Context: an optimization exercise on an open-source flow, tuned for small area, a short achievable clock period and few clock cycles. The choices shown serve that exercise and are no tape-out recipe. RTL that was checked went through simulation tests only; none was proved equivalent to the original. The series may have gaps, and a smaller design here may also do less where the tests do not look. No functional check of the RTL was part of runs 2 to 10 and 23. With no activity given, the tool overestimates toggling in this design, so its power and IR-drop figures are unreliable.

Run 1, the metal 3 layer:
Bar = 20 um.
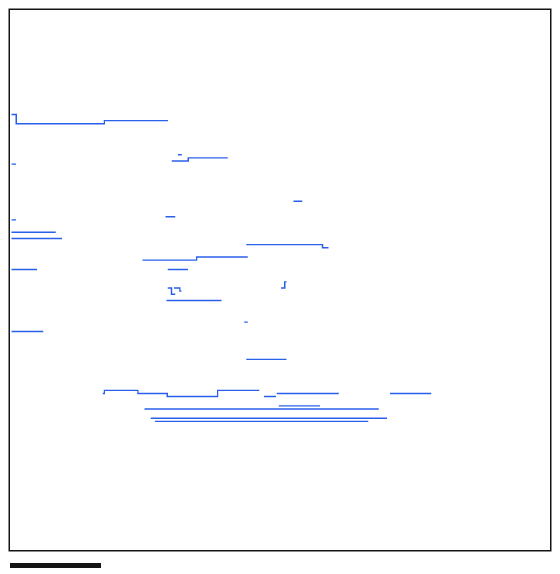
Run 1, signal wires by layer:
Bar = 20 um.
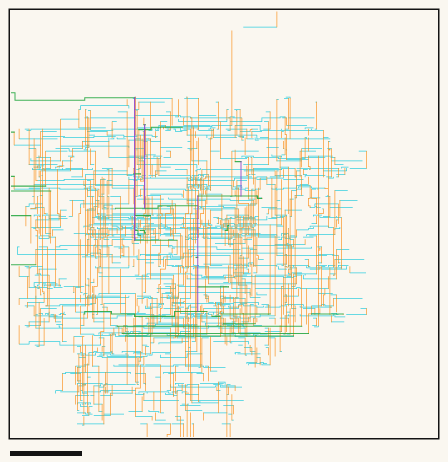
Run 1, port wiring:
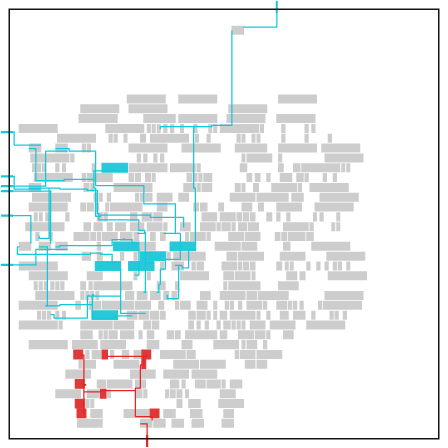
Run 1, cell classes on the final placement:
Bar = 20 um. Fill, decap, tap and diode cells in gray.
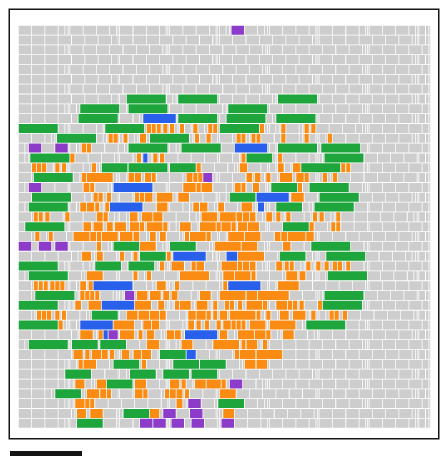
**run.sh**
```bash
#!/bin/bash
# synth_recipe.tcl (not shown) runs the flow's synth.tcl, then flattens the netlist and writes it again
# the make line also repeats each setting of config.mk as NAME=value (left out here)
make -C /OpenROAD-flow-scripts/flow DESIGN_CONFIG=/design/flow/config.mk WORK_HOME=/design/flow/orfs CLKGATE_MAP_FILE= SYNTH_SCRIPT=/design/flow/synth_recipe.tcl finish
```
**config.mk**
```make
export PLATFORM = sky130hd
export DESIGN_NAME = AEC
export DESIGN_NICKNAME = AEC
export VERILOG_FILES = /design/flow/design.v
export SDC_FILE = /design/flow/constraint.sdc
export NUM_CORES = 4
export LEC_CHECK = 0
export CAP_MARGIN = 20
export CORE_MARGIN = 2
export CORE_UTILIZATION = 30
export SLEW_MARGIN = 20
```
**design.v**
```verilog
module AEC(clk, rst, ascii_in, ready, valid, result);
input clk;
input rst;
input ready;
input [7:0] ascii_in;
output valid;
output [6:0] result;
reg active;             
reg valid_r;            
reg c_dig;              
reg c_op;               
reg [3:0] c_val;        
wire inexpr = ready | active;
wire [7:0] a = ascii_in;
wire is_eq  = a[4] & a[3] & a[2];             
wire is_dig = a[6] | (a[4] & ~(a[3] & a[2]));  
wire is_op  = ~a[6] & ~a[4];                   
wire [2:0] a_inc = a[2:0] + 3'd1;
wire [3:0] dval = a[6] ? {1'b1, a_inc} : a[3:0];
always @(posedge clk) begin
	if (rst) begin
		active  <= 1'b0;
		valid_r <= 1'b0;
		c_dig   <= 1'b0;
		c_op    <= 1'b0;
	end else begin
		active  <= inexpr & ~is_eq;
		valid_r <= inexpr & is_eq;
		c_dig   <= inexpr & is_dig;
		c_op    <= inexpr & is_op;
	end
	c_val <= c_op_next_val;
end
wire [3:0] c_op_next_val = is_dig ? dval : {1'b0, a[2:0]};
reg [6:0] A, B;
reg [13:0] E0, E1, E2;    
reg [5:0] F;              
reg po;                   
wire k_lp  = c_op & (c_val[2:0] == 3'd0);    
wire k_rp  = c_op & (c_val[2:0] == 3'd1);    
wire k_mul = c_op & (c_val[2:0] == 3'd2);    
wire k_add = c_op & (c_val[2:0] == 3'd3);    
wire k_sub = c_op & (c_val[2:0] == 3'd5);    
wire [6:0] Asel = k_rp ? (F[0] ? E0[13:7] : 7'd0) : A;
wire [6:0] Bsel = k_rp ? (F[0] ? E0[6:0]  : 7'd1) : B;
wire [6:0] X    = k_rp ? A : (k_mul ? 7'h7f : {3'd0, c_val});
wire [6:0] P    = Bsel * X;
wire [6:0] Q    = Asel + P;
always @(posedge clk) begin
	if (rst) begin
		A  <= 7'd0;
		B  <= 7'd1;
		F  <= 6'd0;
		po <= 1'b0;
	end else begin
		po <= k_mul | k_add | k_sub;
		if (valid_r | k_lp) begin
			A <= 7'd0;
			B <= 7'd1;
		end else if (c_dig | k_rp) begin
			A <= Q;
			B <= P;
		end else if (k_mul) begin
			A <= Q;
		end else if (k_add) begin
			B <= 7'd1;
		end else if (k_sub) begin
			B <= 7'h7f;
		end
		if (k_lp)
			F <= {F[4:0], po};
		else if (k_rp)
			F <= {1'b0, F[5:1]};
	end
	if (k_lp & po) begin
		E0 <= {A, B};
		E1 <= E0;
		E2 <= E1;
	end else if (k_rp & F[0]) begin
		E0 <= E1;
		E1 <= E2;
	end
end
assign valid  = valid_r;
assign result = A;
endmodule
```
**constraint.sdc**
```tcl
create_clock -name core_clock -period 14.0 [get_ports {clk}]
set_input_delay 2.8000 -clock core_clock [delete_from_list [all_inputs] [get_ports {clk}]]
set_output_delay 2.8000 -clock core_clock [all_outputs]
set_load 0.01 [all_outputs]
```
==> out/results.ini, run 1 <==
[run_status]
status = no timing/DRC/antenna violations

[route]
route.top_layer_used = met4
detail_route.wl_per_cell_um = 14.17
vias = 2852
wl_met3_um = 379

[final_layout]
areaGrowthSynthToFinish_pct = 16.17
buffers = 19
fin_area_mm2 = 0.004566
layout_common_cells = nand2_1, nor2_1, edfxtp_1
multiInputGateArea_mm2 = 0.001971

[grt]
grtUsageMet3 = 0.03378
grt_pass1_vias = 2961
gr-total-overflow = 0

[timing]
rsz0062_at_grt = no
slew_violations = 0
slew_headroom = 0.4652
tns_ns = 0

[setup_path]
cp-start-kind = register
setup.worst_path.end = A[6]

[floorplan]
die_area_mm2 = 0.01403
fp.dieH_um = 118.5
rows = 41
core_mm2 = 0.01272
tapCellCount = 172

[synth]
synth-simple-area-share = 0.2222
ys_seq_elements = 71
synth_cells = 411
synth_compound_area_frac = 0.08819

[hold_path]
worstHoldEndpoint = E2[12]

[clock_tree]
cts_repair_resize_count = 0
numCtsBuffers = 9

[placement]
hpwl_um = 5664

Testbench counts for the RTL of run 1, summed over its fixed seeds: cycles 27,544.
Back to the opening pictures, 'the metal 3 layer':
main direction: horizontal
nets with wire on the layer: 19
share of all routed wire: 4.5%
wire length on this layer: 380 um
longest straight run: 51.5 um

Back to the opening pictures, 'signal wires by layer':
legend:
  metal 4:
    color: purple
    wire_length: 104 um
  metal 3:
    color: green
    wire_length: 380 um
  metal 2:
    color: orange
    wire_length: 4000 um
  metal 1:
    color: cyan
    wire_length: 4030 um

Back to the opening pictures, 'port wiring':
legend:
  `rst`:
    color: red
    direction: input
    edge: bottom
    end_cells: 9
    wire: 75.6 um
  `result`:
    color: cyan
    direction: output
    edge: 6 left, 1 top
    end_cells: 7
    wire: 635 um

Back to the opening pictures, 'cell classes on the final placement':
legend:
  combinational and other logic:
    color: orange
    cells: 323
    share_of_their_area: 46%
  flops:
    color: green
    cells: 71
    share_of_their_area: 42%
  other buffers and delay cells:
    color: purple
    cells: 19
    share_of_their_area: 4.2%
  clock drivers and dummy loads:
    color: blue
    cells: 16
    share_of_their_area: 7.2%

run 1: flip-flops by register name, indices dropped and copies added (netlist names):
register  flops
active        1
c_val         4
A             7
po            1
c_dig         1
E1           14
c_op          1
E2           14
E0           14
valid_r       1
B             7
F             6
run 1: stage by stage:
step	setup WS [ns]	util
4_1_cts	7.850	0.3586
2_1_floorplan	8.788	-
3_5_place_dp	7.857	0.3339
5_1_grt	7.677	0.3589
3_3_place_gp	7.935	0.3339
6_report	7.911	0.3589
run 1: worst max-delay path, cell delays in order, from the launching register on:
cell      delay, ns
dfxtp_1        0.79
and4bb_4       0.52
mux2i_1        0.24
or2_2          0.35
fa_1           0.53
inv_1          0.04
ha_1           0.26
inv_1          0.05
fa_1           0.50
fa_1           0.55
inv_1          0.06
ha_1           0.32
xnor2_1        0.28
ha_1           0.31
a21o_1         0.19
a31oi_1        0.18
xnor2_1        0.17
xnor3_1        0.42
mux2i_1        0.13
nor2_1         0.05
==> run 2: changes to the inputs <==
==> design.v (replaced) <==
module AEC(clk, rst, ascii_in, ready, valid, result);
input clk;
input rst;
input ready;
input [7:0] ascii_in;
output valid;
output [6:0] result;
reg active;             
reg valid_r;            
reg k_dig, k_pm, k_mul, k_lp, k_rp;    
reg [3:0] xv;           
wire inexpr = ready | active;
wire [7:0] a = ascii_in;
wire is_eq  = a[4] & a[3] & a[2];              
wire is_dig = a[6] | (a[4] & ~(a[3] & a[2]));  
wire is_op  = ~a[6] & ~a[4];                   
wire [2:0] a_inc = a[2:0] + 3'd1;
wire [3:0] dval = a[6] ? {1'b1, a_inc} : a[3:0];
always @(posedge clk) begin
	if (rst) begin
		active  <= 1'b0;
		valid_r <= 1'b0;
		k_dig   <= 1'b0;
		k_pm    <= 1'b0;
		k_mul   <= 1'b0;
		k_lp    <= 1'b0;
		k_rp    <= 1'b0;
	end else begin
		active  <= inexpr & ~is_eq;
		valid_r <= inexpr & is_eq;
		k_dig   <= inexpr & is_dig;
		k_pm    <= inexpr & is_op & a[0] & (a[1] | a[2]);  
		k_mul   <= inexpr & is_op & ~a[0] & a[1];    
		k_lp    <= inexpr & is_op & ~a[0] & ~a[1];   
		k_rp    <= inexpr & is_op & a[0] & ~a[2] & ~a[1];  
	end
	xv <= a[6] ? {1'b1, a_inc} : (is_op & a[1] & ~a[0]) ? 4'hf : a[3:0];
end
reg [6:0] A, B;
reg [13:0] E0, E1, E2;    
reg [5:0] F;              
reg po;                   
wire [6:0] Asel = k_rp ? (F[0] ? E0[13:7] : 7'd0) : A;
wire [6:0] Bsel = k_rp ? (F[0] ? E0[6:0]  : 7'd1) : B;
wire [6:0] X    = k_rp ? A : {{3{k_mul}}, xv};
wire [6:0] P    = Bsel * X;
wire [6:0] Q    = Asel + P;
always @(posedge clk) begin
	if (rst) begin
		A  <= 7'd0;
		B  <= 7'd1;
		F  <= 6'd0;
		po <= 1'b0;
	end else begin
		po <= k_mul | k_pm;
		if (valid_r | k_lp) begin
			A <= 7'd0;
			B <= 7'd1;
		end else if (k_dig | k_rp) begin
			A <= Q;
			B <= P;
		end else if (k_mul) begin
			A <= Q;
		end else if (k_pm) begin
			B <= xv[2] ? 7'h7f : 7'd1;
		end
		if (k_lp)
			F <= {F[4:0], po};
		else if (k_rp)
			F <= {1'b0, F[5:1]};
	end
	if (k_lp & po) begin
		E0 <= {A, B};
		E1 <= E0;
		E2 <= E1;
	end else if (k_rp & F[0]) begin
		E0 <= E1;
		E1 <= E2;
	end
end
assign valid  = valid_r;
assign result = A;
endmodule
Run 2, cell classes on the final placement:
Bar = 20 um. Fill, decap, tap and diode cells in gray.
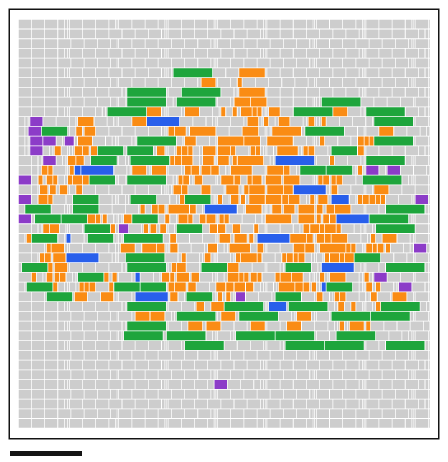
final instance area: 0.004632 mm^2
Core Util, Final: 0.3526
Core Footprint: 0.01314 mm^2

Run 2, signal wires by layer:
Bar = 20 um.
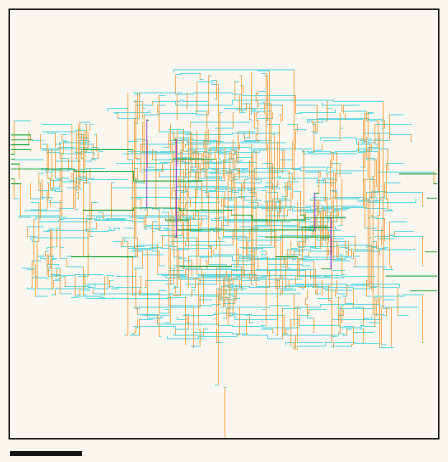
gr usage total: 0.1176
routed via count: 2716

==> run 2 against run 1 <==
  * Setup slack better by 0.83 ns
  * Worst hold slack got worse by 0.012 ns
  * Highest routed layer unchanged
  * Still clean on timing, DRC and antenna
  * Maximum frequency grew 16%
  * Critical path type unchanged
==> out/results.ini, run 2 <==
[final_layout]
reg_top3 = E0 x14, E1 x14, E2 x14
areaGrowthSynthToFinish_pct = 15.65

[floorplan]
fp.dieH_um = 119.5
die_area_mm2 = 0.01429

[grt]
grtUsageMet3 = 0.03517
gr-total-overflow = 0
antenna_found_initial = 1
grt_pass1_vias = 2664

[placement]
place_ws_ns = 8.769

[setup_path]
cp.depth = 17
crit_family = adder cells
cp-start-kind = register
max_stage_delay_ns = 0.56
crit_chain = buf_4 -> and2_1 -> a21oi_1 -> nor2_1 -> fa_1 -> ha_1 -> inv_1 -> fa_1 -> fa_1 -> inv_1 -> ha_1 -> a21oi_1 -> xnor2_2 -> xnor3_1 -> xnor2_2 -> o211ai_1 -> nor2b_1
cp_common_cell = fa_1
worstSetupPathType = reg2reg
crit_slowest_cell = fa_1
path_buf_inv = 3
setup.worst_path.end = B[6]

[timing]
fin_ws_ns = 8.742
rsz0062_at_grt = no
slew_headroom = 0.5090
tns_ns = 0

[clock_tree]
cts_repair_resize_count = 0
numCtsBuffers = 9

[synth]
synth-simple-area-share = 0.1318
ys_seq_elements = 74
synth_compound_area_frac = 0.1197
synth-xor-area-share = 0.04655
synth_cells = 379

[route]
wl_met3_um = 339
finalWirelength_um = 8101
route.top_layer_used = met4

[run_status]
status = no timing/DRC/antenna violations

run 2: cell count changes after synthesis, moves of 7 or more:
cell / change
nand2_1: -71
mux2_2: +22
a21oi_1: +13
inv_1: +10
o21ai_0: +10
nor2_1: -7
run 2: metrics by stage:
step                  util  cell area, um^2  instances  hold slack [ns]
global placement    0.3298             4333        557           0.4263
floorplan                -             4005        379           0.4204
CTS                 0.3526             4632        573           0.4467
detailed placement  0.3298             4333        557           0.4313
global route        0.3526             4632        573           0.4623
finish              0.3526             4632        573           0.4436
run 2: how the worst min path moves through the flow:
stage / endpoint / slack [ns] / cells after the start
after floorplan: E2[0] / 0.42 / 0
after global placement: E2[2] / 0.43 / 0
after detailed placement: E2[5] / 0.43 / 0
after CTS: E2[4] / 0.45 / 0
after global routing: E2[0] / 0.46 / 0
final: E2[4] / 0.44 / 0
run 2: area by class of cell:
cell class,instances,area (um^2)
clock buffer,13,260.3
multi-input combinational,268,1953
inverter,20,75.07
timing repair buffer,19,182.7
fill,1335,8506
tap,176,220.2
clock inverter,3,38.79
sequential,74,1902
==> run 3: changes to the inputs <==
==> flow/run.sh (new file) <==
#!/bin/bash
# Standard ORFS layout (standard.sh) with a few extra make settings:
# a tighter setup repair target, plain buf_1 port buffers instead of the
# delay buffers buffer_ports picks by default, and no CTS dummy loads.
set -euo pipefail
MARGIN=$(cat flow/margin 2>/dev/null || echo 10)
bash standard.sh \
  "SETUP_SLACK_MARGIN=${MARGIN}" \
  "BUFFER_PORTS_ARGS=-buffer_cell sky130_fd_sc_hd__buf_1" \
  "CTS_ARGS=-sink_clustering_enable -repair_clock_nets -dont_use_dummy_load" \
  finish > standard_flow.log 2>&1
==> flow/margin (new file) <==
10
==> standard.sh (new file) <==
#!/bin/bash
# synth_recipe.tcl (not shown) runs the flow's synth.tcl, then flattens the netlist and writes it again
# the make line also repeats each setting of config.mk as NAME=value (left out here)
make -C /OpenROAD-flow-scripts/flow DESIGN_CONFIG=/design/flow/config.mk WORK_HOME=/design/flow/orfs CLKGATE_MAP_FILE= SYNTH_SCRIPT=/design/flow/synth_recipe.tcl "${@:-finish}"
removed: run.sh
Run 3, the metal 3 layer:
Bar = 20 um.
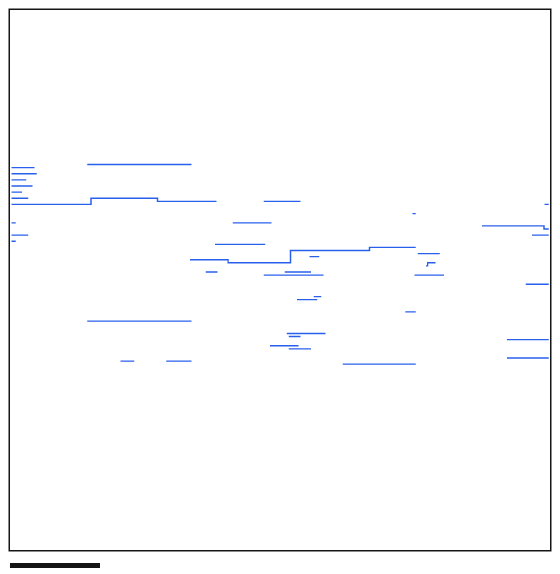
longest straight run: 22.8 um
share of all routed wire: 3.8%
wire length on this layer: 332 um

==> run 3 against run 2 <==
  * Still clean on timing, DRC and antenna
  * Area after synthesis is the same
  * Setup slack gained 1.0 ns
  * Non-clock buffer count grew 13
  * Largest cell class unchanged
==> out/results.ini, run 3 <==
[synth]
synth_compound_area_frac = 0.1197
ys_seq_elements = 74
synth_cells = 379
synth-xor-area-share = 0.04655

[route]
detail_route.wl_per_cell_um = 15.10
finalWirelength_um = 8745

[grt]
grt_util_all_layers = 0.1288
gr-total-overflow = 0
grt_pass1_vias = 2766

[hold_path]
holdPathStages = 0

[final_layout]
buf_share = 0.05693
regArea_mm2 = 0.001911
layout_common_cells = edfxtp_1, nor2_1, nand2_1
seq_share = 0.3934
clockBufferCount = 9
final_core_util = 0.3697
final_cells = 579
fin_area_mm2 = 0.004857
multi_input_area_share = 0.4426
areaGrowthSynthToFinish_pct = 21.27
multiInputGateArea_mm2 = 0.002150

[setup_path]
worstSetupPathType = reg2reg
cp-start-kind = register
setup.worst_path.end = A[6]

[placement]
place_ws_ns = 9.065
dp_cells = 557
placed_cell_area_mm2 = 0.004293

[timing]
slew_headroom = 0.5151
fin_ws_ns = 9.744
tns_ns = 0
slew_violations = 0

[floorplan]
rows = 42
tapCellCount = 176
fp.dieH_um = 119.5
core_mm2 = 0.01314

[run_status]
status = no timing/DRC/antenna violations

Run 3, signal wires by layer:
Bar = 20 um.
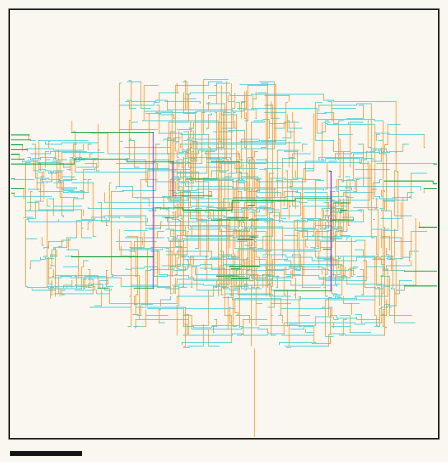
legend:
  metal 2:
    color: orange
    wire_length: 4040 um
  metal 4:
    color: purple
    wire_length: 86.4 um
  metal 3:
    color: green
    wire_length: 332 um
  metal 1:
    color: cyan
    wire_length: 4290 um

-- run 3: cell counts after synthesis --
No cell type changed its count.
-- run 3: cell families after synthesis --
kind of cell	after synthesis
AO/OA/AOI/OAI	76
XOR/XNOR	18
adder cells (fa/ha/maj)	28
buffers and inverters	37
flip-flops	74
multiplexers	32
AND/OR/NAND/NOR	114
-- run 3: repair_timing --
action / in CTS / in global routing
hold buffers: 0 / 0
pin swaps: 7 / 6
gates cloned: 2 / 1
endpoints found under the setup margin: 7 / 4
setup buffers: 6 / 4
gates resized for setup: 15 / 17
-- run 3: worst max-delay path, cell delays in order, from the launching register on --
cell and delay (ns):
dfxtp_4 0.39, buf_12 0.13, and2b_2 0.25, a32o_2 0.24, fa_1 0.57, ha_4 0.23
ha_4 0.24, fa_1 0.51, ha_4 0.31, xor2_2 0.24, ha_4 0.25, o21ai_1 0.09
o21bai_1 0.11, a21oi_2 0.15, xnor2_1 0.15, xnor2_1 0.16, a211oi_2 0.08
-- run 3: layer usage --
layer	vias up	share of wire	GRT usage
li1	1388	-	-
met1	1367	0.49	0.1783
met2	55	0.46	0.1993
met3	11	0.038	0.03565
met4	0	0.0098	0.03309
met5	-	0	0
==> run 4: changes to the inputs <==
==> flow/run.sh (replaced) <==
#!/bin/bash
# Runs the standard ORFS layout (standard.sh) with the extra make
# settings listed one per line in flow/make_args.
set -euo pipefail
mapfile -t extra < flow/make_args
bash standard.sh "${extra[@]}" finish > standard_flow.log 2>&1
==> flow/make_args (new file) <==
SETUP_SLACK_MARGIN=10
BUFFER_PORTS_ARGS=-buffer_cell sky130_fd_sc_hd__buf_1
CTS_ARGS=-sink_clustering_enable -repair_clock_nets -dont_use_dummy_load -sink_clustering_size 40 -sink_clustering_max_diameter 150
removed: flow/margin
Run 4, cell classes on the final placement:
Bar = 20 um. Fill, decap, tap and diode cells in gray.
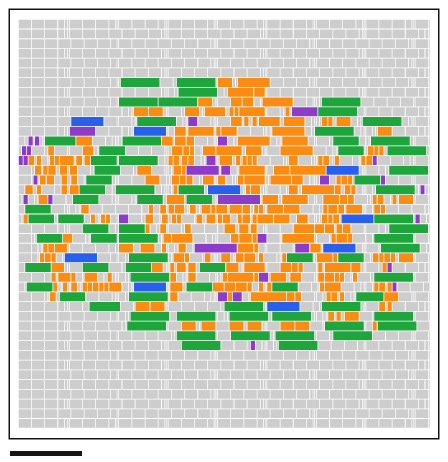
legend:
  flops:
    color: green
    cells: 74
    share_of_their_area: 41%
  other buffers and delay cells:
    color: purple
    cells: 32
    share_of_their_area: 6.0%
  combinational and other logic:
    color: orange
    cells: 288
    share_of_their_area: 48%
  clock drivers:
    color: blue
    cells: 9
    share_of_their_area: 4.9%

Run 4, port wiring:
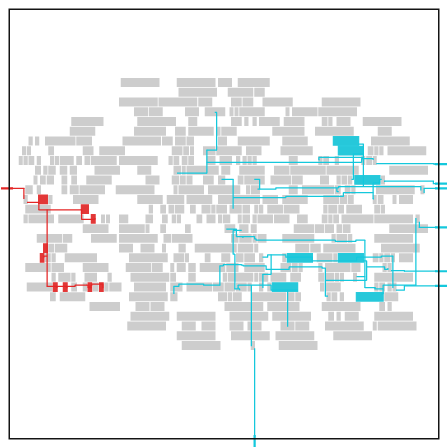
num ports: 19
input/output buffers: 16

==> run 4 against run 3 <==
  * Non-clock buffer count unchanged
  * Design area unchanged
  * Sequential share of layout area unchanged
  * Critical endpoint unchanged
  * Synthesized cell count unchanged
  * Area after synthesis unchanged
  * Final cell count unchanged
  * Die area unchanged
  * Largest cell class unchanged
  * Global-route usage unchanged
  * Via count unchanged
==> out/results.ini, run 4 <==
[run_status]
status = no timing/DRC/antenna violations

[grt]
grt.busiest_layer = met2
grt_util_all_layers = 0.1288
grt_pass1_vias = 2766
use_met2 = 0.1993

[final_layout]
seq_share = 0.3934
areaGrowthSynthToFinish_pct = 21.27
layout_common_cells = edfxtp_1, nor2_1, nand2_1
buf_share = 0.05693
multiInputGateArea_mm2 = 0.002150
regArea_mm2 = 0.001911
reg_top3 = E0 x14, E1 x14, E2 x14
fill_cells = 1314

[setup_path]
max_stage_delay_ns = 0.57
worstSetupPathType = reg2reg

[floorplan]
fp.dieH_um = 119.5
tapCellCount = 176

[clock_tree]
holdBufCountCts = 0
postCtsSetupRepairBufs = 6

[synth]
ys_seq_elements = 74

[route]
wl_met1_um = 4287
wl_met3_um = 332
route.top_layer_used = met4

[timing]
slew_headroom = 0.5151
slew_violations = 0

[hold_path]
holdPathStages = 0

==> run 4: cell counts after synthesis <==
No cell type changed its count.
==> run 4: how the worst min path moves through the flow <==
stage               startpoint      to  slack (ns)
global placement         E1[2]   E2[2]        0.43
CTS                      E1[2]   E2[2]        0.45
detailed placement      E1[13]  E2[13]        0.43
global route             E1[2]   E2[2]        0.45
finish                   E1[6]   E2[6]        0.45
floorplan                E1[0]   E2[0]        0.42
==> run 4: cell families (layout without fill, tap and decap cells) <==
| family | after synthesis | count (layout) | share of synthesized area |
|---|---|---|---|
| adders and majority gates | 28 | 28 | 0.1025 |
| and+or+nand+nor | 114 | 114 | 0.1318 |
| muxes | 32 | 32 | 0.08716 |
| DFF | 74 | 74 | 0.4749 |
| xor gates and xnor gates | 18 | 18 | 0.04655 |
| buffers and inverters | 37 | 61 | 0.03749 |
| AOI/OAI and AO/OA | 76 | 76 | 0.1197 |
==> run 5: changes to the inputs <==
==> flow/make_args (replaced) <==
SETUP_SLACK_MARGIN=10
BUFFER_PORTS_ARGS=-buffer_cell sky130_fd_sc_hd__buf_1
CTS_ARGS=-sink_clustering_enable -repair_clock_nets -dont_use_dummy_load
--- a/config.mk
+++ b/config.mk
@@ -5,7 +5,8 @@
 export SDC_FILE = /design/flow/constraint.sdc
 export NUM_CORES = 4
 export LEC_CHECK = 0
+export ABC_AREA = 1
 export CAP_MARGIN = 20
 export CORE_MARGIN = 2
-export CORE_UTILIZATION = 30
+export CORE_UTILIZATION = 50
 export SLEW_MARGIN = 20
Run 5, IR drop over the die:
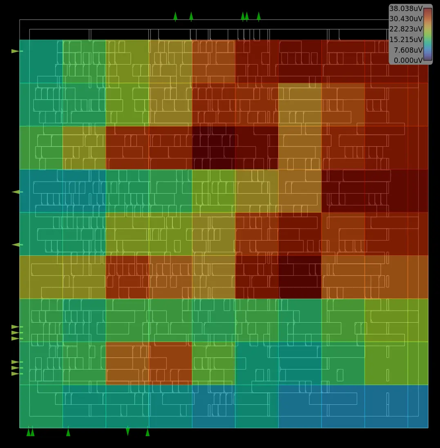

Run 5, signal wires by layer:
Bar = 20 um.
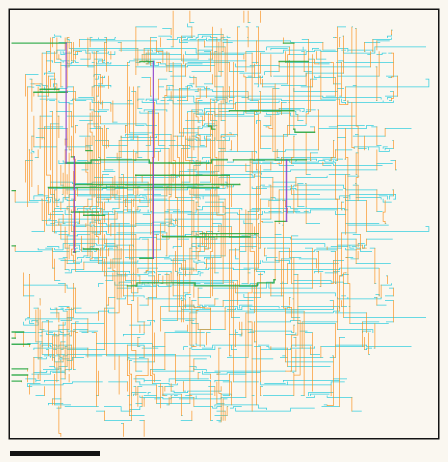
legend:
  metal 3:
    color: green
    wire_length: 312 um
  metal 4:
    color: purple
    wire_length: 105 um
  metal 2:
    color: orange
    wire_length: 4180 um
  metal 1:
    color: cyan
    wire_length: 4250 um

==> run 5 against run 4 <==
  * Clock-buffer cell count is the same
  * Core utilization grew 22 points
  * Largest cell class unchanged
  * Highest routed layer unchanged
==> out/results.ini, run 5 <==
[clock_tree]
numCtsBuffers = 9
cts_repair_resize_count = 32

[timing]
holdWs_ns = 0.4625
fin_ws_ns = 9.860

[setup_path]
max_stage_delay_ns = 0.56
crit_family = adder cells
cp.depth = 19
crit_slowest_cell = fa_1
crit_chain = buf_12 -> buf_16 -> o21ai_4 -> nand2_2 -> fa_1 -> inv_1 -> ha_1 -> inv_2 -> fa_1 -> fa_1 -> inv_2 -> ha_4 -> xor2_4 -> ha_4 -> a21oi_4 -> xnor2_2 -> nand3_1 -> nand2_1 -> a21oi_2
path_buf_inv = 5
worstSetupPathType = reg2reg
cp_common_cell = fa_1

[route]
wl_met3_um = 312
finalWirelength_um = 8843
route.top_layer_used = met4
detail_route.wl_per_cell_um = 14.17
vias = 3167
wl_met1_um = 4249
wl_met2_um = 4177

[final_layout]
fin_area_mm2 = 0.004797
final_core_util = 0.5928
areaGrowthSynthToFinish_pct = 16.61
reg_top3 = E0 x14, E1 x14, E2 x14
final_cells = 624

[floorplan]
die_area_mm2 = 0.008969
core_mm2 = 0.008093
rows = 33
fp.dieH_um = 94.71

[run_status]
status = no timing/DRC/antenna violations

[grt]
grt_pass1_vias = 3022
use_met2 = 0.3410
antenna_found_initial = 0
grt_util_all_layers = 0.2178
gr-total-overflow = 0
grtUsageMet1 = 0.3029
grt.busiest_layer = met2

[placement]
port_buffers = 16
hpwl_um = 6278
placed_cell_area_mm2 = 0.004268
place_ws_ns = 9.322

[synth]
synth_cells = 488
ys_seq_elements = 74

## run 5: changes by cell type after synthesis, moves of 5 or more
| cell | before | now |
|---|---|---|
| a21oi_1 | 32 | 16 |
| inv_1 | 20 | 85 |
| mux2_2 | 23 | 0 |
| mux2i_1 | 9 | 0 |
| nand2_1 | 31 | 134 |
| nand2_2 | 0 | 5 |
| nand3_1 | 3 | 16 |
| nor2_1 | 42 | 23 |
| nor2b_1 | 10 | 0 |
| o21ai_0 | 16 | 36 |
| o22ai_1 | 2 | 8 |
| xnor2_1 | 13 | 1 |
| xor2_1 | 2 | 7 |
## run 5: final timing paths
path / end / startpoint / slack [ns]
max: A[6] / k_rp / 9.86
min reg2reg: F[5] / F[5] / 0.46
min: F[5] / F[5] / 0.46
max reg2reg: A[6] / k_rp / 9.86
## run 5: final cells by class
class	instances	area, um^2
inverter	87	339.1
timing repair buffer	35	276.5
fill	752	3296
sequential	74	1907
clock buffer	9	123.9
tap	105	131.4
multi-input combinational	314	2019
## run 5: logic make-up after synthesis
kind of cell,after synthesis,synth area share
fa+ha+maj,28,0.09976
xor+xnor,8,0.01703
simple gates,196,0.2019
flops,74,0.4623
buf+inv,100,0.1004
compound gates,82,0.1186
==> run 6: changes to the inputs <==
==> flow/make_args (replaced) <==
SETUP_SLACK_MARGIN=10
BUFFER_PORTS_ARGS=-buffer_cell sky130_fd_sc_hd__buf_1
CTS_ARGS=-sink_clustering_enable -repair_clock_nets -dont_use_dummy_load -buf_list sky130_fd_sc_hd__clkbuf_4
Run 6, cell classes on the final placement:
Bar = 20 um. Fill, decap, tap and diode cells in gray.
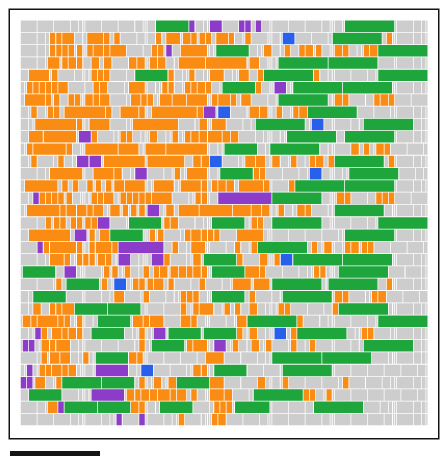
Core Util, Final: 0.5810
Row Count: 33
sequential portion of the cell area: 0.4055
Core Footprint: 0.008093 mm^2

Run 6, signal wires by layer:
Bar = 20 um.
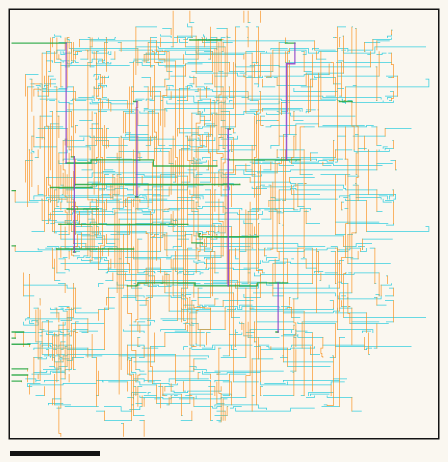
WL final: 8844 um
Avg WL per Cell: 14.17 um
routed via count: 3153
gr usage total: 0.2176

==> run 6 against run 5 <==
  * Core utilization is 1.2 points lower
  * Critical path depth fell by 1
  * Wire length about the same
  * Non-clock buffer count stayed put
  * Still clean on timing, DRC and antenna
  * Largest cell class unchanged
==> out/results.ini, run 6 <==
[timing]
slew_violations = 0
holdWs_ns = 0.4612
slew_headroom = 0.4999
rsz0062_at_grt = yes
tns_ns = 0

[grt]
grt.busiest_layer = met2
gr-total-overflow = 0
grtUsageMet1 = 0.3029
use_met2 = 0.3410
grt_pass1_vias = 3013

[final_layout]
layout_common_cells = nand2_1, inv_1, edfxtp_1
regArea_mm2 = 0.001907
clockBufferCount = 9
multi_input_gates = 314
fill_cells = 766
clkCellAreaFrac = 0.01437
dominant_cells = multi-input gates
buf_share = 0.05801
multi_input_area_share = 0.4231
inv_count = 87
final_cells = 624
multiInputGateArea_mm2 = 0.001989
buffers = 35
design.seq.count = 74
fin_area_mm2 = 0.004702

[hold_path]
min_from = k_pm

[run_status]
status = no timing/DRC/antenna violations

[route]
wl_met1_um = 4259
wl_met3_um = 246
wl_met2_um = 4196
route.top_layer_used = met4

[synth]
ys_seq_elements = 74
synth_top_family_by_area = simple AND/OR/NAND/NOR gates
synth-simple-area-share = 0.2019
synth_mux_area_frac = 0
synth_cells = 488

[placement]
place_ws_ns = 9.322
hpwl_um = 6278
placed_cell_area_mm2 = 0.004268
port_buffers = 16

[setup_path]
path_buf_inv = 7
crit_chain = buf_12 -> buf_16 -> o21ai_4 -> nand2_2 -> fa_1 -> inv_1 -> ha_1 -> inv_2 -> fa_1 -> fa_1 -> inv_2 -> ha_4 -> xor2_4 -> ha_4 -> buf_4 -> xor2_1 -> o211ai_1 -> inv_1
worstSetupPathType = reg2reg
rrSetupSlack_ns = 9.85
crit_family = adder cells
worstReg2RegStart = k_rp
cp_common_cell = fa_1

[floorplan]
tapCellCount = 105
fp.dieH_um = 94.71
die_area_mm2 = 0.008969

[clock_tree]
numCtsBuffers = 9

==> run 6: how the worst max path moves through the flow <==
stage	from	to	slack [ns]	depth (start not counted)
after global placement	k_rp	A[6]	9.37	20
after floorplan	k_rp	A[6]	10.01	22
after CTS	k_rp	A[6]	9.82	20
final	k_rp	A[5]	9.85	18
after detailed placement	k_rp	A[6]	9.32	20
after global routing	k_rp	A[6]	9.61	20
==> run 6: what timing repair did <==
item                       CTS  global route
setup endpoints to repair    6             5
cloned                       2             0
pin swaps                    9             6
setup buffers               11             2
gates resized for setup     30            11
==> run 6: cell families after synthesis <==
logic type | after synthesis
AND/OR/NAND/NOR | 196
adder cells (fa/ha/maj) | 28
buffers and inverters | 100
flip-flops | 74
AO/OA/AOI/OAI | 82
XOR/XNOR | 8
==> run 7: changes to the inputs <==
==> flow/make_args (replaced) <==
SETUP_SLACK_MARGIN=11
BUFFER_PORTS_ARGS=-buffer_cell sky130_fd_sc_hd__buf_1
CTS_ARGS=-sink_clustering_enable -repair_clock_nets -dont_use_dummy_load -buf_list sky130_fd_sc_hd__clkbuf_8
Run 7, signal wires by layer:
Bar = 20 um.
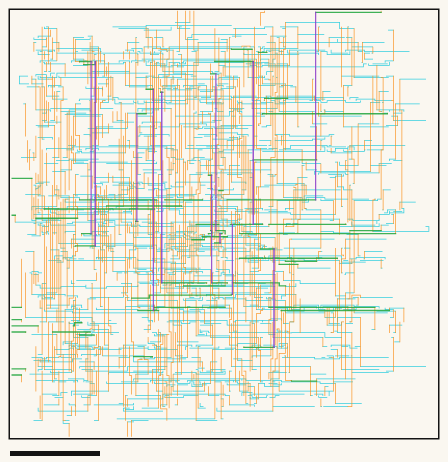
legend:
  metal 2:
    color: orange
    wire_length: 4810 um
  metal 4:
    color: purple
    wire_length: 369 um
  metal 1:
    color: cyan
    wire_length: 4500 um
  metal 3:
    color: green
    wire_length: 489 um

==> run 7 against run 6 <==
  * Global-route usage increased by 1.5 points
  * Die area unchanged
  * Non-clock buffer count increased by 35
  * Critical endpoint is now A[6]
  * Largest cell class unchanged
==> out/results.ini, run 7 <==
[run_status]
status = no timing/DRC/antenna violations

[clock_tree]
numCtsBuffers = 9
cts_repair_resize_count = 70
postCtsSetupRepairBufs = 23

[floorplan]
fp.dieH_um = 94.71
num_io_pins = 19
rows = 33

[route]
vias = 3464
detail_route.wl_per_cell_um = 15.43
finalWirelength_um = 10170

[synth]
synth_cells = 488
synth_top_area_share = 0.3066

[setup_path]
max_stage_delay_ns = 0.56
worstReg2RegStart = k_rp
cp-start-kind = register
crit_chain = buf_8 -> nand3_4 -> nand2_4 -> nand2_2 -> fa_1 -> inv_2 -> ha_4 -> inv_2 -> fa_1 -> fa_1 -> inv_2 -> ha_4 -> xor2_4 -> ha_4 -> a21oi_4 -> xnor2_2 -> inv_1 -> nand2_1 -> nand2_1 -> a21oi_2
crit_path_start = k_rp
setup.worst_path.end = A[6]
cp.depth = 20
path_buf_inv = 5
reg2reg_to = A[6]
crit_family = adder cells

[grt]
grt_pass1_vias = 3203
grt_util_all_layers = 0.2331
antenna_found_initial = 0
gr-total-overflow = 0

[final_layout]
areaGrowthSynthToFinish_pct = 34.09
reg_top3 = E0 x14, E1 x14, E2 x14
final_cells = 659

[placement]
placed_cell_area_mm2 = 0.004395
hpwl_um = 6483
dp_cells = 598
place_ws_ns = 9.222
port_buffers = 16

[timing]
slew_headroom = 0.4928
rsz0062_at_grt = yes
tns_ns = 0
holdWs_ns = 0.4436
fin_ws_ns = 9.827

[hold_path]
worstHoldEndpoint = E2[9]
min_from = E1[9]
holdPathStages = 0

Run 7, cell classes on the final placement:
Bar = 20 um. Fill, decap, tap and diode cells in gray.
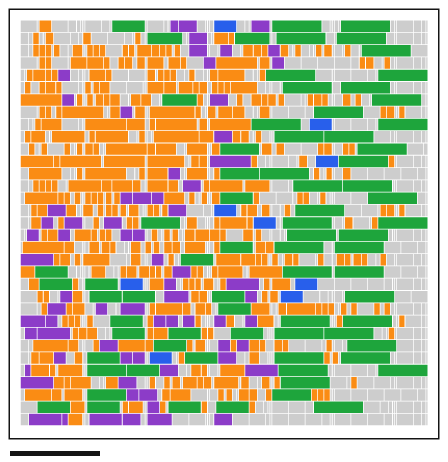
sequential portion of the cell area: 0.3495
final instance area: 0.005517 mm^2
Core Util, Final: 0.6817

run 7: changes by cell type in the layout (fill, tap and decap cells not counted), sizes merged:
cell      delta
clkinvlp     +1
inv          -2
clkbuf       +1
clkinv       +1
buf         +35
bufbuf       -1
run 7: kinds of logic (layout without fill, tap and decap cells):
kind of cell	Yosys count	in the layout	share of synthesized area
adders and majority gates	28	28	0.09976
xor gates and xnor gates	8	8	0.01703
buffers and inverters	100	166	0.1004
DFF	74	74	0.4623
AOI/OAI and AO/OA	82	82	0.1186
and+or+nand+nor	196	196	0.2019
run 7: routing by layer:
metal  vias up  part of all wire  GRT usage
met5         -                 0          0
met4         0             0.036    0.09783
met3        26             0.048    0.03671
met2       100              0.47     0.3522
met1      1621              0.44     0.3342
li1       1717                 -          -
run 7: area by class of cell:
| type | instances | area [um^2] |
|---|---|---|
| Fill cell | 660 | 2576 |
| Multi-Input combinational cell | 314 | 2238 |
| Sequential cell | 74 | 1928 |
| Timing Repair Buffer | 70 | 729.5 |
| Inverter | 87 | 365.4 |
| Tap cell | 105 | 131.4 |
| Clock buffer | 9 | 123.9 |
==> run 8: changes to the inputs <==
--- a/design.v
+++ b/design.v
@@ -40,10 +40,13 @@
 reg [13:0] E0, E1, E2;    
 reg [5:0] F;              
 reg po;                   
+wire nx_rp = ~a[6] & ~a[4] & a[0] & ~a[1] & ~a[2];
+wire pop_now = k_rp & F[0];
+wire nx_f = k_rp ? F[1] : F[0];
+wire [6:0] nx_c = nx_f ? (pop_now ? E1[6:0] : E0[6:0]) : 7'd1;
 wire [6:0] Asel = k_rp ? (F[0] ? E0[13:7] : 7'd0) : A;
-wire [6:0] Bsel = k_rp ? (F[0] ? E0[6:0]  : 7'd1) : B;
 wire [6:0] X    = k_rp ? A : {{3{k_mul}}, xv};
-wire [6:0] P    = Bsel * X;
+wire [6:0] P    = B * X;
 wire [6:0] Q    = Asel + P;
 always @(posedge clk) begin
 	if (rst) begin
@@ -58,7 +61,7 @@
 			B <= 7'd1;
 		end else if (k_dig | k_rp) begin
 			A <= Q;
-			B <= P;
+			B <= nx_rp ? nx_c : P;
 		end else if (k_mul) begin
 			A <= Q;
 		end else if (k_pm) begin
==> flow/make_args (replaced) <==
SETUP_SLACK_MARGIN=10
BUFFER_PORTS_ARGS=-buffer_cell sky130_fd_sc_hd__buf_1
CTS_ARGS=-sink_clustering_enable -repair_clock_nets -dont_use_dummy_load -buf_list sky130_fd_sc_hd__clkbuf_8
Run 8, signal wires by layer:
Bar = 20 um.
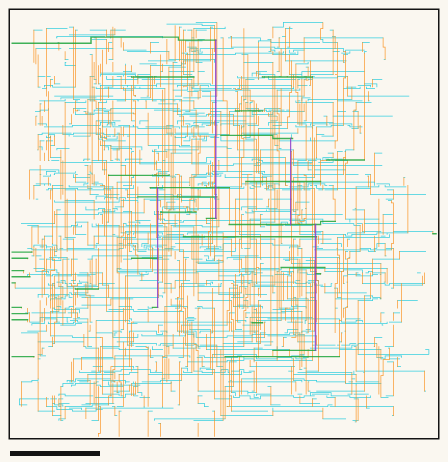
legend:
  metal 1:
    color: cyan
    wire_length: 4540 um
  metal 3:
    color: green
    wire_length: 320 um
  metal 4:
    color: purple
    wire_length: 113 um
  metal 2:
    color: orange
    wire_length: 4210 um

==> run 8 against run 7 <==
  * Via count shrank 5.7%
  * Critical path type unchanged
  * First-iteration DRC count shrank 32%
  * Wire length shrank 9.7%
  * Final cell count decreased by 4.4%
  * Global-route usage down 0.67 points
  * Largest cell class unchanged
==> out/results.ini, run 8 <==
[run_status]
status = no timing/DRC/antenna violations

[synth]
synth_top_area_share = 0.3064
synth_cells = 499
ys_seq_elements = 74
synth-simple-area-share = 0.2182
synthAdderAreaFrac = 0.09970

[placement]
hpwl_um = 6616

[grt]
grt_pass1_vias = 3161
grt_util_all_layers = 0.2264
grt.busiest_layer = met2
grtUsageMet1 = 0.3242
antenna_found_initial = 0

[floorplan]
num_io_pins = 19
die_area_mm2 = 0.008975
core_mm2 = 0.008093
rows = 33

[final_layout]
fin_area_mm2 = 0.004750
final_core_util = 0.5869
fill_cells = 755
reg_top3 = E0 x14, E1 x14, E2 x14

[route]
route.top_layer_used = met4
detail_route.wl_per_cell_um = 14.58
wl_met2_um = 4210

[timing]
rsz0062_at_grt = yes
fin_ws_ns = 9.926

[hold_path]
holdPathStages = 0

[setup_path]
rrSetupSlack_ns = 9.93
reg2reg_to = A[6]
crit_path_start = k_rp

[clock_tree]
numCtsBuffers = 9
cts_repair_resize_count = 27

Run 8, the metal 3 layer:
Bar = 20 um.
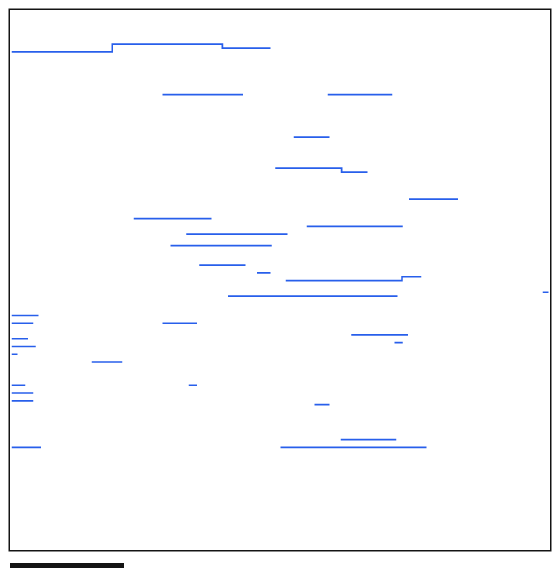
routed via count: 3267
M3 GR Usage: 0.04070
WL final: 9183 um

## run 8: cell types whose count changed in the layout (fill, tap and decap cells not counted), moves of 5 or more
cell	change
dfxtp_4	-5
nand2_1	+18
buf_6	-19
dfxtp_1	+6
buf_1	+14
nand2_2	-7
buf_12	-7
nor2_1	+14
buf_4	-25
inv_1	-6
a31oi_1	+5
## run 8: cell type report
class                   instances  area, um^2  share of cell area
repair buffers                 27       150.1             0.03161
inverters                      81       314.1             0.06612
clock buffers                   9       123.9             0.02608
multi-input cells             334        2122              0.4468
well taps                     105       131.4             0.02766
flip-flops and latches         74        1908              0.4017
## run 8: worst max-delay path: stages (launching register included)
cell	delay (ns)
dfxtp_4	0.39
buf_6	0.13
nand2_2	0.07
nand2_4	0.07
inv_4	0.08
nor2_4	0.04
fa_1	0.59
ha_4	0.22
ha_4	0.22
fa_1	0.58
ha_4	0.24
a21oi_2	0.15
nand2_2	0.10
xor2_4	0.21
ha_4	0.27
inv_2	0.04
nor2_4	0.09
nor2_4	0.04
xnor2_2	0.13
nand3_1	0.09
nand2_1	0.05
nor2_1	0.09
nor2_1	0.04
==> run 9: changes to the inputs <==
==> design.v (replaced) <==
module AEC(clk, rst, ascii_in, ready, valid, result);
input clk;
input rst;
input ready;
input [7:0] ascii_in;
output valid;
output [6:0] result;
reg active;             
reg valid_r;            
reg k_dig, k_pm, k_mul, k_lp, k_rp;    
reg [3:0] xv;           
wire inexpr = ready | active;
wire [7:0] a = ascii_in;
wire is_eq  = a[4] & a[3] & a[2];              
wire is_dig = a[6] | (a[4] & ~(a[3] & a[2]));  
wire is_op  = ~a[6] & ~a[4];                   
wire [2:0] a_inc = a[2:0] + 3'd1;
always @(posedge clk) begin
	if (rst) begin
		active  <= 1'b0;
		valid_r <= 1'b0;
		k_dig   <= 1'b0;
		k_pm    <= 1'b0;
		k_mul   <= 1'b0;
		k_lp    <= 1'b0;
		k_rp    <= 1'b0;
	end else begin
		active  <= inexpr & ~is_eq;
		valid_r <= inexpr & is_eq;
		k_dig   <= inexpr & is_dig;
		k_pm    <= inexpr & is_op & a[0] & (a[1] | a[2]);  
		k_mul   <= inexpr & is_op & ~a[0] & a[1];           
		k_lp    <= inexpr & is_op & ~a[0] & ~a[1];          
		k_rp    <= inexpr & is_op & a[0] & ~a[2] & ~a[1];   
	end
	xv <= a[6] ? {1'b1, a_inc} : (is_op & a[1] & ~a[0]) ? 4'hf : a[3:0];
end
reg [6:0] A, B, K;
reg [13:0] E0, E1, E2;    
reg [5:0] F;              
reg po;                   
wire [6:0] P = B * xv + (k_mul ? {~B[2:0], 4'd0} + 7'd16 : 7'd0);
wire [6:0] Q = A + P;
wire [6:0] S_o = F[0] ? E0[13:7] : 7'd0;
wire [6:0] R = S_o + A;
wire [6:0] K_o = F[0] ? E0[6:0] : K;
wire [6:0] negK = ~K + 7'd1;
always @(posedge clk) begin
	if (rst) begin
		A  <= 7'd0;
		B  <= 7'd1;
		K  <= 7'd1;
		F  <= 6'd0;
		po <= 1'b0;
	end else begin
		po <= k_mul | k_pm;
		if (valid_r) begin
			A <= 7'd0;
			B <= 7'd1;
			K <= 7'd1;
		end else if (k_dig) begin
			A <= Q;
			B <= P;
		end else if (k_mul) begin
			A <= Q;
		end else if (k_pm) begin
			B <= xv[2] ? negK : K;
		end else if (k_lp) begin
			A <= 7'd0;
			K <= B;
		end else if (k_rp) begin
			A <= R;
			B <= A;
			K <= K_o;
		end
		if (k_lp)
			F <= {F[4:0], po};
		else if (k_rp)
			F <= {1'b0, F[5:1]};
	end
	if (k_lp & po) begin
		E0 <= {A, K};
		E1 <= E0;
		E2 <= E1;
	end else if (k_rp & F[0]) begin
		E0 <= E1;
		E1 <= E2;
	end
end
assign valid  = valid_r;
assign result = A;
endmodule
Run 9, cell classes on the final placement:
Bar = 20 um. Fill, decap, tap and diode cells in gray.
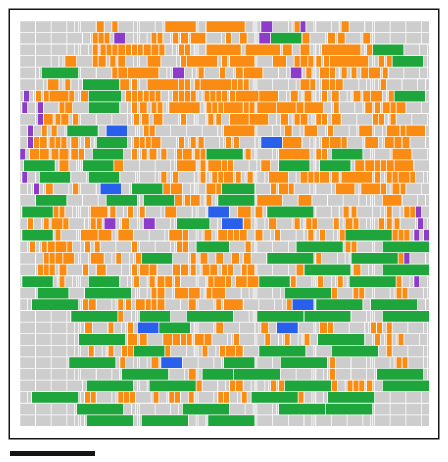
legend:
  other buffers and delay cells:
    color: purple
    cells: 23
    share_of_their_area: 2.3%
  clock drivers:
    color: blue
    cells: 9
    share_of_their_area: 2.5%
  flops:
    color: green
    cells: 81
    share_of_their_area: 42%
  combinational and other logic:
    color: orange
    cells: 477
    share_of_their_area: 53%

Run 9, IR drop over the die:
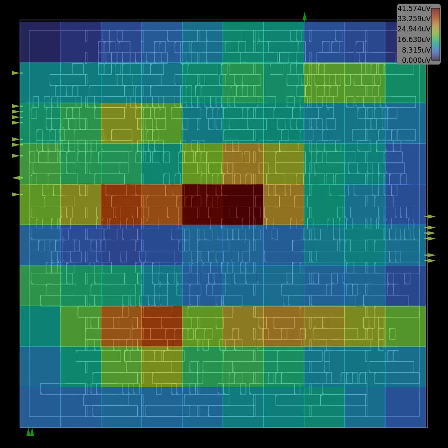

==> run 9 against run 8 <==
  * Register-to-register slack improved by 0.29 ns
  * Design area increased by 5.9%
  * Setup slack improved by 0.20 ns
  * Global-route usage decreased by 1.2 points
  * Largest cell class unchanged
==> out/results.ini, run 9 <==
[run_status]
status = no timing/DRC/antenna violations

[final_layout]
final_cells = 701
multi_input_gates = 390
areaGrowthSynthToFinish_pct = 8.096
regArea_mm2 = 0.002062
buffers = 23
buf_share = 0.02239
multi_input_area_share = 0.4504
layout_common_cells = nand2_1, inv_1, edfxtp_1
seq_share = 0.4101
clockBufferCount = 9
fin_area_mm2 = 0.005029

[floorplan]
fp.dieH_um = 100.5
rows = 35
tapCellCount = 111
core_mm2 = 0.009153
die_area_mm2 = 0.01009
num_io_pins = 19

[synth]
synth_top_area_share = 0.2711
ys_seq_elements = 81

[route]
finalWirelength_um = 10020
detail_route.wl_per_cell_um = 14.29
vias = 3681

[clock_tree]
holdBufCountCts = 0
numCtsBuffers = 9

[grt]
grtUsageMet3 = 0.03883
grtUsageMet1 = 0.2858
use_met2 = 0.3645
gr-total-overflow = 0
grt.busiest_layer = met2
grt_util_all_layers = 0.2139
grt_pass1_vias = 3552

[timing]
rsz0062_at_grt = no
slew_headroom = 0.3411
tns_ns = 0
holdWs_ns = 0.4526
slew_violations = 0

[placement]
placed_cell_area_mm2 = 0.004790
place_ws_ns = 9.637
port_buffers = 16
dp_cells = 687

[setup_path]
crit_chain = buf_1
cp-start-kind = register
crit_family = flip-flops
crit_slowest_cell = dfxtp_1

## run 9: cell types whose count changed after synthesis, sizes merged, moves of 4 or more
cell	delta
nand4	+5
inv	+5
nand3	+8
a21oi	+9
buf	+5
dfxtp	+7
o22ai	-4
xor2	+4
nor2	-20
a22oi	+4
nand2	+39
a31oi	+5
## run 9: worst paths after layout
check | depth (start not counted) | from | endpoint
worst max-delay path | 1 | A[2] | result[2]
worst min-delay path | 0 | E1[4] | E2[4]
worst max register to register | 19 | xv[3] | A[6]
worst min register to register | 0 | E1[4] | E2[4]
## run 9: timing repair
action                     4_1_cts  5_1_grt
gates cloned                     0        0
gates resized for setup          4       17
setup buffers                    1        4
setup endpoints to repair        4        2
pin swaps                        0        6
## run 9: kinds of logic (layout without fill, tap and decap cells)
group,count (synthesis),in the layout,synth area share
DFF,81,81,0.4389
and+or+nand+nor,247,247,0.2211
AOI/OAI and AO/OA,101,101,0.1283
xor gates and xnor gates,8,8,0.01506
adders and majority gates,34,34,0.1092
buffers and inverters,102,119,0.08741
## run 9: routing by layer
layer  share of wire  vias up
met5               0        -
met4          0.0078        0
li1                -     1909
met2            0.49       71
met3           0.045        7
met1            0.46     1694
==> run 10: changes to the inputs <==
--- a/design.v
+++ b/design.v
@@ -33,14 +33,26 @@
 		k_lp    <= inexpr & is_op & ~a[0] & ~a[1];          
 		k_rp    <= inexpr & is_op & a[0] & ~a[2] & ~a[1];   
 	end
-	xv <= a[6] ? {1'b1, a_inc} : (is_op & a[1] & ~a[0]) ? 4'hf : a[3:0];
+	xv <= a[6] ? {1'b1, a_inc} : (is_op & a[1] & ~a[0]) ? 4'h1 : a[3:0];
 end
 reg [6:0] A, B, K;
 reg [13:0] E0, E1, E2;    
 reg [5:0] F;              
 reg po;                   
-wire [6:0] P = B * xv + (k_mul ? {~B[2:0], 4'd0} + 7'd16 : 7'd0);
-wire [6:0] Q = A + P;
+wire [6:0] r0 = ({7{xv[0]}} & B) ^ {7{k_mul}};
+wire [6:0] r1 = {7{xv[1]}} & {B[5:0], 1'b0};
+wire [6:0] r2 = {7{xv[2]}} & {B[4:0], 2'b0};
+wire [6:0] r3 = {7{xv[3]}} & {B[3:0], 3'b0};
+wire [6:0] s1 = r0 ^ r1 ^ r2;
+wire [6:0] c1 = (r0 & r1) | (r0 & r2) | (r1 & r2);
+wire [6:0] t1 = {c1[5:0], 1'b0};
+wire [6:0] s2 = s1 ^ t1 ^ r3;
+wire [6:0] c2 = (s1 & t1) | (s1 & r3) | (t1 & r3);
+wire [6:0] t2 = {c2[5:0], k_mul};
+wire [6:0] s3 = s2 ^ t2 ^ A;
+wire [6:0] c3 = (s2 & t2) | (s2 & A) | (t2 & A);
+wire [6:0] P = s2 + t2;
+wire [6:0] Q = s3 + {c3[5:0], 1'b0};
 wire [6:0] S_o = F[0] ? E0[13:7] : 7'd0;
 wire [6:0] R = S_o + A;
 wire [6:0] K_o = F[0] ? E0[6:0] : K;
Run 10, the metal 3 layer:
Bar = 20 um.
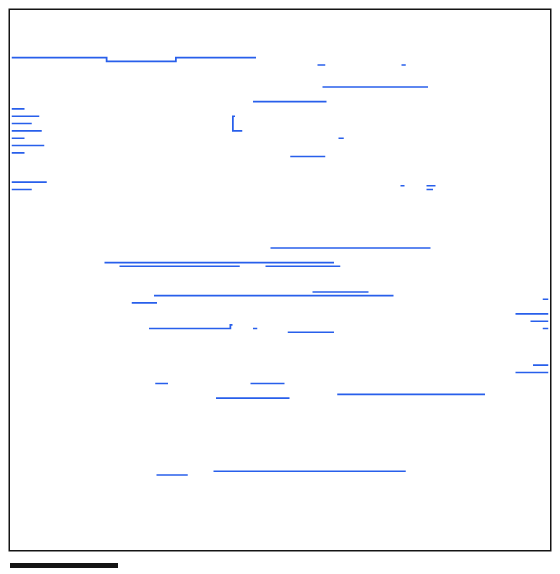
wire length on this layer: 428 um
main direction: horizontal
nets with wire on the layer: 31
longest straight run: 44.2 um
share of all routed wire: 4.3%

==> run 10 against run 9 <==
  * Sequential share of layout area up 0.45 points
  * Global-route usage rose by 0.72 points
  * Sequential cell count unchanged
  * Highest routed layer unchanged
==> out/results.ini, run 10 <==
[run_status]
status = no timing/DRC/antenna violations

[route]
wl_met3_um = 427
finalWirelength_um = 10050
vias = 3622

[final_layout]
regArea_mm2 = 0.002043
final_cells = 689

[synth]
synth_top_area_share = 0.2719
synth_cells = 563
synth-xor-area-share = 0.02644

[placement]
place_ws_ns = 10.23
hpwl_um = 7411
port_buffers = 16

[floorplan]
rows = 35
core_mm2 = 0.009109

[grt]
grt_util_all_layers = 0.2211
antenna_found_initial = 0

[clock_tree]
postCtsSetupRepairBufs = 0

[setup_path]
setup.worst_path.end = result[4]
ff2ff_path_depth = 16
crit_slowest_cell = dfxtp_1
max_stage_delay_ns = 0.59

Run 10, port wiring:
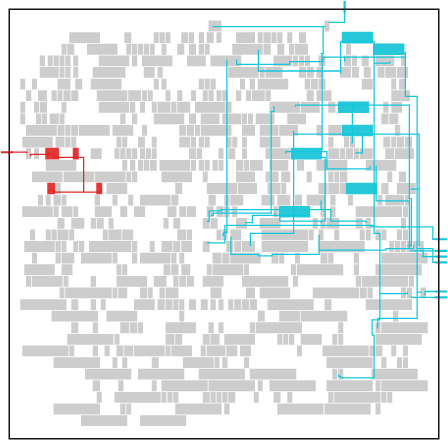
legend:
  `rst`:
    color: red
    direction: input
    edge: left
    end_cells: 5
    wire: 40.1 um
  `result`:
    color: cyan
    direction: output
    edge: 6 right, 1 top
    end_cells: 7
    wire: 858 um

run 10: changes by cell type after synthesis, moves of 5 or more:
| cell | before | now |
|---|---|---|
| nand4_1 | 7 | 2 |
| o211ai_1 | 4 | 10 |
| nand2_1 | 184 | 165 |
| inv_1 | 78 | 84 |
| nor2_1 | 16 | 21 |
run 10: routing by layer:
layer / global-route usage / up-vias
met4: 0.07376 / 0
met2: 0.3733 / 66
met1: 0.2857 / 1670
met5: 0 / -
met3: 0.04318 / 10
li1: - / 1876
run 10: metrics by stage:
| stage | instance area, um^2 | hold slack [ns] | util |
|---|---|---|---|
| final | 4928 | 0.4510 | 0.5411 |
| after global routing | 4928 | 0.4689 | 0.5411 |
| after global placement | 4803 | 0.4299 | 0.5273 |
| after detailed placement | 4803 | 0.4368 | 0.5273 |
| after floorplan | 4638 | 0.4268 | - |
| after CTS | 4927 | 0.4509 | 0.5409 |
run 10: area by class of cell:
cell class / count / share of cell area
inverter: 87 / 0.06626
timing repair buffer: 19 / 0.01676
tap: 111 / 0.02818
clock buffer: 9 / 0.02513
multi-input combinational: 382 / 0.4491
sequential: 81 / 0.4146
==> run 11: changes to the inputs <==
--- a/design.v
+++ b/design.v
@@ -36,7 +36,8 @@
 	xv <= a[6] ? {1'b1, a_inc} : (is_op & a[1] & ~a[0]) ? 4'h1 : a[3:0];
 end
 reg [6:0] A, B, K;
-reg [13:0] E0, E1, E2;    
+reg [13:0] E0, E1;        
+reg [6:0] E2;             
 reg [5:0] F;              
 reg po;                   
 wire [6:0] r0 = ({7{xv[0]}} & B) ^ {7{k_mul}};
@@ -93,10 +94,10 @@
 	if (k_lp & po) begin
 		E0 <= {A, K};
 		E1 <= E0;
-		E2 <= E1;
+		E2 <= E1[13:7];
 	end else if (k_rp & F[0]) begin
 		E0 <= E1;
-		E1 <= E2;
+		E1 <= {E2, 7'd1};
 	end
 end
 assign valid  = valid_r;
Run 11, cell classes on the final placement:
Bar = 20 um. Fill, decap, tap and diode cells in gray.
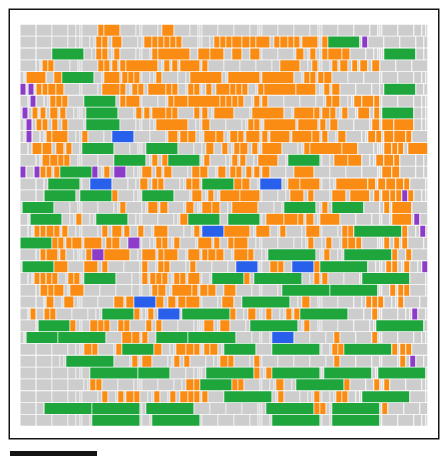
Core Util, Final: 0.5446
final instance area: 0.004726 mm^2

Run 11, the metal 3 layer:
Bar = 20 um.
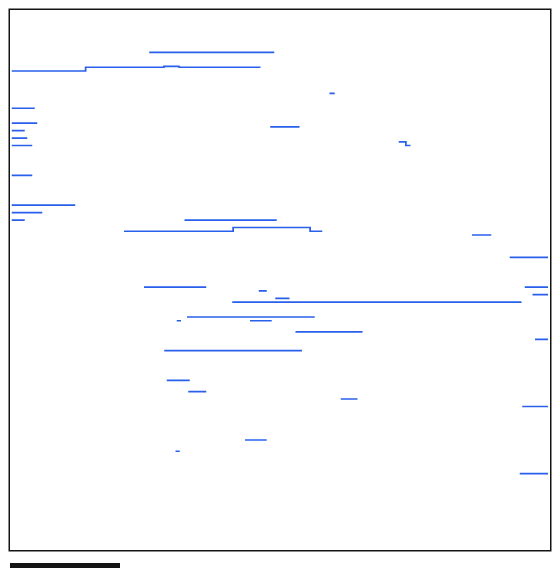
M3 GR Usage: 0.03617
WL final: 9312 um
routed via count: 3500

==> run 11 against run 10 <==
  * Still clean
  * Worst hold slack gained 0.0049 ns
  * Setup slack lost 0.032 ns
  * Clock skew grew 0.0065 ns
  * Wire length shrank 7.3%
  * Sequential cell count shrank 7
  * Final cell count shrank 2.8%
  * Die area shrank 3.6%
  * Design area shrank 4.1%
  * Critical path type unchanged
  * Largest cell class unchanged
==> out/results.ini, run 11 <==
[final_layout]
multiInputGateArea_mm2 = 0.002217
final_cells = 670
layout_common_cells = nand2_1, inv_1, dfxtp_1
regArea_mm2 = 0.001833
areaGrowthSynthToFinish_pct = 5.828

[setup_path]
worstSetupPathType = reg2out
crit_chain = buf_1
cp-start-kind = register
worstReg2RegStart = xv[0]
crit_path_start = A[5]
crit_slowest_cell = dfxtp_1
rrSetupSlack_ns = 10.45

[placement]
placed_cell_area_mm2 = 0.004601
hpwl_um = 6910
place_ws_ns = 10.23
port_buffers = 16

[hold_path]
worstHoldEndpoint = E2[3]

[timing]
slew_violations = 0
fin_ws_ns = 10.05
slew_headroom = 0.5868

[route]
wl_met3_um = 340

[floorplan]
core_mm2 = 0.008678

[synth]
synth-xor-area-share = 0.02718
synthAdderAreaFrac = 0.1154
synth_compound_area_frac = 0.1387
ys_seq_elements = 74

[run_status]
status = no timing/DRC/antenna violations

[clock_tree]
holdBufCountCts = 0

[grt]
antenna_found_initial = 0

Testbench counts for the RTL of run 11, summed over its fixed seeds: cycles 27,544.
==> run 11: cell type report <==
class                      count  share of cell area
sequential                    74              0.3879
inverter                      89             0.07069
timing repair buffer          19             0.01747
multi-input combinational    371              0.4692
tap                          108             0.02859
clock buffer                   9             0.02621
==> run 11: metal layers <==
layer / vias up / global-route usage
li1: 1827 / -
met1: 1610 / 0.2661
met2: 54 / 0.3496
met3: 9 / 0.03617
met4: 0 / 0.06428
met5: - / 0
==> run 11: cells by family after synthesis <==
family,after synthesis
compound gates,101
xor+xnor,13
fa+ha+maj,34
buf+inv,104
flops,74
simple gates,223
==> run 11: worst max-delay path by stage <==
stage	cells past startpoint	endpoint
final	1	result[5]
after global routing	1	result[5]
after CTS	1	result[5]
after detailed placement	13	A[6]
after global placement	13	A[6]
after floorplan	4	B[2]
==> run 11: repair_timing <==
item                       in CTS  in global routing
buffers inserted                0                  0
hold endpoints to repair        0                  0
setup endpoints to repair       0                  2
gates resized for setup         0                  1
==> run 12: changes to the inputs <==
==> flow/make_args (replaced) <==
SETUP_SLACK_MARGIN=10.6
BUFFER_PORTS_ARGS=-buffer_cell sky130_fd_sc_hd__buf_1
CTS_ARGS=-sink_clustering_enable -repair_clock_nets -dont_use_dummy_load -buf_list sky130_fd_sc_hd__clkbuf_8
Run 12, IR drop over the die:
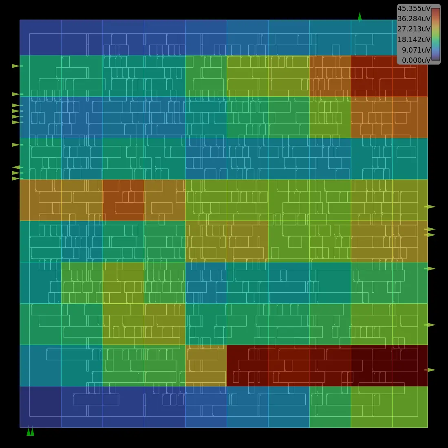

==> run 12 against run 11 <==
  * Die area stayed put
  * Maximum frequency is 9.5% higher
  * Wire length is 5.5% higher
  * Register-to-register slack better by 0.19 ns
  * Critical path depth stayed put
  * Area after synthesis stayed put
  * Worst hold slack worse by 0.0051 ns
  * Final cell count is 2.4% higher
==> out/results.ini, run 12 <==
[run_status]
status = no timing/DRC/antenna violations

[setup_path]
max_stage_delay_ns = 0.36
worstSetupPathType = reg2out
crit_path_start = A[5]
rrSetupSlack_ns = 10.64
cp-start-kind = register

[floorplan]
fp.dieH_um = 98.51
die_area_mm2 = 0.009703
num_io_pins = 19
rows = 34

[route]
detail_route.wl_per_cell_um = 14.32

[grt]
grt_util_all_layers = 0.2169
gr-total-overflow = 0
antenna_found_initial = 0

[placement]
port_buffers = 16
place_ws_ns = 10.09
placed_cell_area_mm2 = 0.004603

[timing]
fin_ws_ns = 10.39
holdWs_ns = 0.4508
tns_ns = 0

[synth]
synth_top_area_share = 0.2354
ys_seq_elements = 74

[clock_tree]
numCtsBuffers = 9

[hold_path]
holdPathStages = 0

[final_layout]
final_core_util = 0.5751
reg_top3 = E0 x14, E1 x14
fin_area_mm2 = 0.004991

Run 12, cell classes on the final placement:
Bar = 20 um. Fill, decap, tap and diode cells in gray.
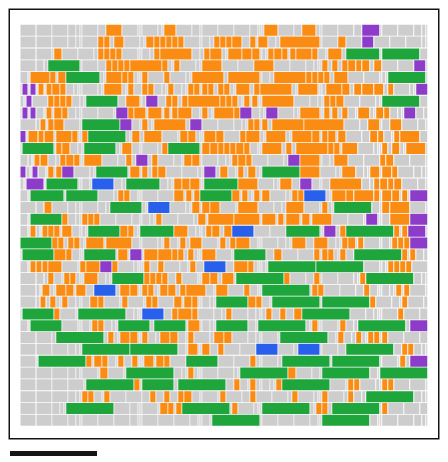
legend:
  clock drivers:
    color: blue
    cells: 9
    share_of_their_area: 2.6%
  flops:
    color: green
    cells: 74
    share_of_their_area: 38%
  other buffers and delay cells:
    color: purple
    cells: 35
    share_of_their_area: 5.4%
  combinational and other logic:
    color: orange
    cells: 460
    share_of_their_area: 54%

[run 12: cell counts after synthesis]
Identical to the previous run, type by type.
[run 12: per-layer routing]
metal,vias to the layer above,GRT usage,routed length (um)
li1,1848,-,-
met1,1665,0.2770,4517
met2,61,0.3794,4911
met3,10,0.03759,287
met4,0,0.06217,109
met5,-,0,0
[run 12: cell families after synthesis]
group | synth area share
AOI/OAI and AO/OA | 0.1387
xor gates and xnor gates | 0.02718
adders and majority gates | 0.1154
buffers and inverters | 0.09414
DFF | 0.4102
and+or+nand+nor | 0.2143
[run 12: timing repair]
action                                  4_1_cts  5_1_grt
pin swaps                                     1        4
buffers inserted                             14        3
endpoints found under the setup margin       21       12
hold buffers                                  0        0
resized for setup                            36        8
[run 12: final cells by class]
type                       count  area, um^2
timing repair buffer          35       262.8
sequential                    74        1867
fill                         822        3687
inverter                      89       337.8
multi-input combinational    371        2265
clock buffer                   9       123.9
tap                          108       135.1
Run 12, the metal 3 layer:
Bar = 20 um.
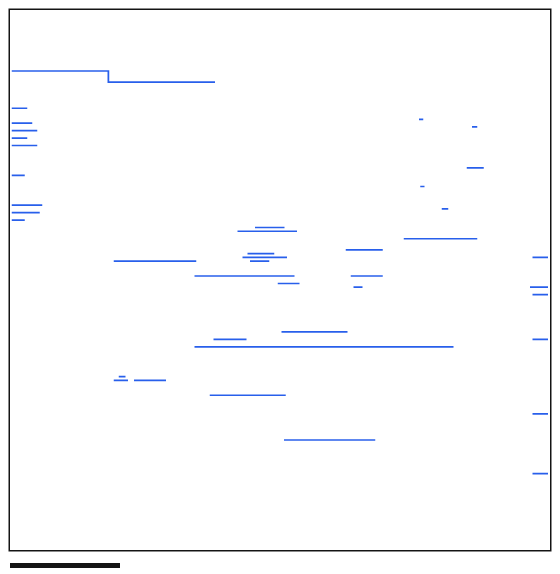

==> run 13: changes to the inputs <==
==> flow/make_args (replaced) <==
SETUP_SLACK_MARGIN=10.3
BUFFER_PORTS_ARGS=-buffer_cell sky130_fd_sc_hd__buf_1
CTS_ARGS=-sink_clustering_enable -repair_clock_nets -dont_use_dummy_load -buf_list sky130_fd_sc_hd__clkbuf_8
--- a/config.mk
+++ b/config.mk
@@ -5,7 +5,6 @@
 export SDC_FILE = /design/flow/constraint.sdc
 export NUM_CORES = 4
 export LEC_CHECK = 0
-export ABC_AREA = 1
 export CAP_MARGIN = 20
 export CORE_MARGIN = 2
 export CORE_UTILIZATION = 50
Run 13, the metal 3 layer:
Bar = 20 um.
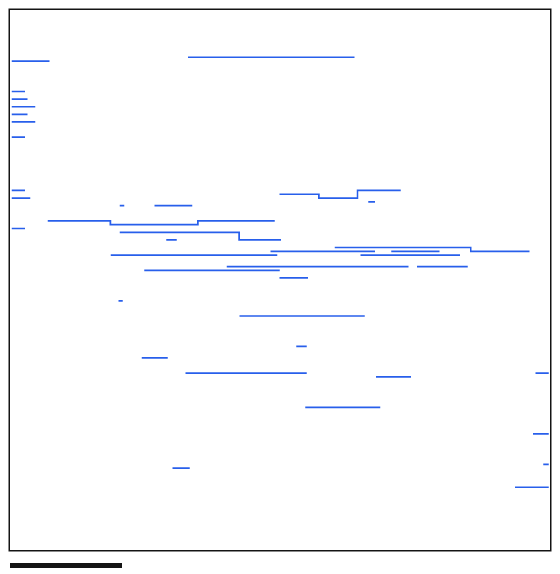
longest straight run: 32.2 um
main direction: horizontal
nets with wire on the layer: 30
share of all routed wire: 4.7%
wire length on this layer: 425 um

==> run 13 against run 12 <==
  * Core utilization down 1.0 points
  * Largest cell class unchanged
  * Wire length is 7.7% lower
  * Register-to-register slack lost 0.20 ns
  * Clock skew decreased by 0.0042 ns
  * Critical endpoint is now result[2]
  * Worst hold slack worse by 0.0075 ns
  * Clock-buffer cell count stayed put
==> out/results.ini, run 13 <==
[run_status]
status = no timing/DRC/antenna violations

[timing]
slew_headroom = 0.3089
holdWs_ns = 0.4432
slew_violations = 0

[grt]
antenna_found_initial = 0
grt_util_all_layers = 0.2125
grtUsageMet3 = 0.04732

[setup_path]
cp-start-kind = register
path_buf_inv = 1
crit_family = flip-flops
reg2reg_to = A[6]
worstReg2RegStart = B[2]

[final_layout]
multi_input_gates = 307
dominant_cells = multi-input gates
multiInputGateArea_mm2 = 0.002340
final_cells = 534
fin_area_mm2 = 0.004666

[clock_tree]
holdBufCountCts = 0

[synth]
synth_top_area_share = 0.2456

[route]
vias = 3036
finalWirelength_um = 9068

[placement]
place_ws_ns = 9.746
port_buffers = 16

[hold_path]
worstHoldEndpoint = E2[0]

Run 13, signal wires by layer:
Bar = 20 um.
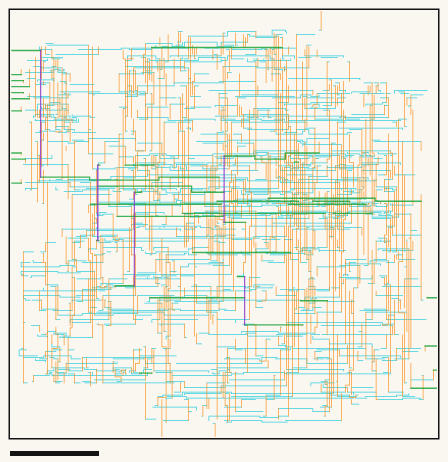
legend:
  metal 3:
    color: green
    wire_length: 425 um
  metal 1:
    color: cyan
    wire_length: 4300 um
  metal 2:
    color: orange
    wire_length: 4250 um
  metal 4:
    color: purple
    wire_length: 92.5 um

==> run 13: cell types whose count changed in the layout (fill, tap and decap cells not counted), sizes merged, moves of 12 or more <==
cell    previous run  this run
o21ai             41        12
xnor2              2        14
mux2               0        21
nand3             24         4
inv               87        12
nand2            159        38
a211oi             2        14
mux2i              0        12
and2               0        13
==> run 13: cell families after synthesis <==
group           count (synthesis)  share of synthesized area
flops                          74                     0.4281
fa+ha+maj                      34                     0.1205
buf+inv                        33                    0.03129
xor+xnor                       30                    0.06667
simple gates                  126                     0.1430
compound gates                 83                     0.1272
mux                            33                    0.08334
==> run 13: timing repair <==
action | CTS | global route
gates resized for setup | 26 | 6
gates cloned | 1 | 0
pin swaps | 1 | 1
endpoints found under the setup margin | 11 | 6
buffers inserted | 4 | 6
==> run 14: changes to the inputs <==
==> flow/make_args (replaced) <==
SETUP_SLACK_MARGIN=10.3
BUFFER_PORTS_ARGS=-buffer_cell sky130_fd_sc_hd__buf_1
CTS_ARGS=-sink_clustering_enable -repair_clock_nets -dont_use_dummy_load -buf_list sky130_fd_sc_hd__clkbuf_8
ADDER_MAP_FILE=
==> run 14 against run 13 <==
  * Worst hold slack improved by 0.0090 ns
  * Critical path type unchanged
  * Maximum frequency increased by 0.19%
  * Non-clock buffer count shrank 2
  * Critical endpoint unchanged
  * Largest cell class unchanged
  * Register-to-register slack improved by 0.24 ns
  * Wire length grew 19%
  * Synthesized cell count grew 27%
  * Sequential cell count stayed put
==> out/results.ini, run 14 <==
[placement]
dp_cells = 638
port_buffers = 16
hpwl_um = 7773
placed_cell_area_mm2 = 0.004910

[final_layout]
final_cells = 652
fin_area_mm2 = 0.005111
areaGrowthSynthToFinish_pct = 6.269
reg_top3 = E0 x14, E1 x14
final_core_util = 0.5505
multiInputGateArea_mm2 = 0.002766
layout_common_cells = nand2_1, nor2_1, edfxtp_1
regArea_mm2 = 0.001863

[floorplan]
core_mm2 = 0.009284
num_io_pins = 19
die_area_mm2 = 0.01042
fp.dieH_um = 102.1
rows = 35

[clock_tree]
holdBufCountCts = 0
cts_repair_resize_count = 17
postCtsSetupRepairBufs = 4

[timing]
holdWs_ns = 0.4523
slew_headroom = 0.5096
fin_ws_ns = 10.34
rsz0062_at_grt = no
slew_violations = 0
tns_ns = 0

[route]
route.top_layer_used = met4
wl_met2_um = 5026
wl_met1_um = 5002
vias = 3860

[setup_path]
reg2reg_to = A[6]
rrSetupSlack_ns = 10.68
cp-start-kind = register
ff2ff_path_depth = 10
max_stage_delay_ns = 0.39

[grt]
gr-total-overflow = 0
use_met2 = 0.3532
grt_util_all_layers = 0.2227
grtUsageMet1 = 0.3095
antenna_found_initial = 0
grt_pass1_vias = 3538

[hold_path]
worstHoldEndpoint = E2[1]
min_from = E1[8]
holdPathStages = 0

[synth]
synth_top_family_by_area = compound AO/OA/AOI/OAI gates
synth-xor-area-share = 0.09886
synth_compound_area_frac = 0.2209
synth_cells = 526
ys_seq_elements = 74
synth_mux_area_frac = 0.07388
synth-simple-area-share = 0.1618

[run_status]
status = no timing/DRC/antenna violations

[run 14: changes by cell type after synthesis, sizes merged, moves of 7 or more]
cell,previous run,this run
buf,5,12
clkbuf,16,25
fa,12,0
ha,22,0
maj3,0,8
nand2,38,56
nor2,36,50
o21ai,12,36
xnor2,14,32
[run 14: worst max-delay path by stage]
stage,start,endpoint,slack [ns],cells past startpoint
floorplan,rst,A[6],10.16,7
global placement,rst,A[5],9.92,6
detailed placement,rst,A[5],9.90,6
CTS,A[0],result[0],10.26,1
global route,A[2],result[2],10.30,1
finish,A[2],result[2],10.34,1
[run 14: cell type report]
type / instances / share of cell area
flip-flops and latches: 74 / 0.3645
well taps: 129 / 0.03158
multi-input cells: 401 / 0.5412
inverters: 14 / 0.01028
clock buffers: 9 / 0.02424
repair buffers: 25 / 0.02815
Run 14, the metal 3 layer:
Bar = 20 um.
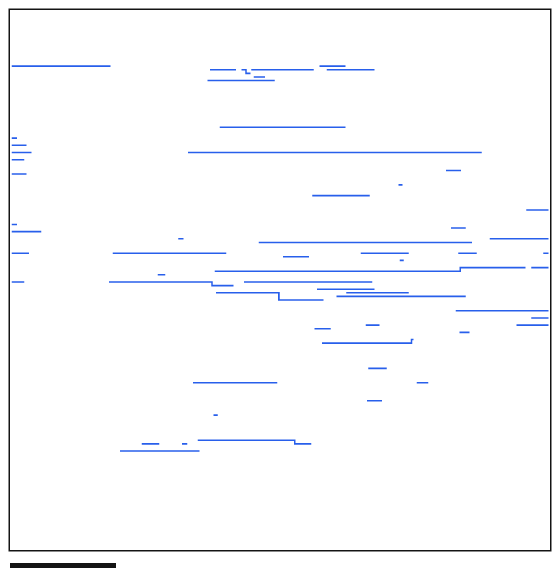
wire length on this layer: 568 um
nets with wire on the layer: 43
main direction: horizontal
share of all routed wire: 5.3%
longest straight run: 55.2 um

Run 14, cell classes on the final placement:
Bar = 20 um. Fill, decap, tap and diode cells in gray.
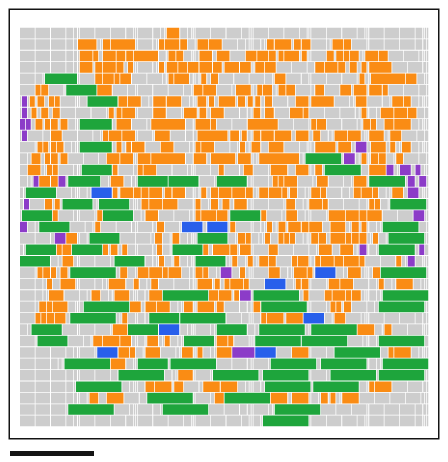
legend:
  combinational and other logic:
    color: orange
    cells: 415
    share_of_their_area: 57%
  flops:
    color: green
    cells: 74
    share_of_their_area: 38%
  clock drivers:
    color: blue
    cells: 9
    share_of_their_area: 2.5%
  other buffers and delay cells:
    color: purple
    cells: 25
    share_of_their_area: 2.9%

==> run 15: changes to the inputs <==
==> flow/make_args (replaced) <==
SETUP_SLACK_MARGIN=10.3
BUFFER_PORTS_ARGS=-buffer_cell sky130_fd_sc_hd__buf_1
CTS_ARGS=-sink_clustering_enable -repair_clock_nets -dont_use_dummy_load -buf_list sky130_fd_sc_hd__clkbuf_8
--- a/config.mk
+++ b/config.mk
@@ -5,6 +5,7 @@
 export SDC_FILE = /design/flow/constraint.sdc
 export NUM_CORES = 4
 export LEC_CHECK = 0
+export ABC_AREA = 1
 export CAP_MARGIN = 20
 export CORE_MARGIN = 2
 export CORE_UTILIZATION = 50
Run 15, IR drop over the die:
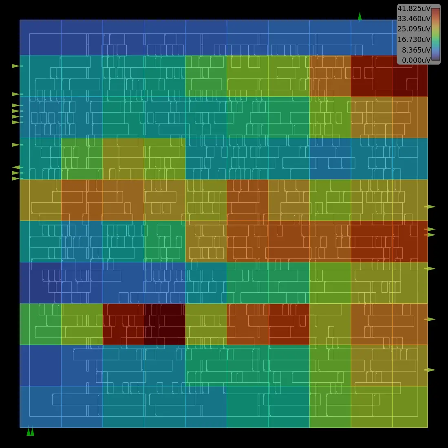

Run 15, signal wires by layer:
Bar = 20 um.
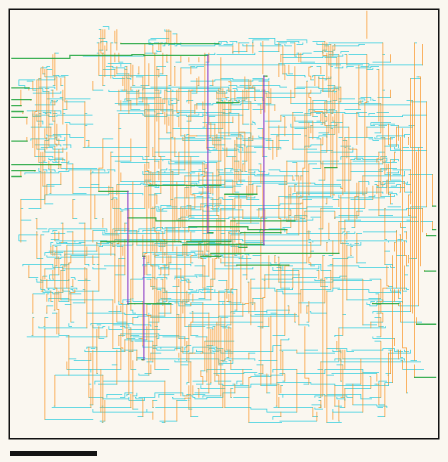
legend:
  metal 4:
    color: purple
    wire_length: 129 um
  metal 1:
    color: cyan
    wire_length: 4380 um
  metal 2:
    color: orange
    wire_length: 4600 um
  metal 3:
    color: green
    wire_length: 344 um

==> run 15 against run 14 <==
  * Area after synthesis fell by 7.2%
  * Wire length fell by 12%
  * Design area fell by 6.2%
  * Setup slack got worse by 0.0097 ns
  * Global-route usage fell by 1.6 points
  * Core utilization rose by 0.17 points
  * Die area fell by 6.9%
  * Clock skew rose by 0.0053 ns
  * Highest routed layer unchanged
==> out/results.ini, run 15 <==
[setup_path]
worstSetupPathType = reg2out
worstReg2RegStart = B[3]
reg2reg_to = A[6]
setup.worst_path.end = result[1]
crit_slowest_cell = dfxtp_2
path_buf_inv = 1
max_stage_delay_ns = 0.39

[final_layout]
fin_area_mm2 = 0.004792
reg_top3 = E0 x14, E1 x14
areaGrowthSynthToFinish_pct = 7.313

[placement]
port_buffers = 16
placed_cell_area_mm2 = 0.004601
place_ws_ns = 10.23

[synth]
synthAdderAreaFrac = 0.1154
synth-simple-area-share = 0.2143
synth_top_area_share = 0.2354

[floorplan]
core_mm2 = 0.008678
die_area_mm2 = 0.009703
rows = 34

[run_status]
status = no timing/DRC/antenna violations

[route]
finalWirelength_um = 9455
detail_route.wl_per_cell_um = 14.01

[timing]
slew_violations = 0
rsz0062_at_grt = yes

[hold_path]
worstHoldEndpoint = E2[3]

[grt]
grt_util_all_layers = 0.2071
gr-total-overflow = 0
grt_pass1_vias = 3407

[clock_tree]
holdBufCountCts = 0

run 15: layer usage:
layer / up-vias / routed length [um] / track usage / share of wire
li1: 1838 / - / - / -
met1: 1626 / 4378 / 0.2661 / 0.46
met2: 55 / 4604 / 0.3574 / 0.49
met3: 9 / 343 / 0.03617 / 0.036
met4: 0 / 129 / 0.06428 / 0.014
met5: - / 0 / 0 / 0
run 15: final cells by class:
cell class,instances,area (um^2)
inverter,89,334.1
tap,108,135.1
clock buffer,9,123.9
timing repair buffer,24,127.6
sequential,74,1854
fill,856,3886
multi-input combinational,371,2217
run 15: cells by family after synthesis:
| family | count (synthesis) |
|---|---|
| buffers and inverters | 104 |
| DFF | 74 |
| adders and majority gates | 34 |
| AOI/OAI and AO/OA | 101 |
| xor gates and xnor gates | 13 |
| and+or+nand+nor | 223 |
run 15: what timing repair did:
action,CTS,global route
buffers inserted,2,3
endpoints found under the setup margin,8,6
cloned,0,0
resized for setup,13,6
Run 15, port wiring:
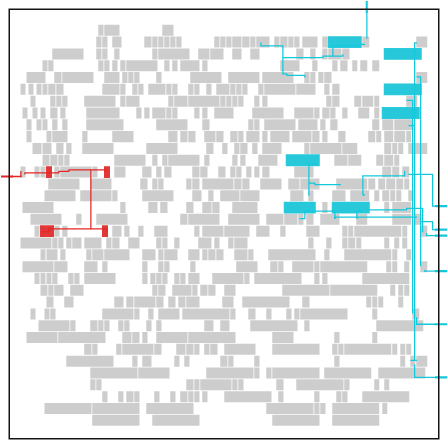

==> run 16: changes to the inputs <==
--- a/config.mk
+++ b/config.mk
@@ -8,5 +8,5 @@
 export ABC_AREA = 1
 export CAP_MARGIN = 20
 export CORE_MARGIN = 2
-export CORE_UTILIZATION = 50
+export CORE_UTILIZATION = 65
 export SLEW_MARGIN = 20
Run 16, port wiring:
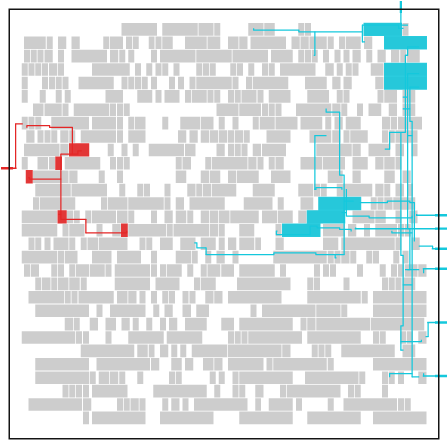

==> run 16 against run 15 <==
  * Still clean
  * Clock-buffer cell count stayed put
  * Critical path depth stayed put
  * Non-clock buffer count unchanged
  * Sequential cell count unchanged
  * Worst hold slack got worse by 0.00072 ns
  * Core utilization increased by 16 points
  * Die area decreased by 22%
  * Global-route usage rose by 6.6 points
  * Synthesized cell count stayed put
  * Sequential share of layout area grew 0.21 points
  * Wire length is 0.66% lower
  * Largest cell class unchanged
  * Highest routed layer unchanged
==> out/results.ini, run 16 <==
[grt]
antenna_found_initial = 0
use_met2 = 0.4698
gr-total-overflow = 0

[final_layout]
areaGrowthSynthToFinish_pct = 6.725
buf_share = 0.02704
buffers = 24
regArea_mm2 = 0.001854
reg_top3 = E0 x14, E1 x14
inv_count = 89
design.seq.count = 74
seq_share = 0.3891
layout_common_cells = nand2_1, inv_1, edfxtp_1, o21ai_0
clockBufferCount = 9

[floorplan]
core_mm2 = 0.006719
tapCellCount = 80

[placement]
port_buffers = 16
place_ws_ns = 9.872

[setup_path]
cp.depth = 1
ff2ff_path_depth = 13
setup.worst_path.end = result[3]
reg2reg_to = A[6]
cp-start-kind = register
max_stage_delay_ns = 0.39

[route]
vias = 3578

[timing]
tns_ns = 0
slew_headroom = 0.5829
slew_violations = 0

[run_status]
status = no timing/DRC/antenna violations

[synth]
ys_seq_elements = 74
synth_top_area_share = 0.2354

Run 16, cell classes on the final placement:
Bar = 20 um. Fill, decap, tap and diode cells in gray.
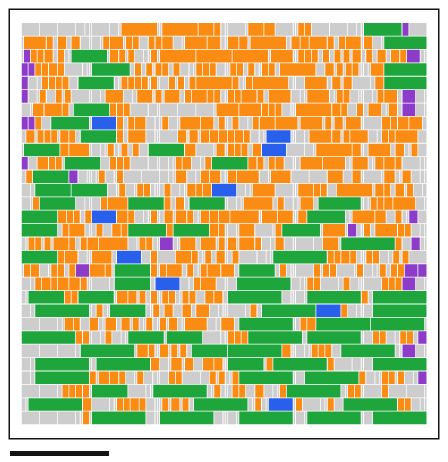
legend:
  clock drivers:
    color: blue
    cells: 9
    share_of_their_area: 2.7%
  other buffers and delay cells:
    color: purple
    cells: 24
    share_of_their_area: 2.8%
  flops:
    color: green
    cells: 74
    share_of_their_area: 40%
  combinational and other logic:
    color: orange
    cells: 460
    share_of_their_area: 55%

==> run 16: cell counts after synthesis <==
Identical to the previous run, type by type.
==> run 16: repair_timing <==
item | in CTS | in global routing
endpoints found under the setup margin | 12 | 9
setup buffers | 0 | 6
resized for setup | 13 | 9
==> run 16: per-layer routing <==
metal  vias to the layer above  share of wire
met5                         -              0
met4                         0          0.016
met3                        15          0.033
met2                        65           0.49
met1                      1664           0.46
li1                       1834              -
==> run 16: logic make-up after synthesis <==
logic type               count (synthesis)  share of synthesized area
adder cells (fa/ha/maj)                 34                     0.1154
AND/OR/NAND/NOR                        223                     0.2143
XOR/XNOR                                13                    0.02718
flip-flops                              74                     0.4102
AO/OA/AOI/OAI                          101                     0.1387
buffers and inverters                  104                    0.09414
==> run 16: stage by stage <==
step                instance area (um^2)  cells
floorplan                           4466    549
global placement                    4558    632
detailed placement                  4561    632
CTS                                 4708    641
global route                        4766    647
finish                              4766    647
==> run 17: changes to the inputs <==
--- a/design.v
+++ b/design.v
@@ -5,10 +5,10 @@
 input [7:0] ascii_in;
 output valid;
 output [6:0] result;
-reg active;             
 reg valid_r;            
 reg k_dig, k_pm, k_mul, k_lp, k_rp;    
 reg [3:0] xv;           
+wire active = k_dig | k_pm | k_mul | k_lp | k_rp;
 wire inexpr = ready | active;
 wire [7:0] a = ascii_in;
 wire is_eq  = a[4] & a[3] & a[2];              
@@ -17,7 +17,6 @@
 wire [2:0] a_inc = a[2:0] + 3'd1;
 always @(posedge clk) begin
 	if (rst) begin
-		active  <= 1'b0;
 		valid_r <= 1'b0;
 		k_dig   <= 1'b0;
 		k_pm    <= 1'b0;
@@ -25,7 +24,6 @@
 		k_lp    <= 1'b0;
 		k_rp    <= 1'b0;
 	end else begin
-		active  <= inexpr & ~is_eq;
 		valid_r <= inexpr & is_eq;
 		k_dig   <= inexpr & is_dig;
 		k_pm    <= inexpr & is_op & a[0] & (a[1] | a[2]);  
@@ -33,17 +31,20 @@
 		k_lp    <= inexpr & is_op & ~a[0] & ~a[1];          
 		k_rp    <= inexpr & is_op & a[0] & ~a[2] & ~a[1];   
 	end
-	xv <= a[6] ? {1'b1, a_inc} : (is_op & a[1] & ~a[0]) ? 4'h1 : a[3:0];
+	xv <= a[6] ? {1'b1, a_inc} :
+	      is_op ? {2'b00, a[1] & ~a[0]} | {1'b0, a[2], 2'b00} :
+	      a[3:0];
 end
 reg [6:0] A, B, K;
 reg [13:0] E0, E1;        
 reg [6:0] E2;             
 reg [5:0] F;              
 reg po;                   
+wire [6:0] S_o = {7{k_rp & F[0]}} & E0[13:7];
 wire [6:0] r0 = ({7{xv[0]}} & B) ^ {7{k_mul}};
 wire [6:0] r1 = {7{xv[1]}} & {B[5:0], 1'b0};
 wire [6:0] r2 = {7{xv[2]}} & {B[4:0], 2'b0};
-wire [6:0] r3 = {7{xv[3]}} & {B[3:0], 3'b0};
+wire [6:0] r3 = ({7{xv[3]}} & {B[3:0], 3'b0}) | S_o;
 wire [6:0] s1 = r0 ^ r1 ^ r2;
 wire [6:0] c1 = (r0 & r1) | (r0 & r2) | (r1 & r2);
 wire [6:0] t1 = {c1[5:0], 1'b0};
@@ -54,8 +55,6 @@
 wire [6:0] c3 = (s2 & t2) | (s2 & A) | (t2 & A);
 wire [6:0] P = s2 + t2;
 wire [6:0] Q = s3 + {c3[5:0], 1'b0};
-wire [6:0] S_o = F[0] ? E0[13:7] : 7'd0;
-wire [6:0] R = S_o + A;
 wire [6:0] K_o = F[0] ? E0[6:0] : K;
 wire [6:0] negK = ~K + 7'd1;
 always @(posedge clk) begin
@@ -64,9 +63,7 @@
 		B  <= 7'd1;
 		K  <= 7'd1;
 		F  <= 6'd0;
-		po <= 1'b0;
 	end else begin
-		po <= k_mul | k_pm;
 		if (valid_r) begin
 			A <= 7'd0;
 			B <= 7'd1;
@@ -82,7 +79,7 @@
 			A <= 7'd0;
 			K <= B;
 		end else if (k_rp) begin
-			A <= R;
+			A <= Q;
 			B <= A;
 			K <= K_o;
 		end
@@ -91,6 +88,7 @@
 		else if (k_rp)
 			F <= {1'b0, F[5:1]};
 	end
+	po <= k_mul | k_pm;
 	if (k_lp & po) begin
 		E0 <= {A, K};
 		E1 <= E0;
==> flow/make_args (replaced) <==
SETUP_SLACK_MARGIN=10.4
BUFFER_PORTS_ARGS=-buffer_cell sky130_fd_sc_hd__buf_1
CTS_ARGS=-sink_clustering_enable -repair_clock_nets -dont_use_dummy_load -buf_list sky130_fd_sc_hd__clkbuf_8
--- a/config.mk
+++ b/config.mk
@@ -5,8 +5,7 @@
 export SDC_FILE = /design/flow/constraint.sdc
 export NUM_CORES = 4
 export LEC_CHECK = 0
-export ABC_AREA = 1
 export CAP_MARGIN = 20
 export CORE_MARGIN = 2
-export CORE_UTILIZATION = 65
+export CORE_UTILIZATION = 50
 export SLEW_MARGIN = 20
Run 17, port wiring:
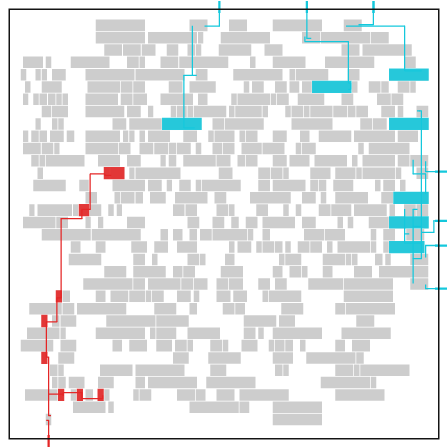
legend:
  `rst`:
    color: red
    direction: input
    edge: bottom
    end_cells: 9
    wire: 87.6 um
  `result`:
    color: cyan
    direction: output
    edge: 4 right, 3 top
    end_cells: 7
    wire: 192 um

==> run 17 against run 16 <==
  * Sequential share of layout area rose by 0.26 points
  * Wire length fell by 3.2%
  * Design area fell by 0.52%
  * Synthesized cell count fell by 28%
  * Area after synthesis fell by 8.3%
  * Critical path type unchanged
  * Highest routed layer unchanged
==> out/results.ini, run 17 <==
[final_layout]
multi_input_area_share = 0.4642
layout_common_cells = nor2_1, edfxtp_1, nand2_1
fin_area_mm2 = 0.004741
multi_input_gates = 271
final_core_util = 0.5858
fill_cells = 731

[setup_path]
cp-start-kind = register
crit_path_start = A[6]
worstReg2RegStart = B[2]
worstSetupPathType = reg2out
crit_slowest_cell = dfxtp_4
crit_family = flip-flops
crit_chain = buf_6

[placement]
place_ws_ns = 9.785
dp_cells = 501
placed_cell_area_mm2 = 0.004273

[timing]
tns_ns = 0

[run_status]
status = no timing/DRC/antenna violations

[grt]
grt_util_all_layers = 0.2178
grt_pass1_vias = 2842
antenna_found_initial = 0

[clock_tree]
numCtsBuffers = 9

Testbench counts for the RTL of run 17, summed over its fixed seeds: cycles 27,544.
Run 17, cell classes on the final placement:
Bar = 20 um. Fill, decap, tap and diode cells in gray.
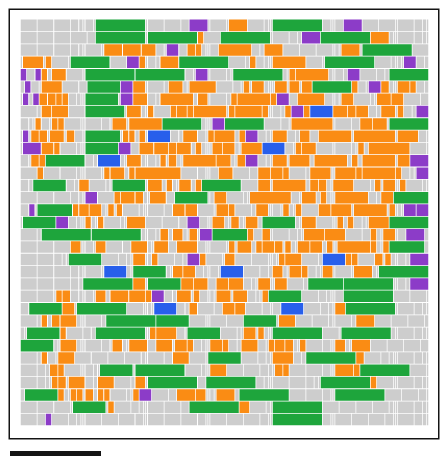
legend:
  flops:
    color: green
    cells: 73
    share_of_their_area: 40%
  other buffers and delay cells:
    color: purple
    cells: 41
    share_of_their_area: 6.7%
  clock drivers:
    color: blue
    cells: 9
    share_of_their_area: 2.7%
  combinational and other logic:
    color: orange
    cells: 302
    share_of_their_area: 50%

run 17: cell types whose count changed after synthesis, sizes merged, moves of 9 or more:
cell and change:
a31oi -9, a211oi +17, xnor2 +19, nand3 -20, mux2 +16, a22oi +9
nand2 -129, o21ai -31, inv -57, and3 +10, mux2i +13
run 17: kinds of logic after synthesis:
logic type                 share of synthesized area
buffers and inverters                        0.04765
adders and majority gates                     0.1301
and+or+nand+nor                               0.1222
muxes                                        0.07575
DFF                                           0.4423
AOI/OAI and AO/OA                             0.1200
xor gates and xnor gates                     0.06201
run 17: repair_timing:
| action | in CTS | in global routing |
|---|---|---|
| gates resized for setup | 39 | 19 |
| endpoints found under the setup margin | 13 | 10 |
| setup buffers | 13 | 7 |
| endpoints found under the hold margin | 0 | 0 |
| pin swaps | 1 | 19 |
run 17: routing by layer:
metal / global-route usage / share of wire / wire (um) / vias to the layer above
met5: 0 / 0 / 0 / -
met4: 0.05435 / 0.011 / 99 / 0
met3: 0.04948 / 0.038 / 350 / 10
met2: 0.3643 / 0.49 / 4451 / 42
met1: 0.2881 / 0.46 / 4196 / 1417
li1: - / - / - / 1427
==> run 18: changes to the inputs <==
==> flow/make_args (replaced) <==
SETUP_SLACK_MARGIN=10.2
BUFFER_PORTS_ARGS=-buffer_cell sky130_fd_sc_hd__buf_1
CTS_ARGS=-sink_clustering_enable -repair_clock_nets -dont_use_dummy_load -buf_list sky130_fd_sc_hd__clkbuf_8
Run 18, signal wires by layer:
Bar = 20 um.
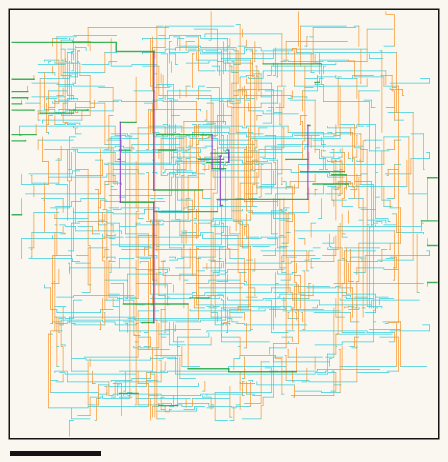
legend:
  metal 4:
    color: purple
    wire_length: 112 um
  metal 1:
    color: cyan
    wire_length: 4160 um
  metal 3:
    color: green
    wire_length: 269 um
  metal 2:
    color: orange
    wire_length: 3910 um

==> run 18 against run 17 <==
  * Sequential cell count is the same
  * Still clean on timing, DRC and antenna
  * Synthesized cell count stayed put
  * Clock-buffer cell count unchanged
  * Worst hold slack worse by 0.012 ns
  * Global-route usage decreased by 0.85 points
  * First-iteration DRC count rose by 43%
  * Area after synthesis stayed put
  * Core utilization down 2.9 points
  * Largest cell class unchanged
==> out/results.ini, run 18 <==
[route]
detail_route.wl_per_cell_um = 16.29
wl_met3_um = 269
wl_met2_um = 3912

[placement]
dp_cells = 500
place_ws_ns = 9.820
hpwl_um = 6182
port_buffers = 16

[setup_path]
ff2ff_path_depth = 14
reg2reg_to = A[6]
max_stage_delay_ns = 0.45
worstSetupPathType = reg2out
crit_slowest_cell = dfxtp_1
path_buf_inv = 1
crit_family = flip-flops
setup.worst_path.end = result[6]
cp.depth = 1
crit_path_start = A[6]
cp-start-kind = register
worstReg2RegStart = k_mul

[timing]
slew_violations = 0
slew_headroom = 0.5402
rsz0062_at_grt = yes
tns_ns = 0

[synth]
synth_top_area_share = 0.2566
ys_seq_elements = 73

[clock_tree]
postCtsSetupRepairBufs = 0
numCtsBuffers = 9

[floorplan]
rows = 33
core_mm2 = 0.008093
die_area_mm2 = 0.008933
num_io_pins = 19

[grt]
grtUsageMet1 = 0.2869
grtUsageMet3 = 0.04549
antenna_found_initial = 0
use_met2 = 0.3369
gr-total-overflow = 0
grt_util_all_layers = 0.2093

[final_layout]
final_cells = 519

[hold_path]
worstHoldEndpoint = E2[4]
holdPathStages = 0
min_from = E1[11]

[run_status]
status = no timing/DRC/antenna violations

Run 18, IR drop over the die:
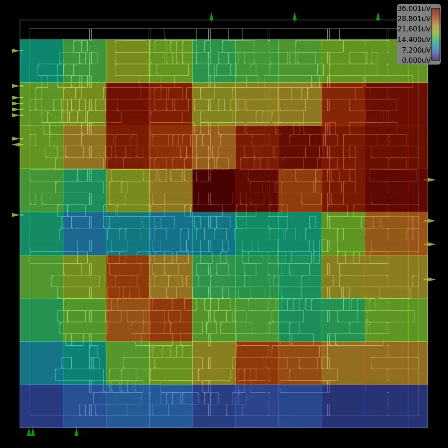

==> run 18: cell counts after synthesis <==
No cell type changed its count.
==> run 18: final cells by class <==
type,instances,area [um^2]
fill,772,3588
multi-input combinational,271,2138
sequential,73,1826
timing repair buffer,30,165.2
tap,105,131.4
clock buffer,9,123.9
inverter,31,120.1
==> run 18: through the flow <==
stage	instance area, um^2	hold WS, ns
final	4504	0.4335
after global routing	4504	0.4623
after CTS	4388	0.4381
after detailed placement	4260	0.4366
after global placement	4260	0.4308
after floorplan	4129	0.4204
==> run 18: cell families (layout without fill, tap and decap cells) <==
kind of cell / Yosys count / after routing / synth area share
mux: 29 / 29 / 0.07575
buf+inv: 49 / 70 / 0.04765
compound gates: 73 / 73 / 0.1200
xor+xnor: 29 / 29 / 0.06201
fa+ha+maj: 33 / 33 / 0.1301
flops: 73 / 73 / 0.4423
simple gates: 107 / 107 / 0.1222
==> run 19: changes to the inputs <==
==> flow/make_args (replaced) <==
SETUP_SLACK_MARGIN=10.3
BUFFER_PORTS_ARGS=-buffer_cell sky130_fd_sc_hd__buf_1
CTS_ARGS=-sink_clustering_enable -repair_clock_nets -dont_use_dummy_load -buf_list sky130_fd_sc_hd__clkbuf_8
--- a/config.mk
+++ b/config.mk
@@ -7,5 +7,5 @@
 export LEC_CHECK = 0
 export CAP_MARGIN = 20
 export CORE_MARGIN = 2
-export CORE_UTILIZATION = 50
+export CORE_UTILIZATION = 40
 export SLEW_MARGIN = 20
Run 19, port wiring:
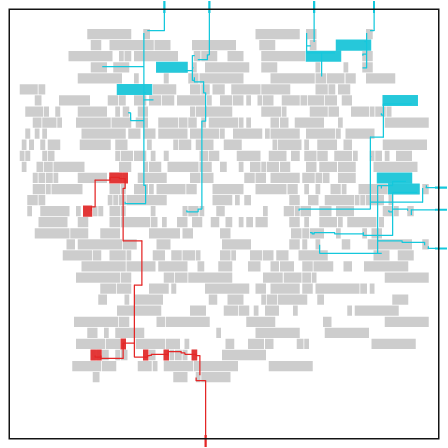
legend:
  `result`:
    color: cyan
    direction: output
    edge: 4 top, 3 right
    end_cells: 7
    wire: 364 um
  `rst`:
    color: red
    direction: input
    edge: bottom
    end_cells: 9
    wire: 122 um

Run 19, the metal 3 layer:
Bar = 20 um.
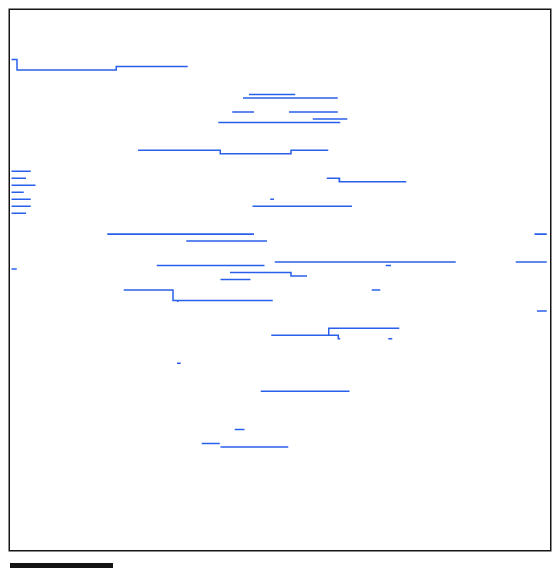
nets with wire on the layer: 27
main direction: horizontal
wire length on this layer: 429 um
share of all routed wire: 4.8%

==> run 19 against run 18 <==
  * First-iteration DRC count down 30%
  * Wire length up 6.9%
  * Sequential cell count unchanged
  * Core utilization down 8.8 points
  * Clock skew down 0.0049 ns
  * Critical endpoint unchanged
==> out/results.ini, run 19 <==
[run_status]
status = no timing/DRC/antenna violations

[clock_tree]
numCtsBuffers = 9
holdBufCountCts = 0
postCtsSetupRepairBufs = 1
cts_repair_resize_count = 25

[floorplan]
rows = 36
fp.dieH_um = 105.2
core_mm2 = 0.009864
die_area_mm2 = 0.01107

[placement]
placed_cell_area_mm2 = 0.004295
place_ws_ns = 9.862
dp_cells = 528
hpwl_um = 6243
port_buffers = 16

[timing]
slew_violations = 0
holdWs_ns = 0.4459
slew_headroom = 0.4857
tns_ns = 0
fin_ws_ns = 10.33

[hold_path]
min_from = E1[10]
worstHoldEndpoint = E2[3]

[setup_path]
crit_slowest_cell = dfxtp_4
crit_chain = buf_2
path_buf_inv = 1
ff2ff_path_depth = 14
max_stage_delay_ns = 0.38
worstReg2RegStart = k_mul
reg2reg_to = A[6]
worstSetupPathType = reg2out
crit_path_start = A[6]
cp.depth = 1

[grt]
antenna_found_initial = 0
gr-total-overflow = 0
grt_pass1_vias = 2968
grt_util_all_layers = 0.1712

[synth]
ys_seq_elements = 73

[final_layout]
fin_area_mm2 = 0.004618
final_cells = 548
layout_common_cells = nor2_1, edfxtp_1, nand2_1, inv_1, dfxtp_1
final_core_util = 0.4682
areaGrowthSynthToFinish_pct = 12.74

[route]
detail_route.wl_per_cell_um = 16.49
vias = 2903

run 19: cell counts after synthesis:
No cell type changed its count.
run 19: logic make-up (layout without fill, tap and decap cells):
group / Yosys count / after routing / share of synthesized area
simple gates: 107 / 107 / 0.1222
compound gates: 73 / 73 / 0.1200
flops: 73 / 73 / 0.4423
buf+inv: 49 / 71 / 0.04765
fa+ha+maj: 33 / 33 / 0.1301
xor+xnor: 29 / 29 / 0.06201
mux: 29 / 29 / 0.07575
run 19: final cells by class:
class,count,area (um^2)
well taps,133,166.4
multi-input cells,271,2171
flip-flops and latches,73,1849
clock buffers,9,123.9
repair buffers,31,187.7
fillers,918,5246
inverters,31,120.1
run 19: layer usage:
layer	global-route usage	wire length, um	vias up
met5	0	0	-
met1	0.2284	4193	1413
met2	0.2747	4252	61
li1	-	-	1414
met4	0.05143	164	0
met3	0.04180	429	15
==> run 20: changes to the inputs <==
--- a/config.mk
+++ b/config.mk
@@ -7,5 +7,5 @@
 export LEC_CHECK = 0
 export CAP_MARGIN = 20
 export CORE_MARGIN = 2
-export CORE_UTILIZATION = 40
+export CORE_UTILIZATION = 70
 export SLEW_MARGIN = 20
==> run 20 against run 19 <==
  * Global-route usage grew 13 points
  * Clock-buffer cell count unchanged
  * Sequential share of layout area is 0.96 points higher
  * Wire length up 0.15%
  * Clock skew rose by 0.013 ns
  * Critical path type unchanged
  * Critical endpoint unchanged
  * Largest cell class unchanged
  * Highest routed layer unchanged
==> out/results.ini, run 20 <==
[timing]
slew_violations = 0
slew_headroom = 0.3341
rsz0062_at_grt = yes
tns_ns = 0

[clock_tree]
numCtsBuffers = 9
cts_repair_resize_count = 18
holdBufCountCts = 0
postCtsSetupRepairBufs = 0

[setup_path]
cp-start-kind = register
worstReg2RegStart = k_mul
reg2reg_to = A[6]
path_buf_inv = 1
max_stage_delay_ns = 0.39
crit_slowest_cell = dfxtp_2
worstSetupPathType = reg2out

[synth]
ys_seq_elements = 73
synth_cells = 393

[floorplan]
die_area_mm2 = 0.006480
core_mm2 = 0.005574
num_io_pins = 19
fp.dieH_um = 80.50

[final_layout]
layout_common_cells = nor2_1, edfxtp_1, nand2_1, inv_1, dfxtp_1

[route]
detail_route.wl_per_cell_um = 18.86
wl_met3_um = 419
wl_met1_um = 3768
finalWirelength_um = 9053

[grt]
grt_util_all_layers = 0.3008
grt_pass1_vias = 2900
use_met2 = 0.5158
grtUsageMet3 = 0.04157

[hold_path]
worstHoldEndpoint = E2[3]

[run_status]
status = no timing/DRC/antenna violations

run 20: cell counts after synthesis:
No cell type changed its count.
run 20: kinds of logic (layout without fill, tap and decap cells):
family,after synthesis,in the layout,synth area share
buf+inv,49,64,0.04765
flops,73,73,0.4423
mux,29,29,0.07575
xor+xnor,29,29,0.06201
fa+ha+maj,33,33,0.1301
simple gates,107,107,0.1222
compound gates,73,73,0.1200
run 20: cell type report:
class | instances | area [um^2] | share of cell area
inverter | 31 | 120.1 | 0.02665
sequential | 73 | 1848 | 0.4100
multi-input combinational | 271 | 2197 | 0.4875
clock buffer | 9 | 123.9 | 0.02748
tap | 72 | 90.09 | 0.01999
timing repair buffer | 24 | 127.6 | 0.02832
run 20: through the flow:
step / area [um^2] / setup WS [ns] / std cells / utilization
final: 4507 / 10.32 / 480 / 0.8085
after global routing: 4507 / 10.30 / 480 / 0.8085
after CTS: 4363 / 10.25 / 475 / 0.7827
after detailed placement: 4212 / 9.970 / 466 / 0.7556
after global placement: 4212 / 9.982 / 466 / 0.7556
after floorplan: 4136 / 10.33 / 393 / -
Run 20, port wiring:
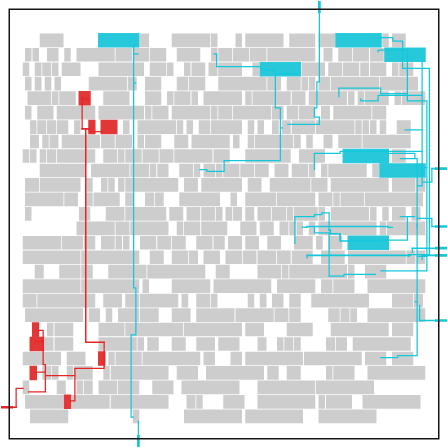
legend:
  `rst`:
    color: red
    direction: input
    edge: left
    end_cells: 9
    wire: 105 um
  `result`:
    color: cyan
    direction: output
    edge: 5 right, 1 top, 1 bottom
    end_cells: 7
    wire: 536 um

Run 20, the metal 3 layer:
Bar = 20 um.
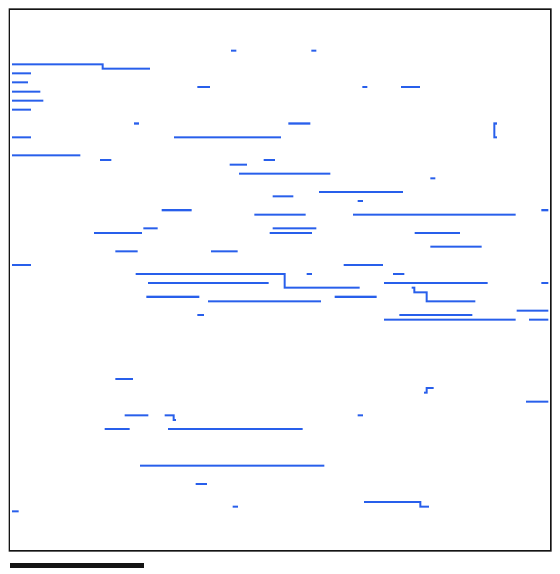
share of all routed wire: 4.6%
longest straight run: 27.1 um

==> run 21: changes to the inputs <==
--- a/config.mk
+++ b/config.mk
@@ -7,5 +7,5 @@
 export LEC_CHECK = 0
 export CAP_MARGIN = 20
 export CORE_MARGIN = 2
-export CORE_UTILIZATION = 70
+export CORE_UTILIZATION = 60
 export SLEW_MARGIN = 20
Run 21, cell classes on the final placement:
Bar = 20 um. Fill, decap, tap and diode cells in gray.
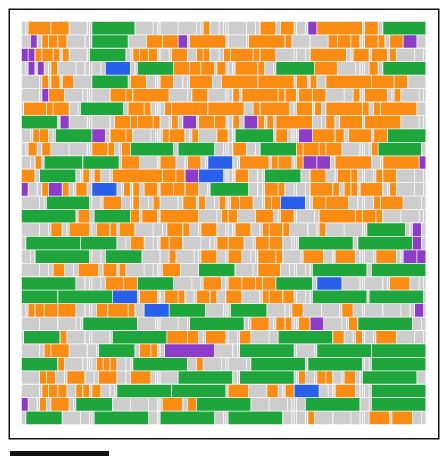
Core Util, Final: 0.6790
sequential portion of the cell area: 0.4068
Core Footprint: 0.006681 mm^2

==> run 21 against run 20 <==
  * Clock-buffer cell count unchanged
  * Critical path depth unchanged
  * Setup slack improved by 0.010 ns
  * Sequential share of layout area decreased by 0.33 points
  * Largest cell class unchanged
  * Highest routed layer unchanged
  * Die area increased by 16%
  * Sequential cell count unchanged
  * Still clean on timing, DRC and antenna
  * Clock skew increased by 0.00053 ns
  * Final cell count increased by 2.5%
  * Non-clock buffer count increased by 4
  * Wire length decreased by 5.4%
==> out/results.ini, run 21 <==
[setup_path]
worstReg2RegStart = k_mul
crit_slowest_cell = dfxtp_4
worstSetupPathType = reg2out
reg2reg_to = A[6]
cp-start-kind = register
path_buf_inv = 1
max_stage_delay_ns = 0.39
ff2ff_path_depth = 14

[hold_path]
worstHoldEndpoint = E2[1]
holdPathStages = 0
min_from = E1[8]

[placement]
hpwl_um = 6119
port_buffers = 16
place_ws_ns = 9.872
dp_cells = 474

[final_layout]
fin_area_mm2 = 0.004537
reg_top3 = E0 x14, E1 x14
areaGrowthSynthToFinish_pct = 10.75

[synth]
synth_top_area_share = 0.2566
synthAdderAreaFrac = 0.1301
synth-simple-area-share = 0.1222
synth-xor-area-share = 0.06200
synth_compound_area_frac = 0.1200
synth_cells = 393
synth_mux_area_frac = 0.07575
ys_seq_elements = 73

[timing]
rsz0062_at_grt = yes
fin_ws_ns = 10.33
tns_ns = 0
slew_headroom = 0.5323
holdWs_ns = 0.4583

[floorplan]
die_area_mm2 = 0.007504
rows = 30
fp.dieH_um = 86.63
num_io_pins = 19

[route]
route.top_layer_used = met4
detail_route.wl_per_cell_um = 17.41
finalWirelength_um = 8568
wl_met3_um = 264
wl_met2_um = 4042

[grt]
antenna_found_initial = 0
gr-total-overflow = 0
use_met2 = 0.4098
grt_pass1_vias = 2779

[clock_tree]
numCtsBuffers = 9

[run_status]
status = no timing/DRC/antenna violations

Run 21, IR drop over the die:
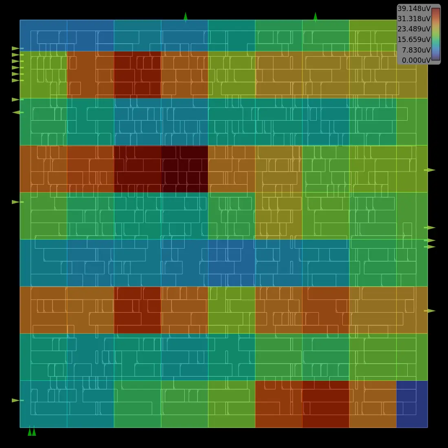

run 21: area by class of cell:
type	instances	area (um^2)
timing repair buffer	28	178.9
inverter	31	120.1
sequential	73	1846
tap	80	100.1
fill	553	2145
multi-input combinational	271	2168
clock buffer	9	123.9
run 21: cells by family after synthesis:
kind of cell | Yosys count
AND/OR/NAND/NOR | 107
AO/OA/AOI/OAI | 73
flip-flops | 73
buffers and inverters | 49
adder cells (fa/ha/maj) | 33
XOR/XNOR | 29
multiplexers | 29
run 21: repair_timing:
action                                  in CTS  in global routing
hold buffers                                 0                  0
pin swaps                                    1                  7
cloned                                       0                  0
endpoints found under the hold margin        0                  0
endpoints found under the setup margin      10                  8
resized for setup                           21                 15
buffers inserted                             5                  3
run 21: worst max-delay path by stage:
stage / start / to / slack (ns) / depth (start not counted)
3_3_place_gp: k_mul / A[6] / 9.91 / 13
4_1_cts: xv[0] / A[6] / 10.30 / 14
6_report: A[6] / result[6] / 10.33 / 1
3_5_place_dp: k_mul / A[6] / 9.87 / 13
2_1_floorplan: rst / K[4] / 10.33 / 5
5_1_grt: xv[2] / A[6] / 10.29 / 13
==> run 22: changes to the inputs <==
--- a/config.mk
+++ b/config.mk
@@ -7,5 +7,5 @@
 export LEC_CHECK = 0
 export CAP_MARGIN = 20
 export CORE_MARGIN = 2
-export CORE_UTILIZATION = 60
+export CORE_UTILIZATION = 50
 export SLEW_MARGIN = 20
==> run 22 against run 21 <==
  * Still clean
  * First-iteration DRC count shrank 12%
  * Design area grew 0.11%
  * Setup slack gained 0.012 ns
  * Worst hold slack gained 0.0024 ns
  * Sequential cell count is the same
  * Area after synthesis is the same
  * Non-clock buffer count is the same
  * Clock-buffer cell count is the same
  * Largest cell class unchanged
==> out/results.ini, run 22 <==
[setup_path]
reg2reg_to = A[6]
crit_slowest_cell = dfxtp_4
crit_chain = buf_2
crit_family = flip-flops
rrSetupSlack_ns = 10.38
max_stage_delay_ns = 0.38
path_buf_inv = 1
setup.worst_path.end = result[6]
cp.depth = 1

[clock_tree]
postCtsSetupRepairBufs = 4
cts_repair_resize_count = 21

[grt]
antenna_found_initial = 0
grt_util_all_layers = 0.2178
grt_pass1_vias = 2775

[timing]
tns_ns = 0
slew_violations = 0

[placement]
port_buffers = 16
placed_cell_area_mm2 = 0.004260
place_ws_ns = 9.811

[final_layout]
fill_cells = 754
buf_share = 0.03526
multi_input_gates = 271
clockBufferCount = 9
buffers = 28

[synth]
synth_compound_area_frac = 0.1200
synth-xor-area-share = 0.06200
synth_top_family_by_area = adder cells
synthAdderAreaFrac = 0.1301

[run_status]
status = no timing/DRC/antenna violations

[floorplan]
rows = 33
fp.dieH_um = 94.52
tapCellCount = 105

[run 22: changes by cell type in the layout (fill, tap and decap cells not counted), moves of 2 or more]
| cell | delta |
|---|---|
| buf_2 | +5 |
| clkbuf_2 | -4 |
| dfxtp_1 | -3 |
| dfxtp_2 | +2 |
| ha_1 | +2 |
| ha_4 | -2 |
[run 22: routing by layer]
metal / GRT usage / vias to the layer above
li1: - / 1409
met1: 0.2965 / 1364
met2: 0.3500 / 42
met3: 0.03831 / 11
met4: 0.07971 / 0
met5: 0 / -
[run 22: worst register-to-register path, delay by kind of cell (launching register included)]
family          cells  cell delay, ns
fa+ha+maj           4            1.80
buf+inv             3            0.28
flops               1            0.38
xor+xnor            3            0.45
compound gates      4            0.59
[run 22: stage by stage]
step / hold WS [ns] / instances / util
floorplan: 0.4204 / 393 / -
global placement: 0.4307 / 500 / 0.5264
detailed placement: 0.4345 / 500 / 0.5264
CTS: 0.4634 / 513 / 0.5495
global route: 0.4754 / 517 / 0.5612
finish: 0.4607 / 517 / 0.5612
Run 22, IR drop over the die:
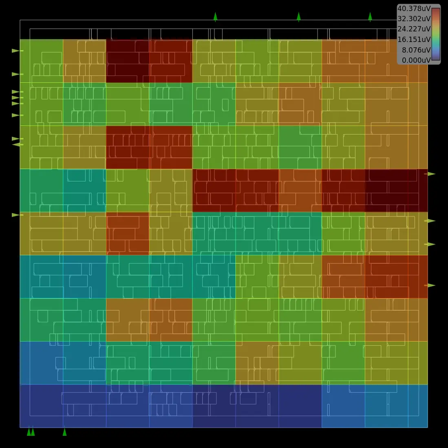

Run 22, cell classes on the final placement:
Bar = 20 um. Fill, decap, tap and diode cells in gray.
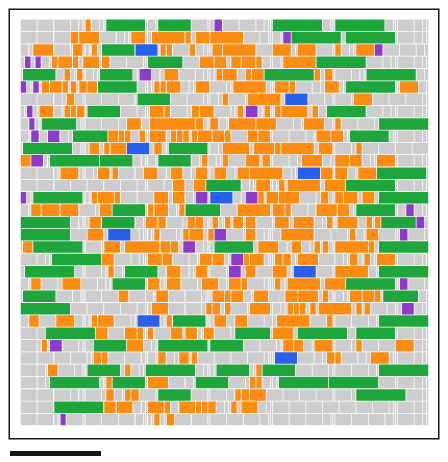
legend:
  clock drivers:
    color: blue
    cells: 9
    share_of_their_area: 2.8%
  flops:
    color: green
    cells: 73
    share_of_their_area: 42%
  combinational and other logic:
    color: orange
    cells: 302
    share_of_their_area: 52%
  other buffers and delay cells:
    color: purple
    cells: 28
    share_of_their_area: 3.6%

==> run 23: changes to the inputs <==
--- a/design.v
+++ b/design.v
@@ -58,17 +58,13 @@
 wire [6:0] K_o = F[0] ? E0[6:0] : K;
 wire [6:0] negK = ~K + 7'd1;
 always @(posedge clk) begin
-	if (rst) begin
-		A  <= 7'd0;
-		B  <= 7'd1;
-		K  <= 7'd1;
-		F  <= 6'd0;
+	if (~active) begin
+		A <= 7'd0;
+		B <= 7'd1;
+		K <= 7'd1;
+		F <= 6'd0;
 	end else begin
-		if (valid_r) begin
-			A <= 7'd0;
-			B <= 7'd1;
-			K <= 7'd1;
-		end else if (k_dig) begin
+		if (k_dig) begin
 			A <= Q;
 			B <= P;
 		end else if (k_mul) begin
Run 23, signal wires by layer:
Bar = 20 um.
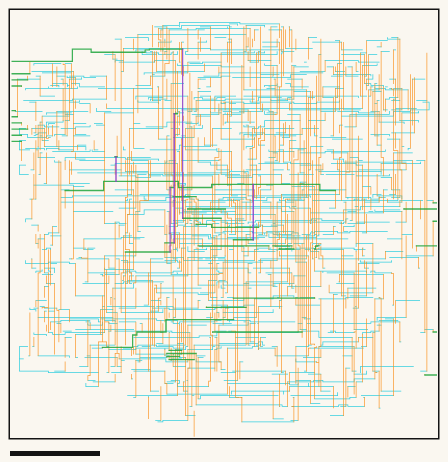
legend:
  metal 1:
    color: cyan
    wire_length: 4000 um
  metal 3:
    color: green
    wire_length: 322 um
  metal 4:
    color: purple
    wire_length: 97.9 um
  metal 2:
    color: orange
    wire_length: 4550 um

==> run 23 against run 22 <==
  * First-iteration DRC count is 81% higher
  * Synthesized cell count shrank 1.8%
  * Still clean on timing, DRC and antenna
  * Wire length increased by 0.87%
  * Final cell count shrank 0.58%
  * Critical endpoint is now A[6]
  * Core utilization up 0.93 points
  * Sequential cell count stayed put
==> out/results.ini, run 23 <==
[setup_path]
cp-start-kind = register
worstSetupPathType = reg2reg

[final_layout]
layout_common_cells = edfxtp_1, nor2_1, nand2_1
fin_area_mm2 = 0.004617
reg_top3 = E0 x14, E1 x14
areaGrowthSynthToFinish_pct = 12.29
final_cells = 514

[floorplan]
rows = 33
core_mm2 = 0.008093
num_io_pins = 19
fp.dieH_um = 94.68

[clock_tree]
numCtsBuffers = 9
cts_repair_resize_count = 24

[run_status]
status = no timing/DRC/antenna violations

[placement]
port_buffers = 16
placed_cell_area_mm2 = 0.004272
dp_cells = 491
place_ws_ns = 9.774

[timing]
fin_ws_ns = 10.32
rsz0062_at_grt = yes
holdWs_ns = 0.4395
tns_ns = 0
slew_violations = 0
slew_headroom = 0.5136

[synth]
synthAdderAreaFrac = 0.1296
ys_seq_elements = 73
synth_cells = 386
synth-xor-area-share = 0.05904
synth_top_area_share = 0.2556

[grt]
antenna_found_initial = 0
grt.busiest_layer = met2
grt_pass1_vias = 2726
gr-total-overflow = 0

[route]
vias = 2849
detail_route.wl_per_cell_um = 17.46
wl_met1_um = 4000
route.top_layer_used = met4
finalWirelength_um = 8972

Run 23, port wiring:
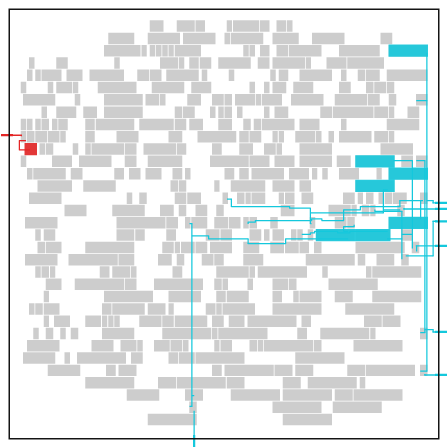
legend:
  `rst`:
    color: red
    direction: input
    edge: left
    end_cells: 1
    wire: 8.00 um
  `result`:
    color: cyan
    direction: output
    edge: 6 right, 1 bottom
    end_cells: 7
    wire: 404 um

-- run 23: cell count changes after synthesis, sizes merged, moves of 4 or more --
cell    delta
a22oi      -9
clkbuf     +4
o22ai      +4
xnor2      -9
a211oi     -4
o21ai      +5
nor2       -7
-- run 23: final cells by class --
cell class              instances  area [um^2]
well taps                     105        131.4
multi-input cells             263         2178
clock buffers                   9        123.9
inverters                      31        123.9
flip-flops and latches         73         1859
repair buffers                 33        200.2
fillers                       745         3476
-- run 23: worst max-delay path, cell delays in order, from the launching register on --
cell and delay (ns):
dfxtp_4 0.38, nand2_2 0.07, xnor2_2 0.13, fa_1 0.49, fa_1 0.58, inv_1 0.06
fa_1 0.49, inv_2 0.06, ha_4 0.22, a211oi_4 0.22, o21bai_1 0.09, a21oi_1 0.16
xnor3_1 0.27, a21o_1 0.17, a21o_1 0.16
-- run 23: path summary, 6_finish.rpt --
path	start	to	slack, ns	cells past startpoint
worst max-delay path	xv[0]	A[6]	10.32	14
worst min-delay path	E1[11]	E2[4]	0.44	0
worst max register to register	xv[0]	A[6]	10.32	14
worst min register to register	E1[11]	E2[4]	0.44	0

==> port drivers added, routing unchanged <==
The results above use ideal ports. As a check the final layouts listed here were re-extracted and re-timed, cells and wires unchanged. Step 1, drivers: a clkbuf_16 drives clk and a buf_2 each remaining input, both assumed. Step 2, shift: input delay + t, output delay - t, t = (earliest + latest rising clock arrival at the registers) / 2. This alone moves slack from input paths to output paths. Three values: ideal ports, drivers, drivers and shift; two values: the first two.
run	t, ns	setup WS [ns]	latest minus earliest clock arrival (ns)
run 1	0.367	7.911 / 7.911 / 7.911	0.008 / 0.009
run 2	0.363	8.742 / 8.742 / 8.742	0.011 / 0.011
run 3	0.362	9.744 / 9.744 / 9.744	0.017 / 0.017
run 4	0.362	9.744 / 9.744 / 9.744	0.017 / 0.017
run 5	0.365	9.860 / 9.860 / 9.860	0.022 / 0.023
run 6	0.439	9.847 / 9.847 / 9.847	0.036 / 0.035
run 7	0.366	9.827 / 9.827 / 9.827	0.023 / 0.022
run 8	0.381	9.926 / 9.926 / 9.825	0.024 / 0.023
run 9	0.371	10.125 / 10.092 / 9.940	0.030 / 0.029
run 10	0.371	10.078 / 10.043 / 10.218	0.025 / 0.025
run 11	0.367	10.046 / 10.013 / 10.249	0.030 / 0.031
run 12	0.371	10.388 / 10.352 / 10.323	0.023 / 0.024
run 13	0.368	10.334 / 10.302 / 10.014	0.020 / 0.019
run 14	0.369	10.341 / 10.309 / 10.009	0.026 / 0.025
run 15	0.366	10.331 / 10.298 / 10.250	0.030 / 0.030
run 16	0.365	10.343 / 10.311 / 10.098	0.021 / 0.020
run 17	0.373	10.396 / 10.360 / 10.087	0.014 / 0.014
run 18	0.369	10.226 / 10.194 / 10.023	0.020 / 0.021
run 19	0.371	10.334 / 10.301 / 10.047	0.016 / 0.015
run 20	0.375	10.320 / 10.289 / 10.038	0.028 / 0.028
run 21	0.372	10.331 / 10.302 / 10.061	0.028 / 0.029
run 22	0.369	10.342 / 10.310 / 10.034	0.019 / 0.020
run 23	0.373	10.316 / 10.316 / 10.177	0.023 / 0.023
After both steps setup and hold are still met in every run listed. The setup slack of run 14, which loses most, moves by -0.032 ns with the drivers and by -0.332 ns with both steps.
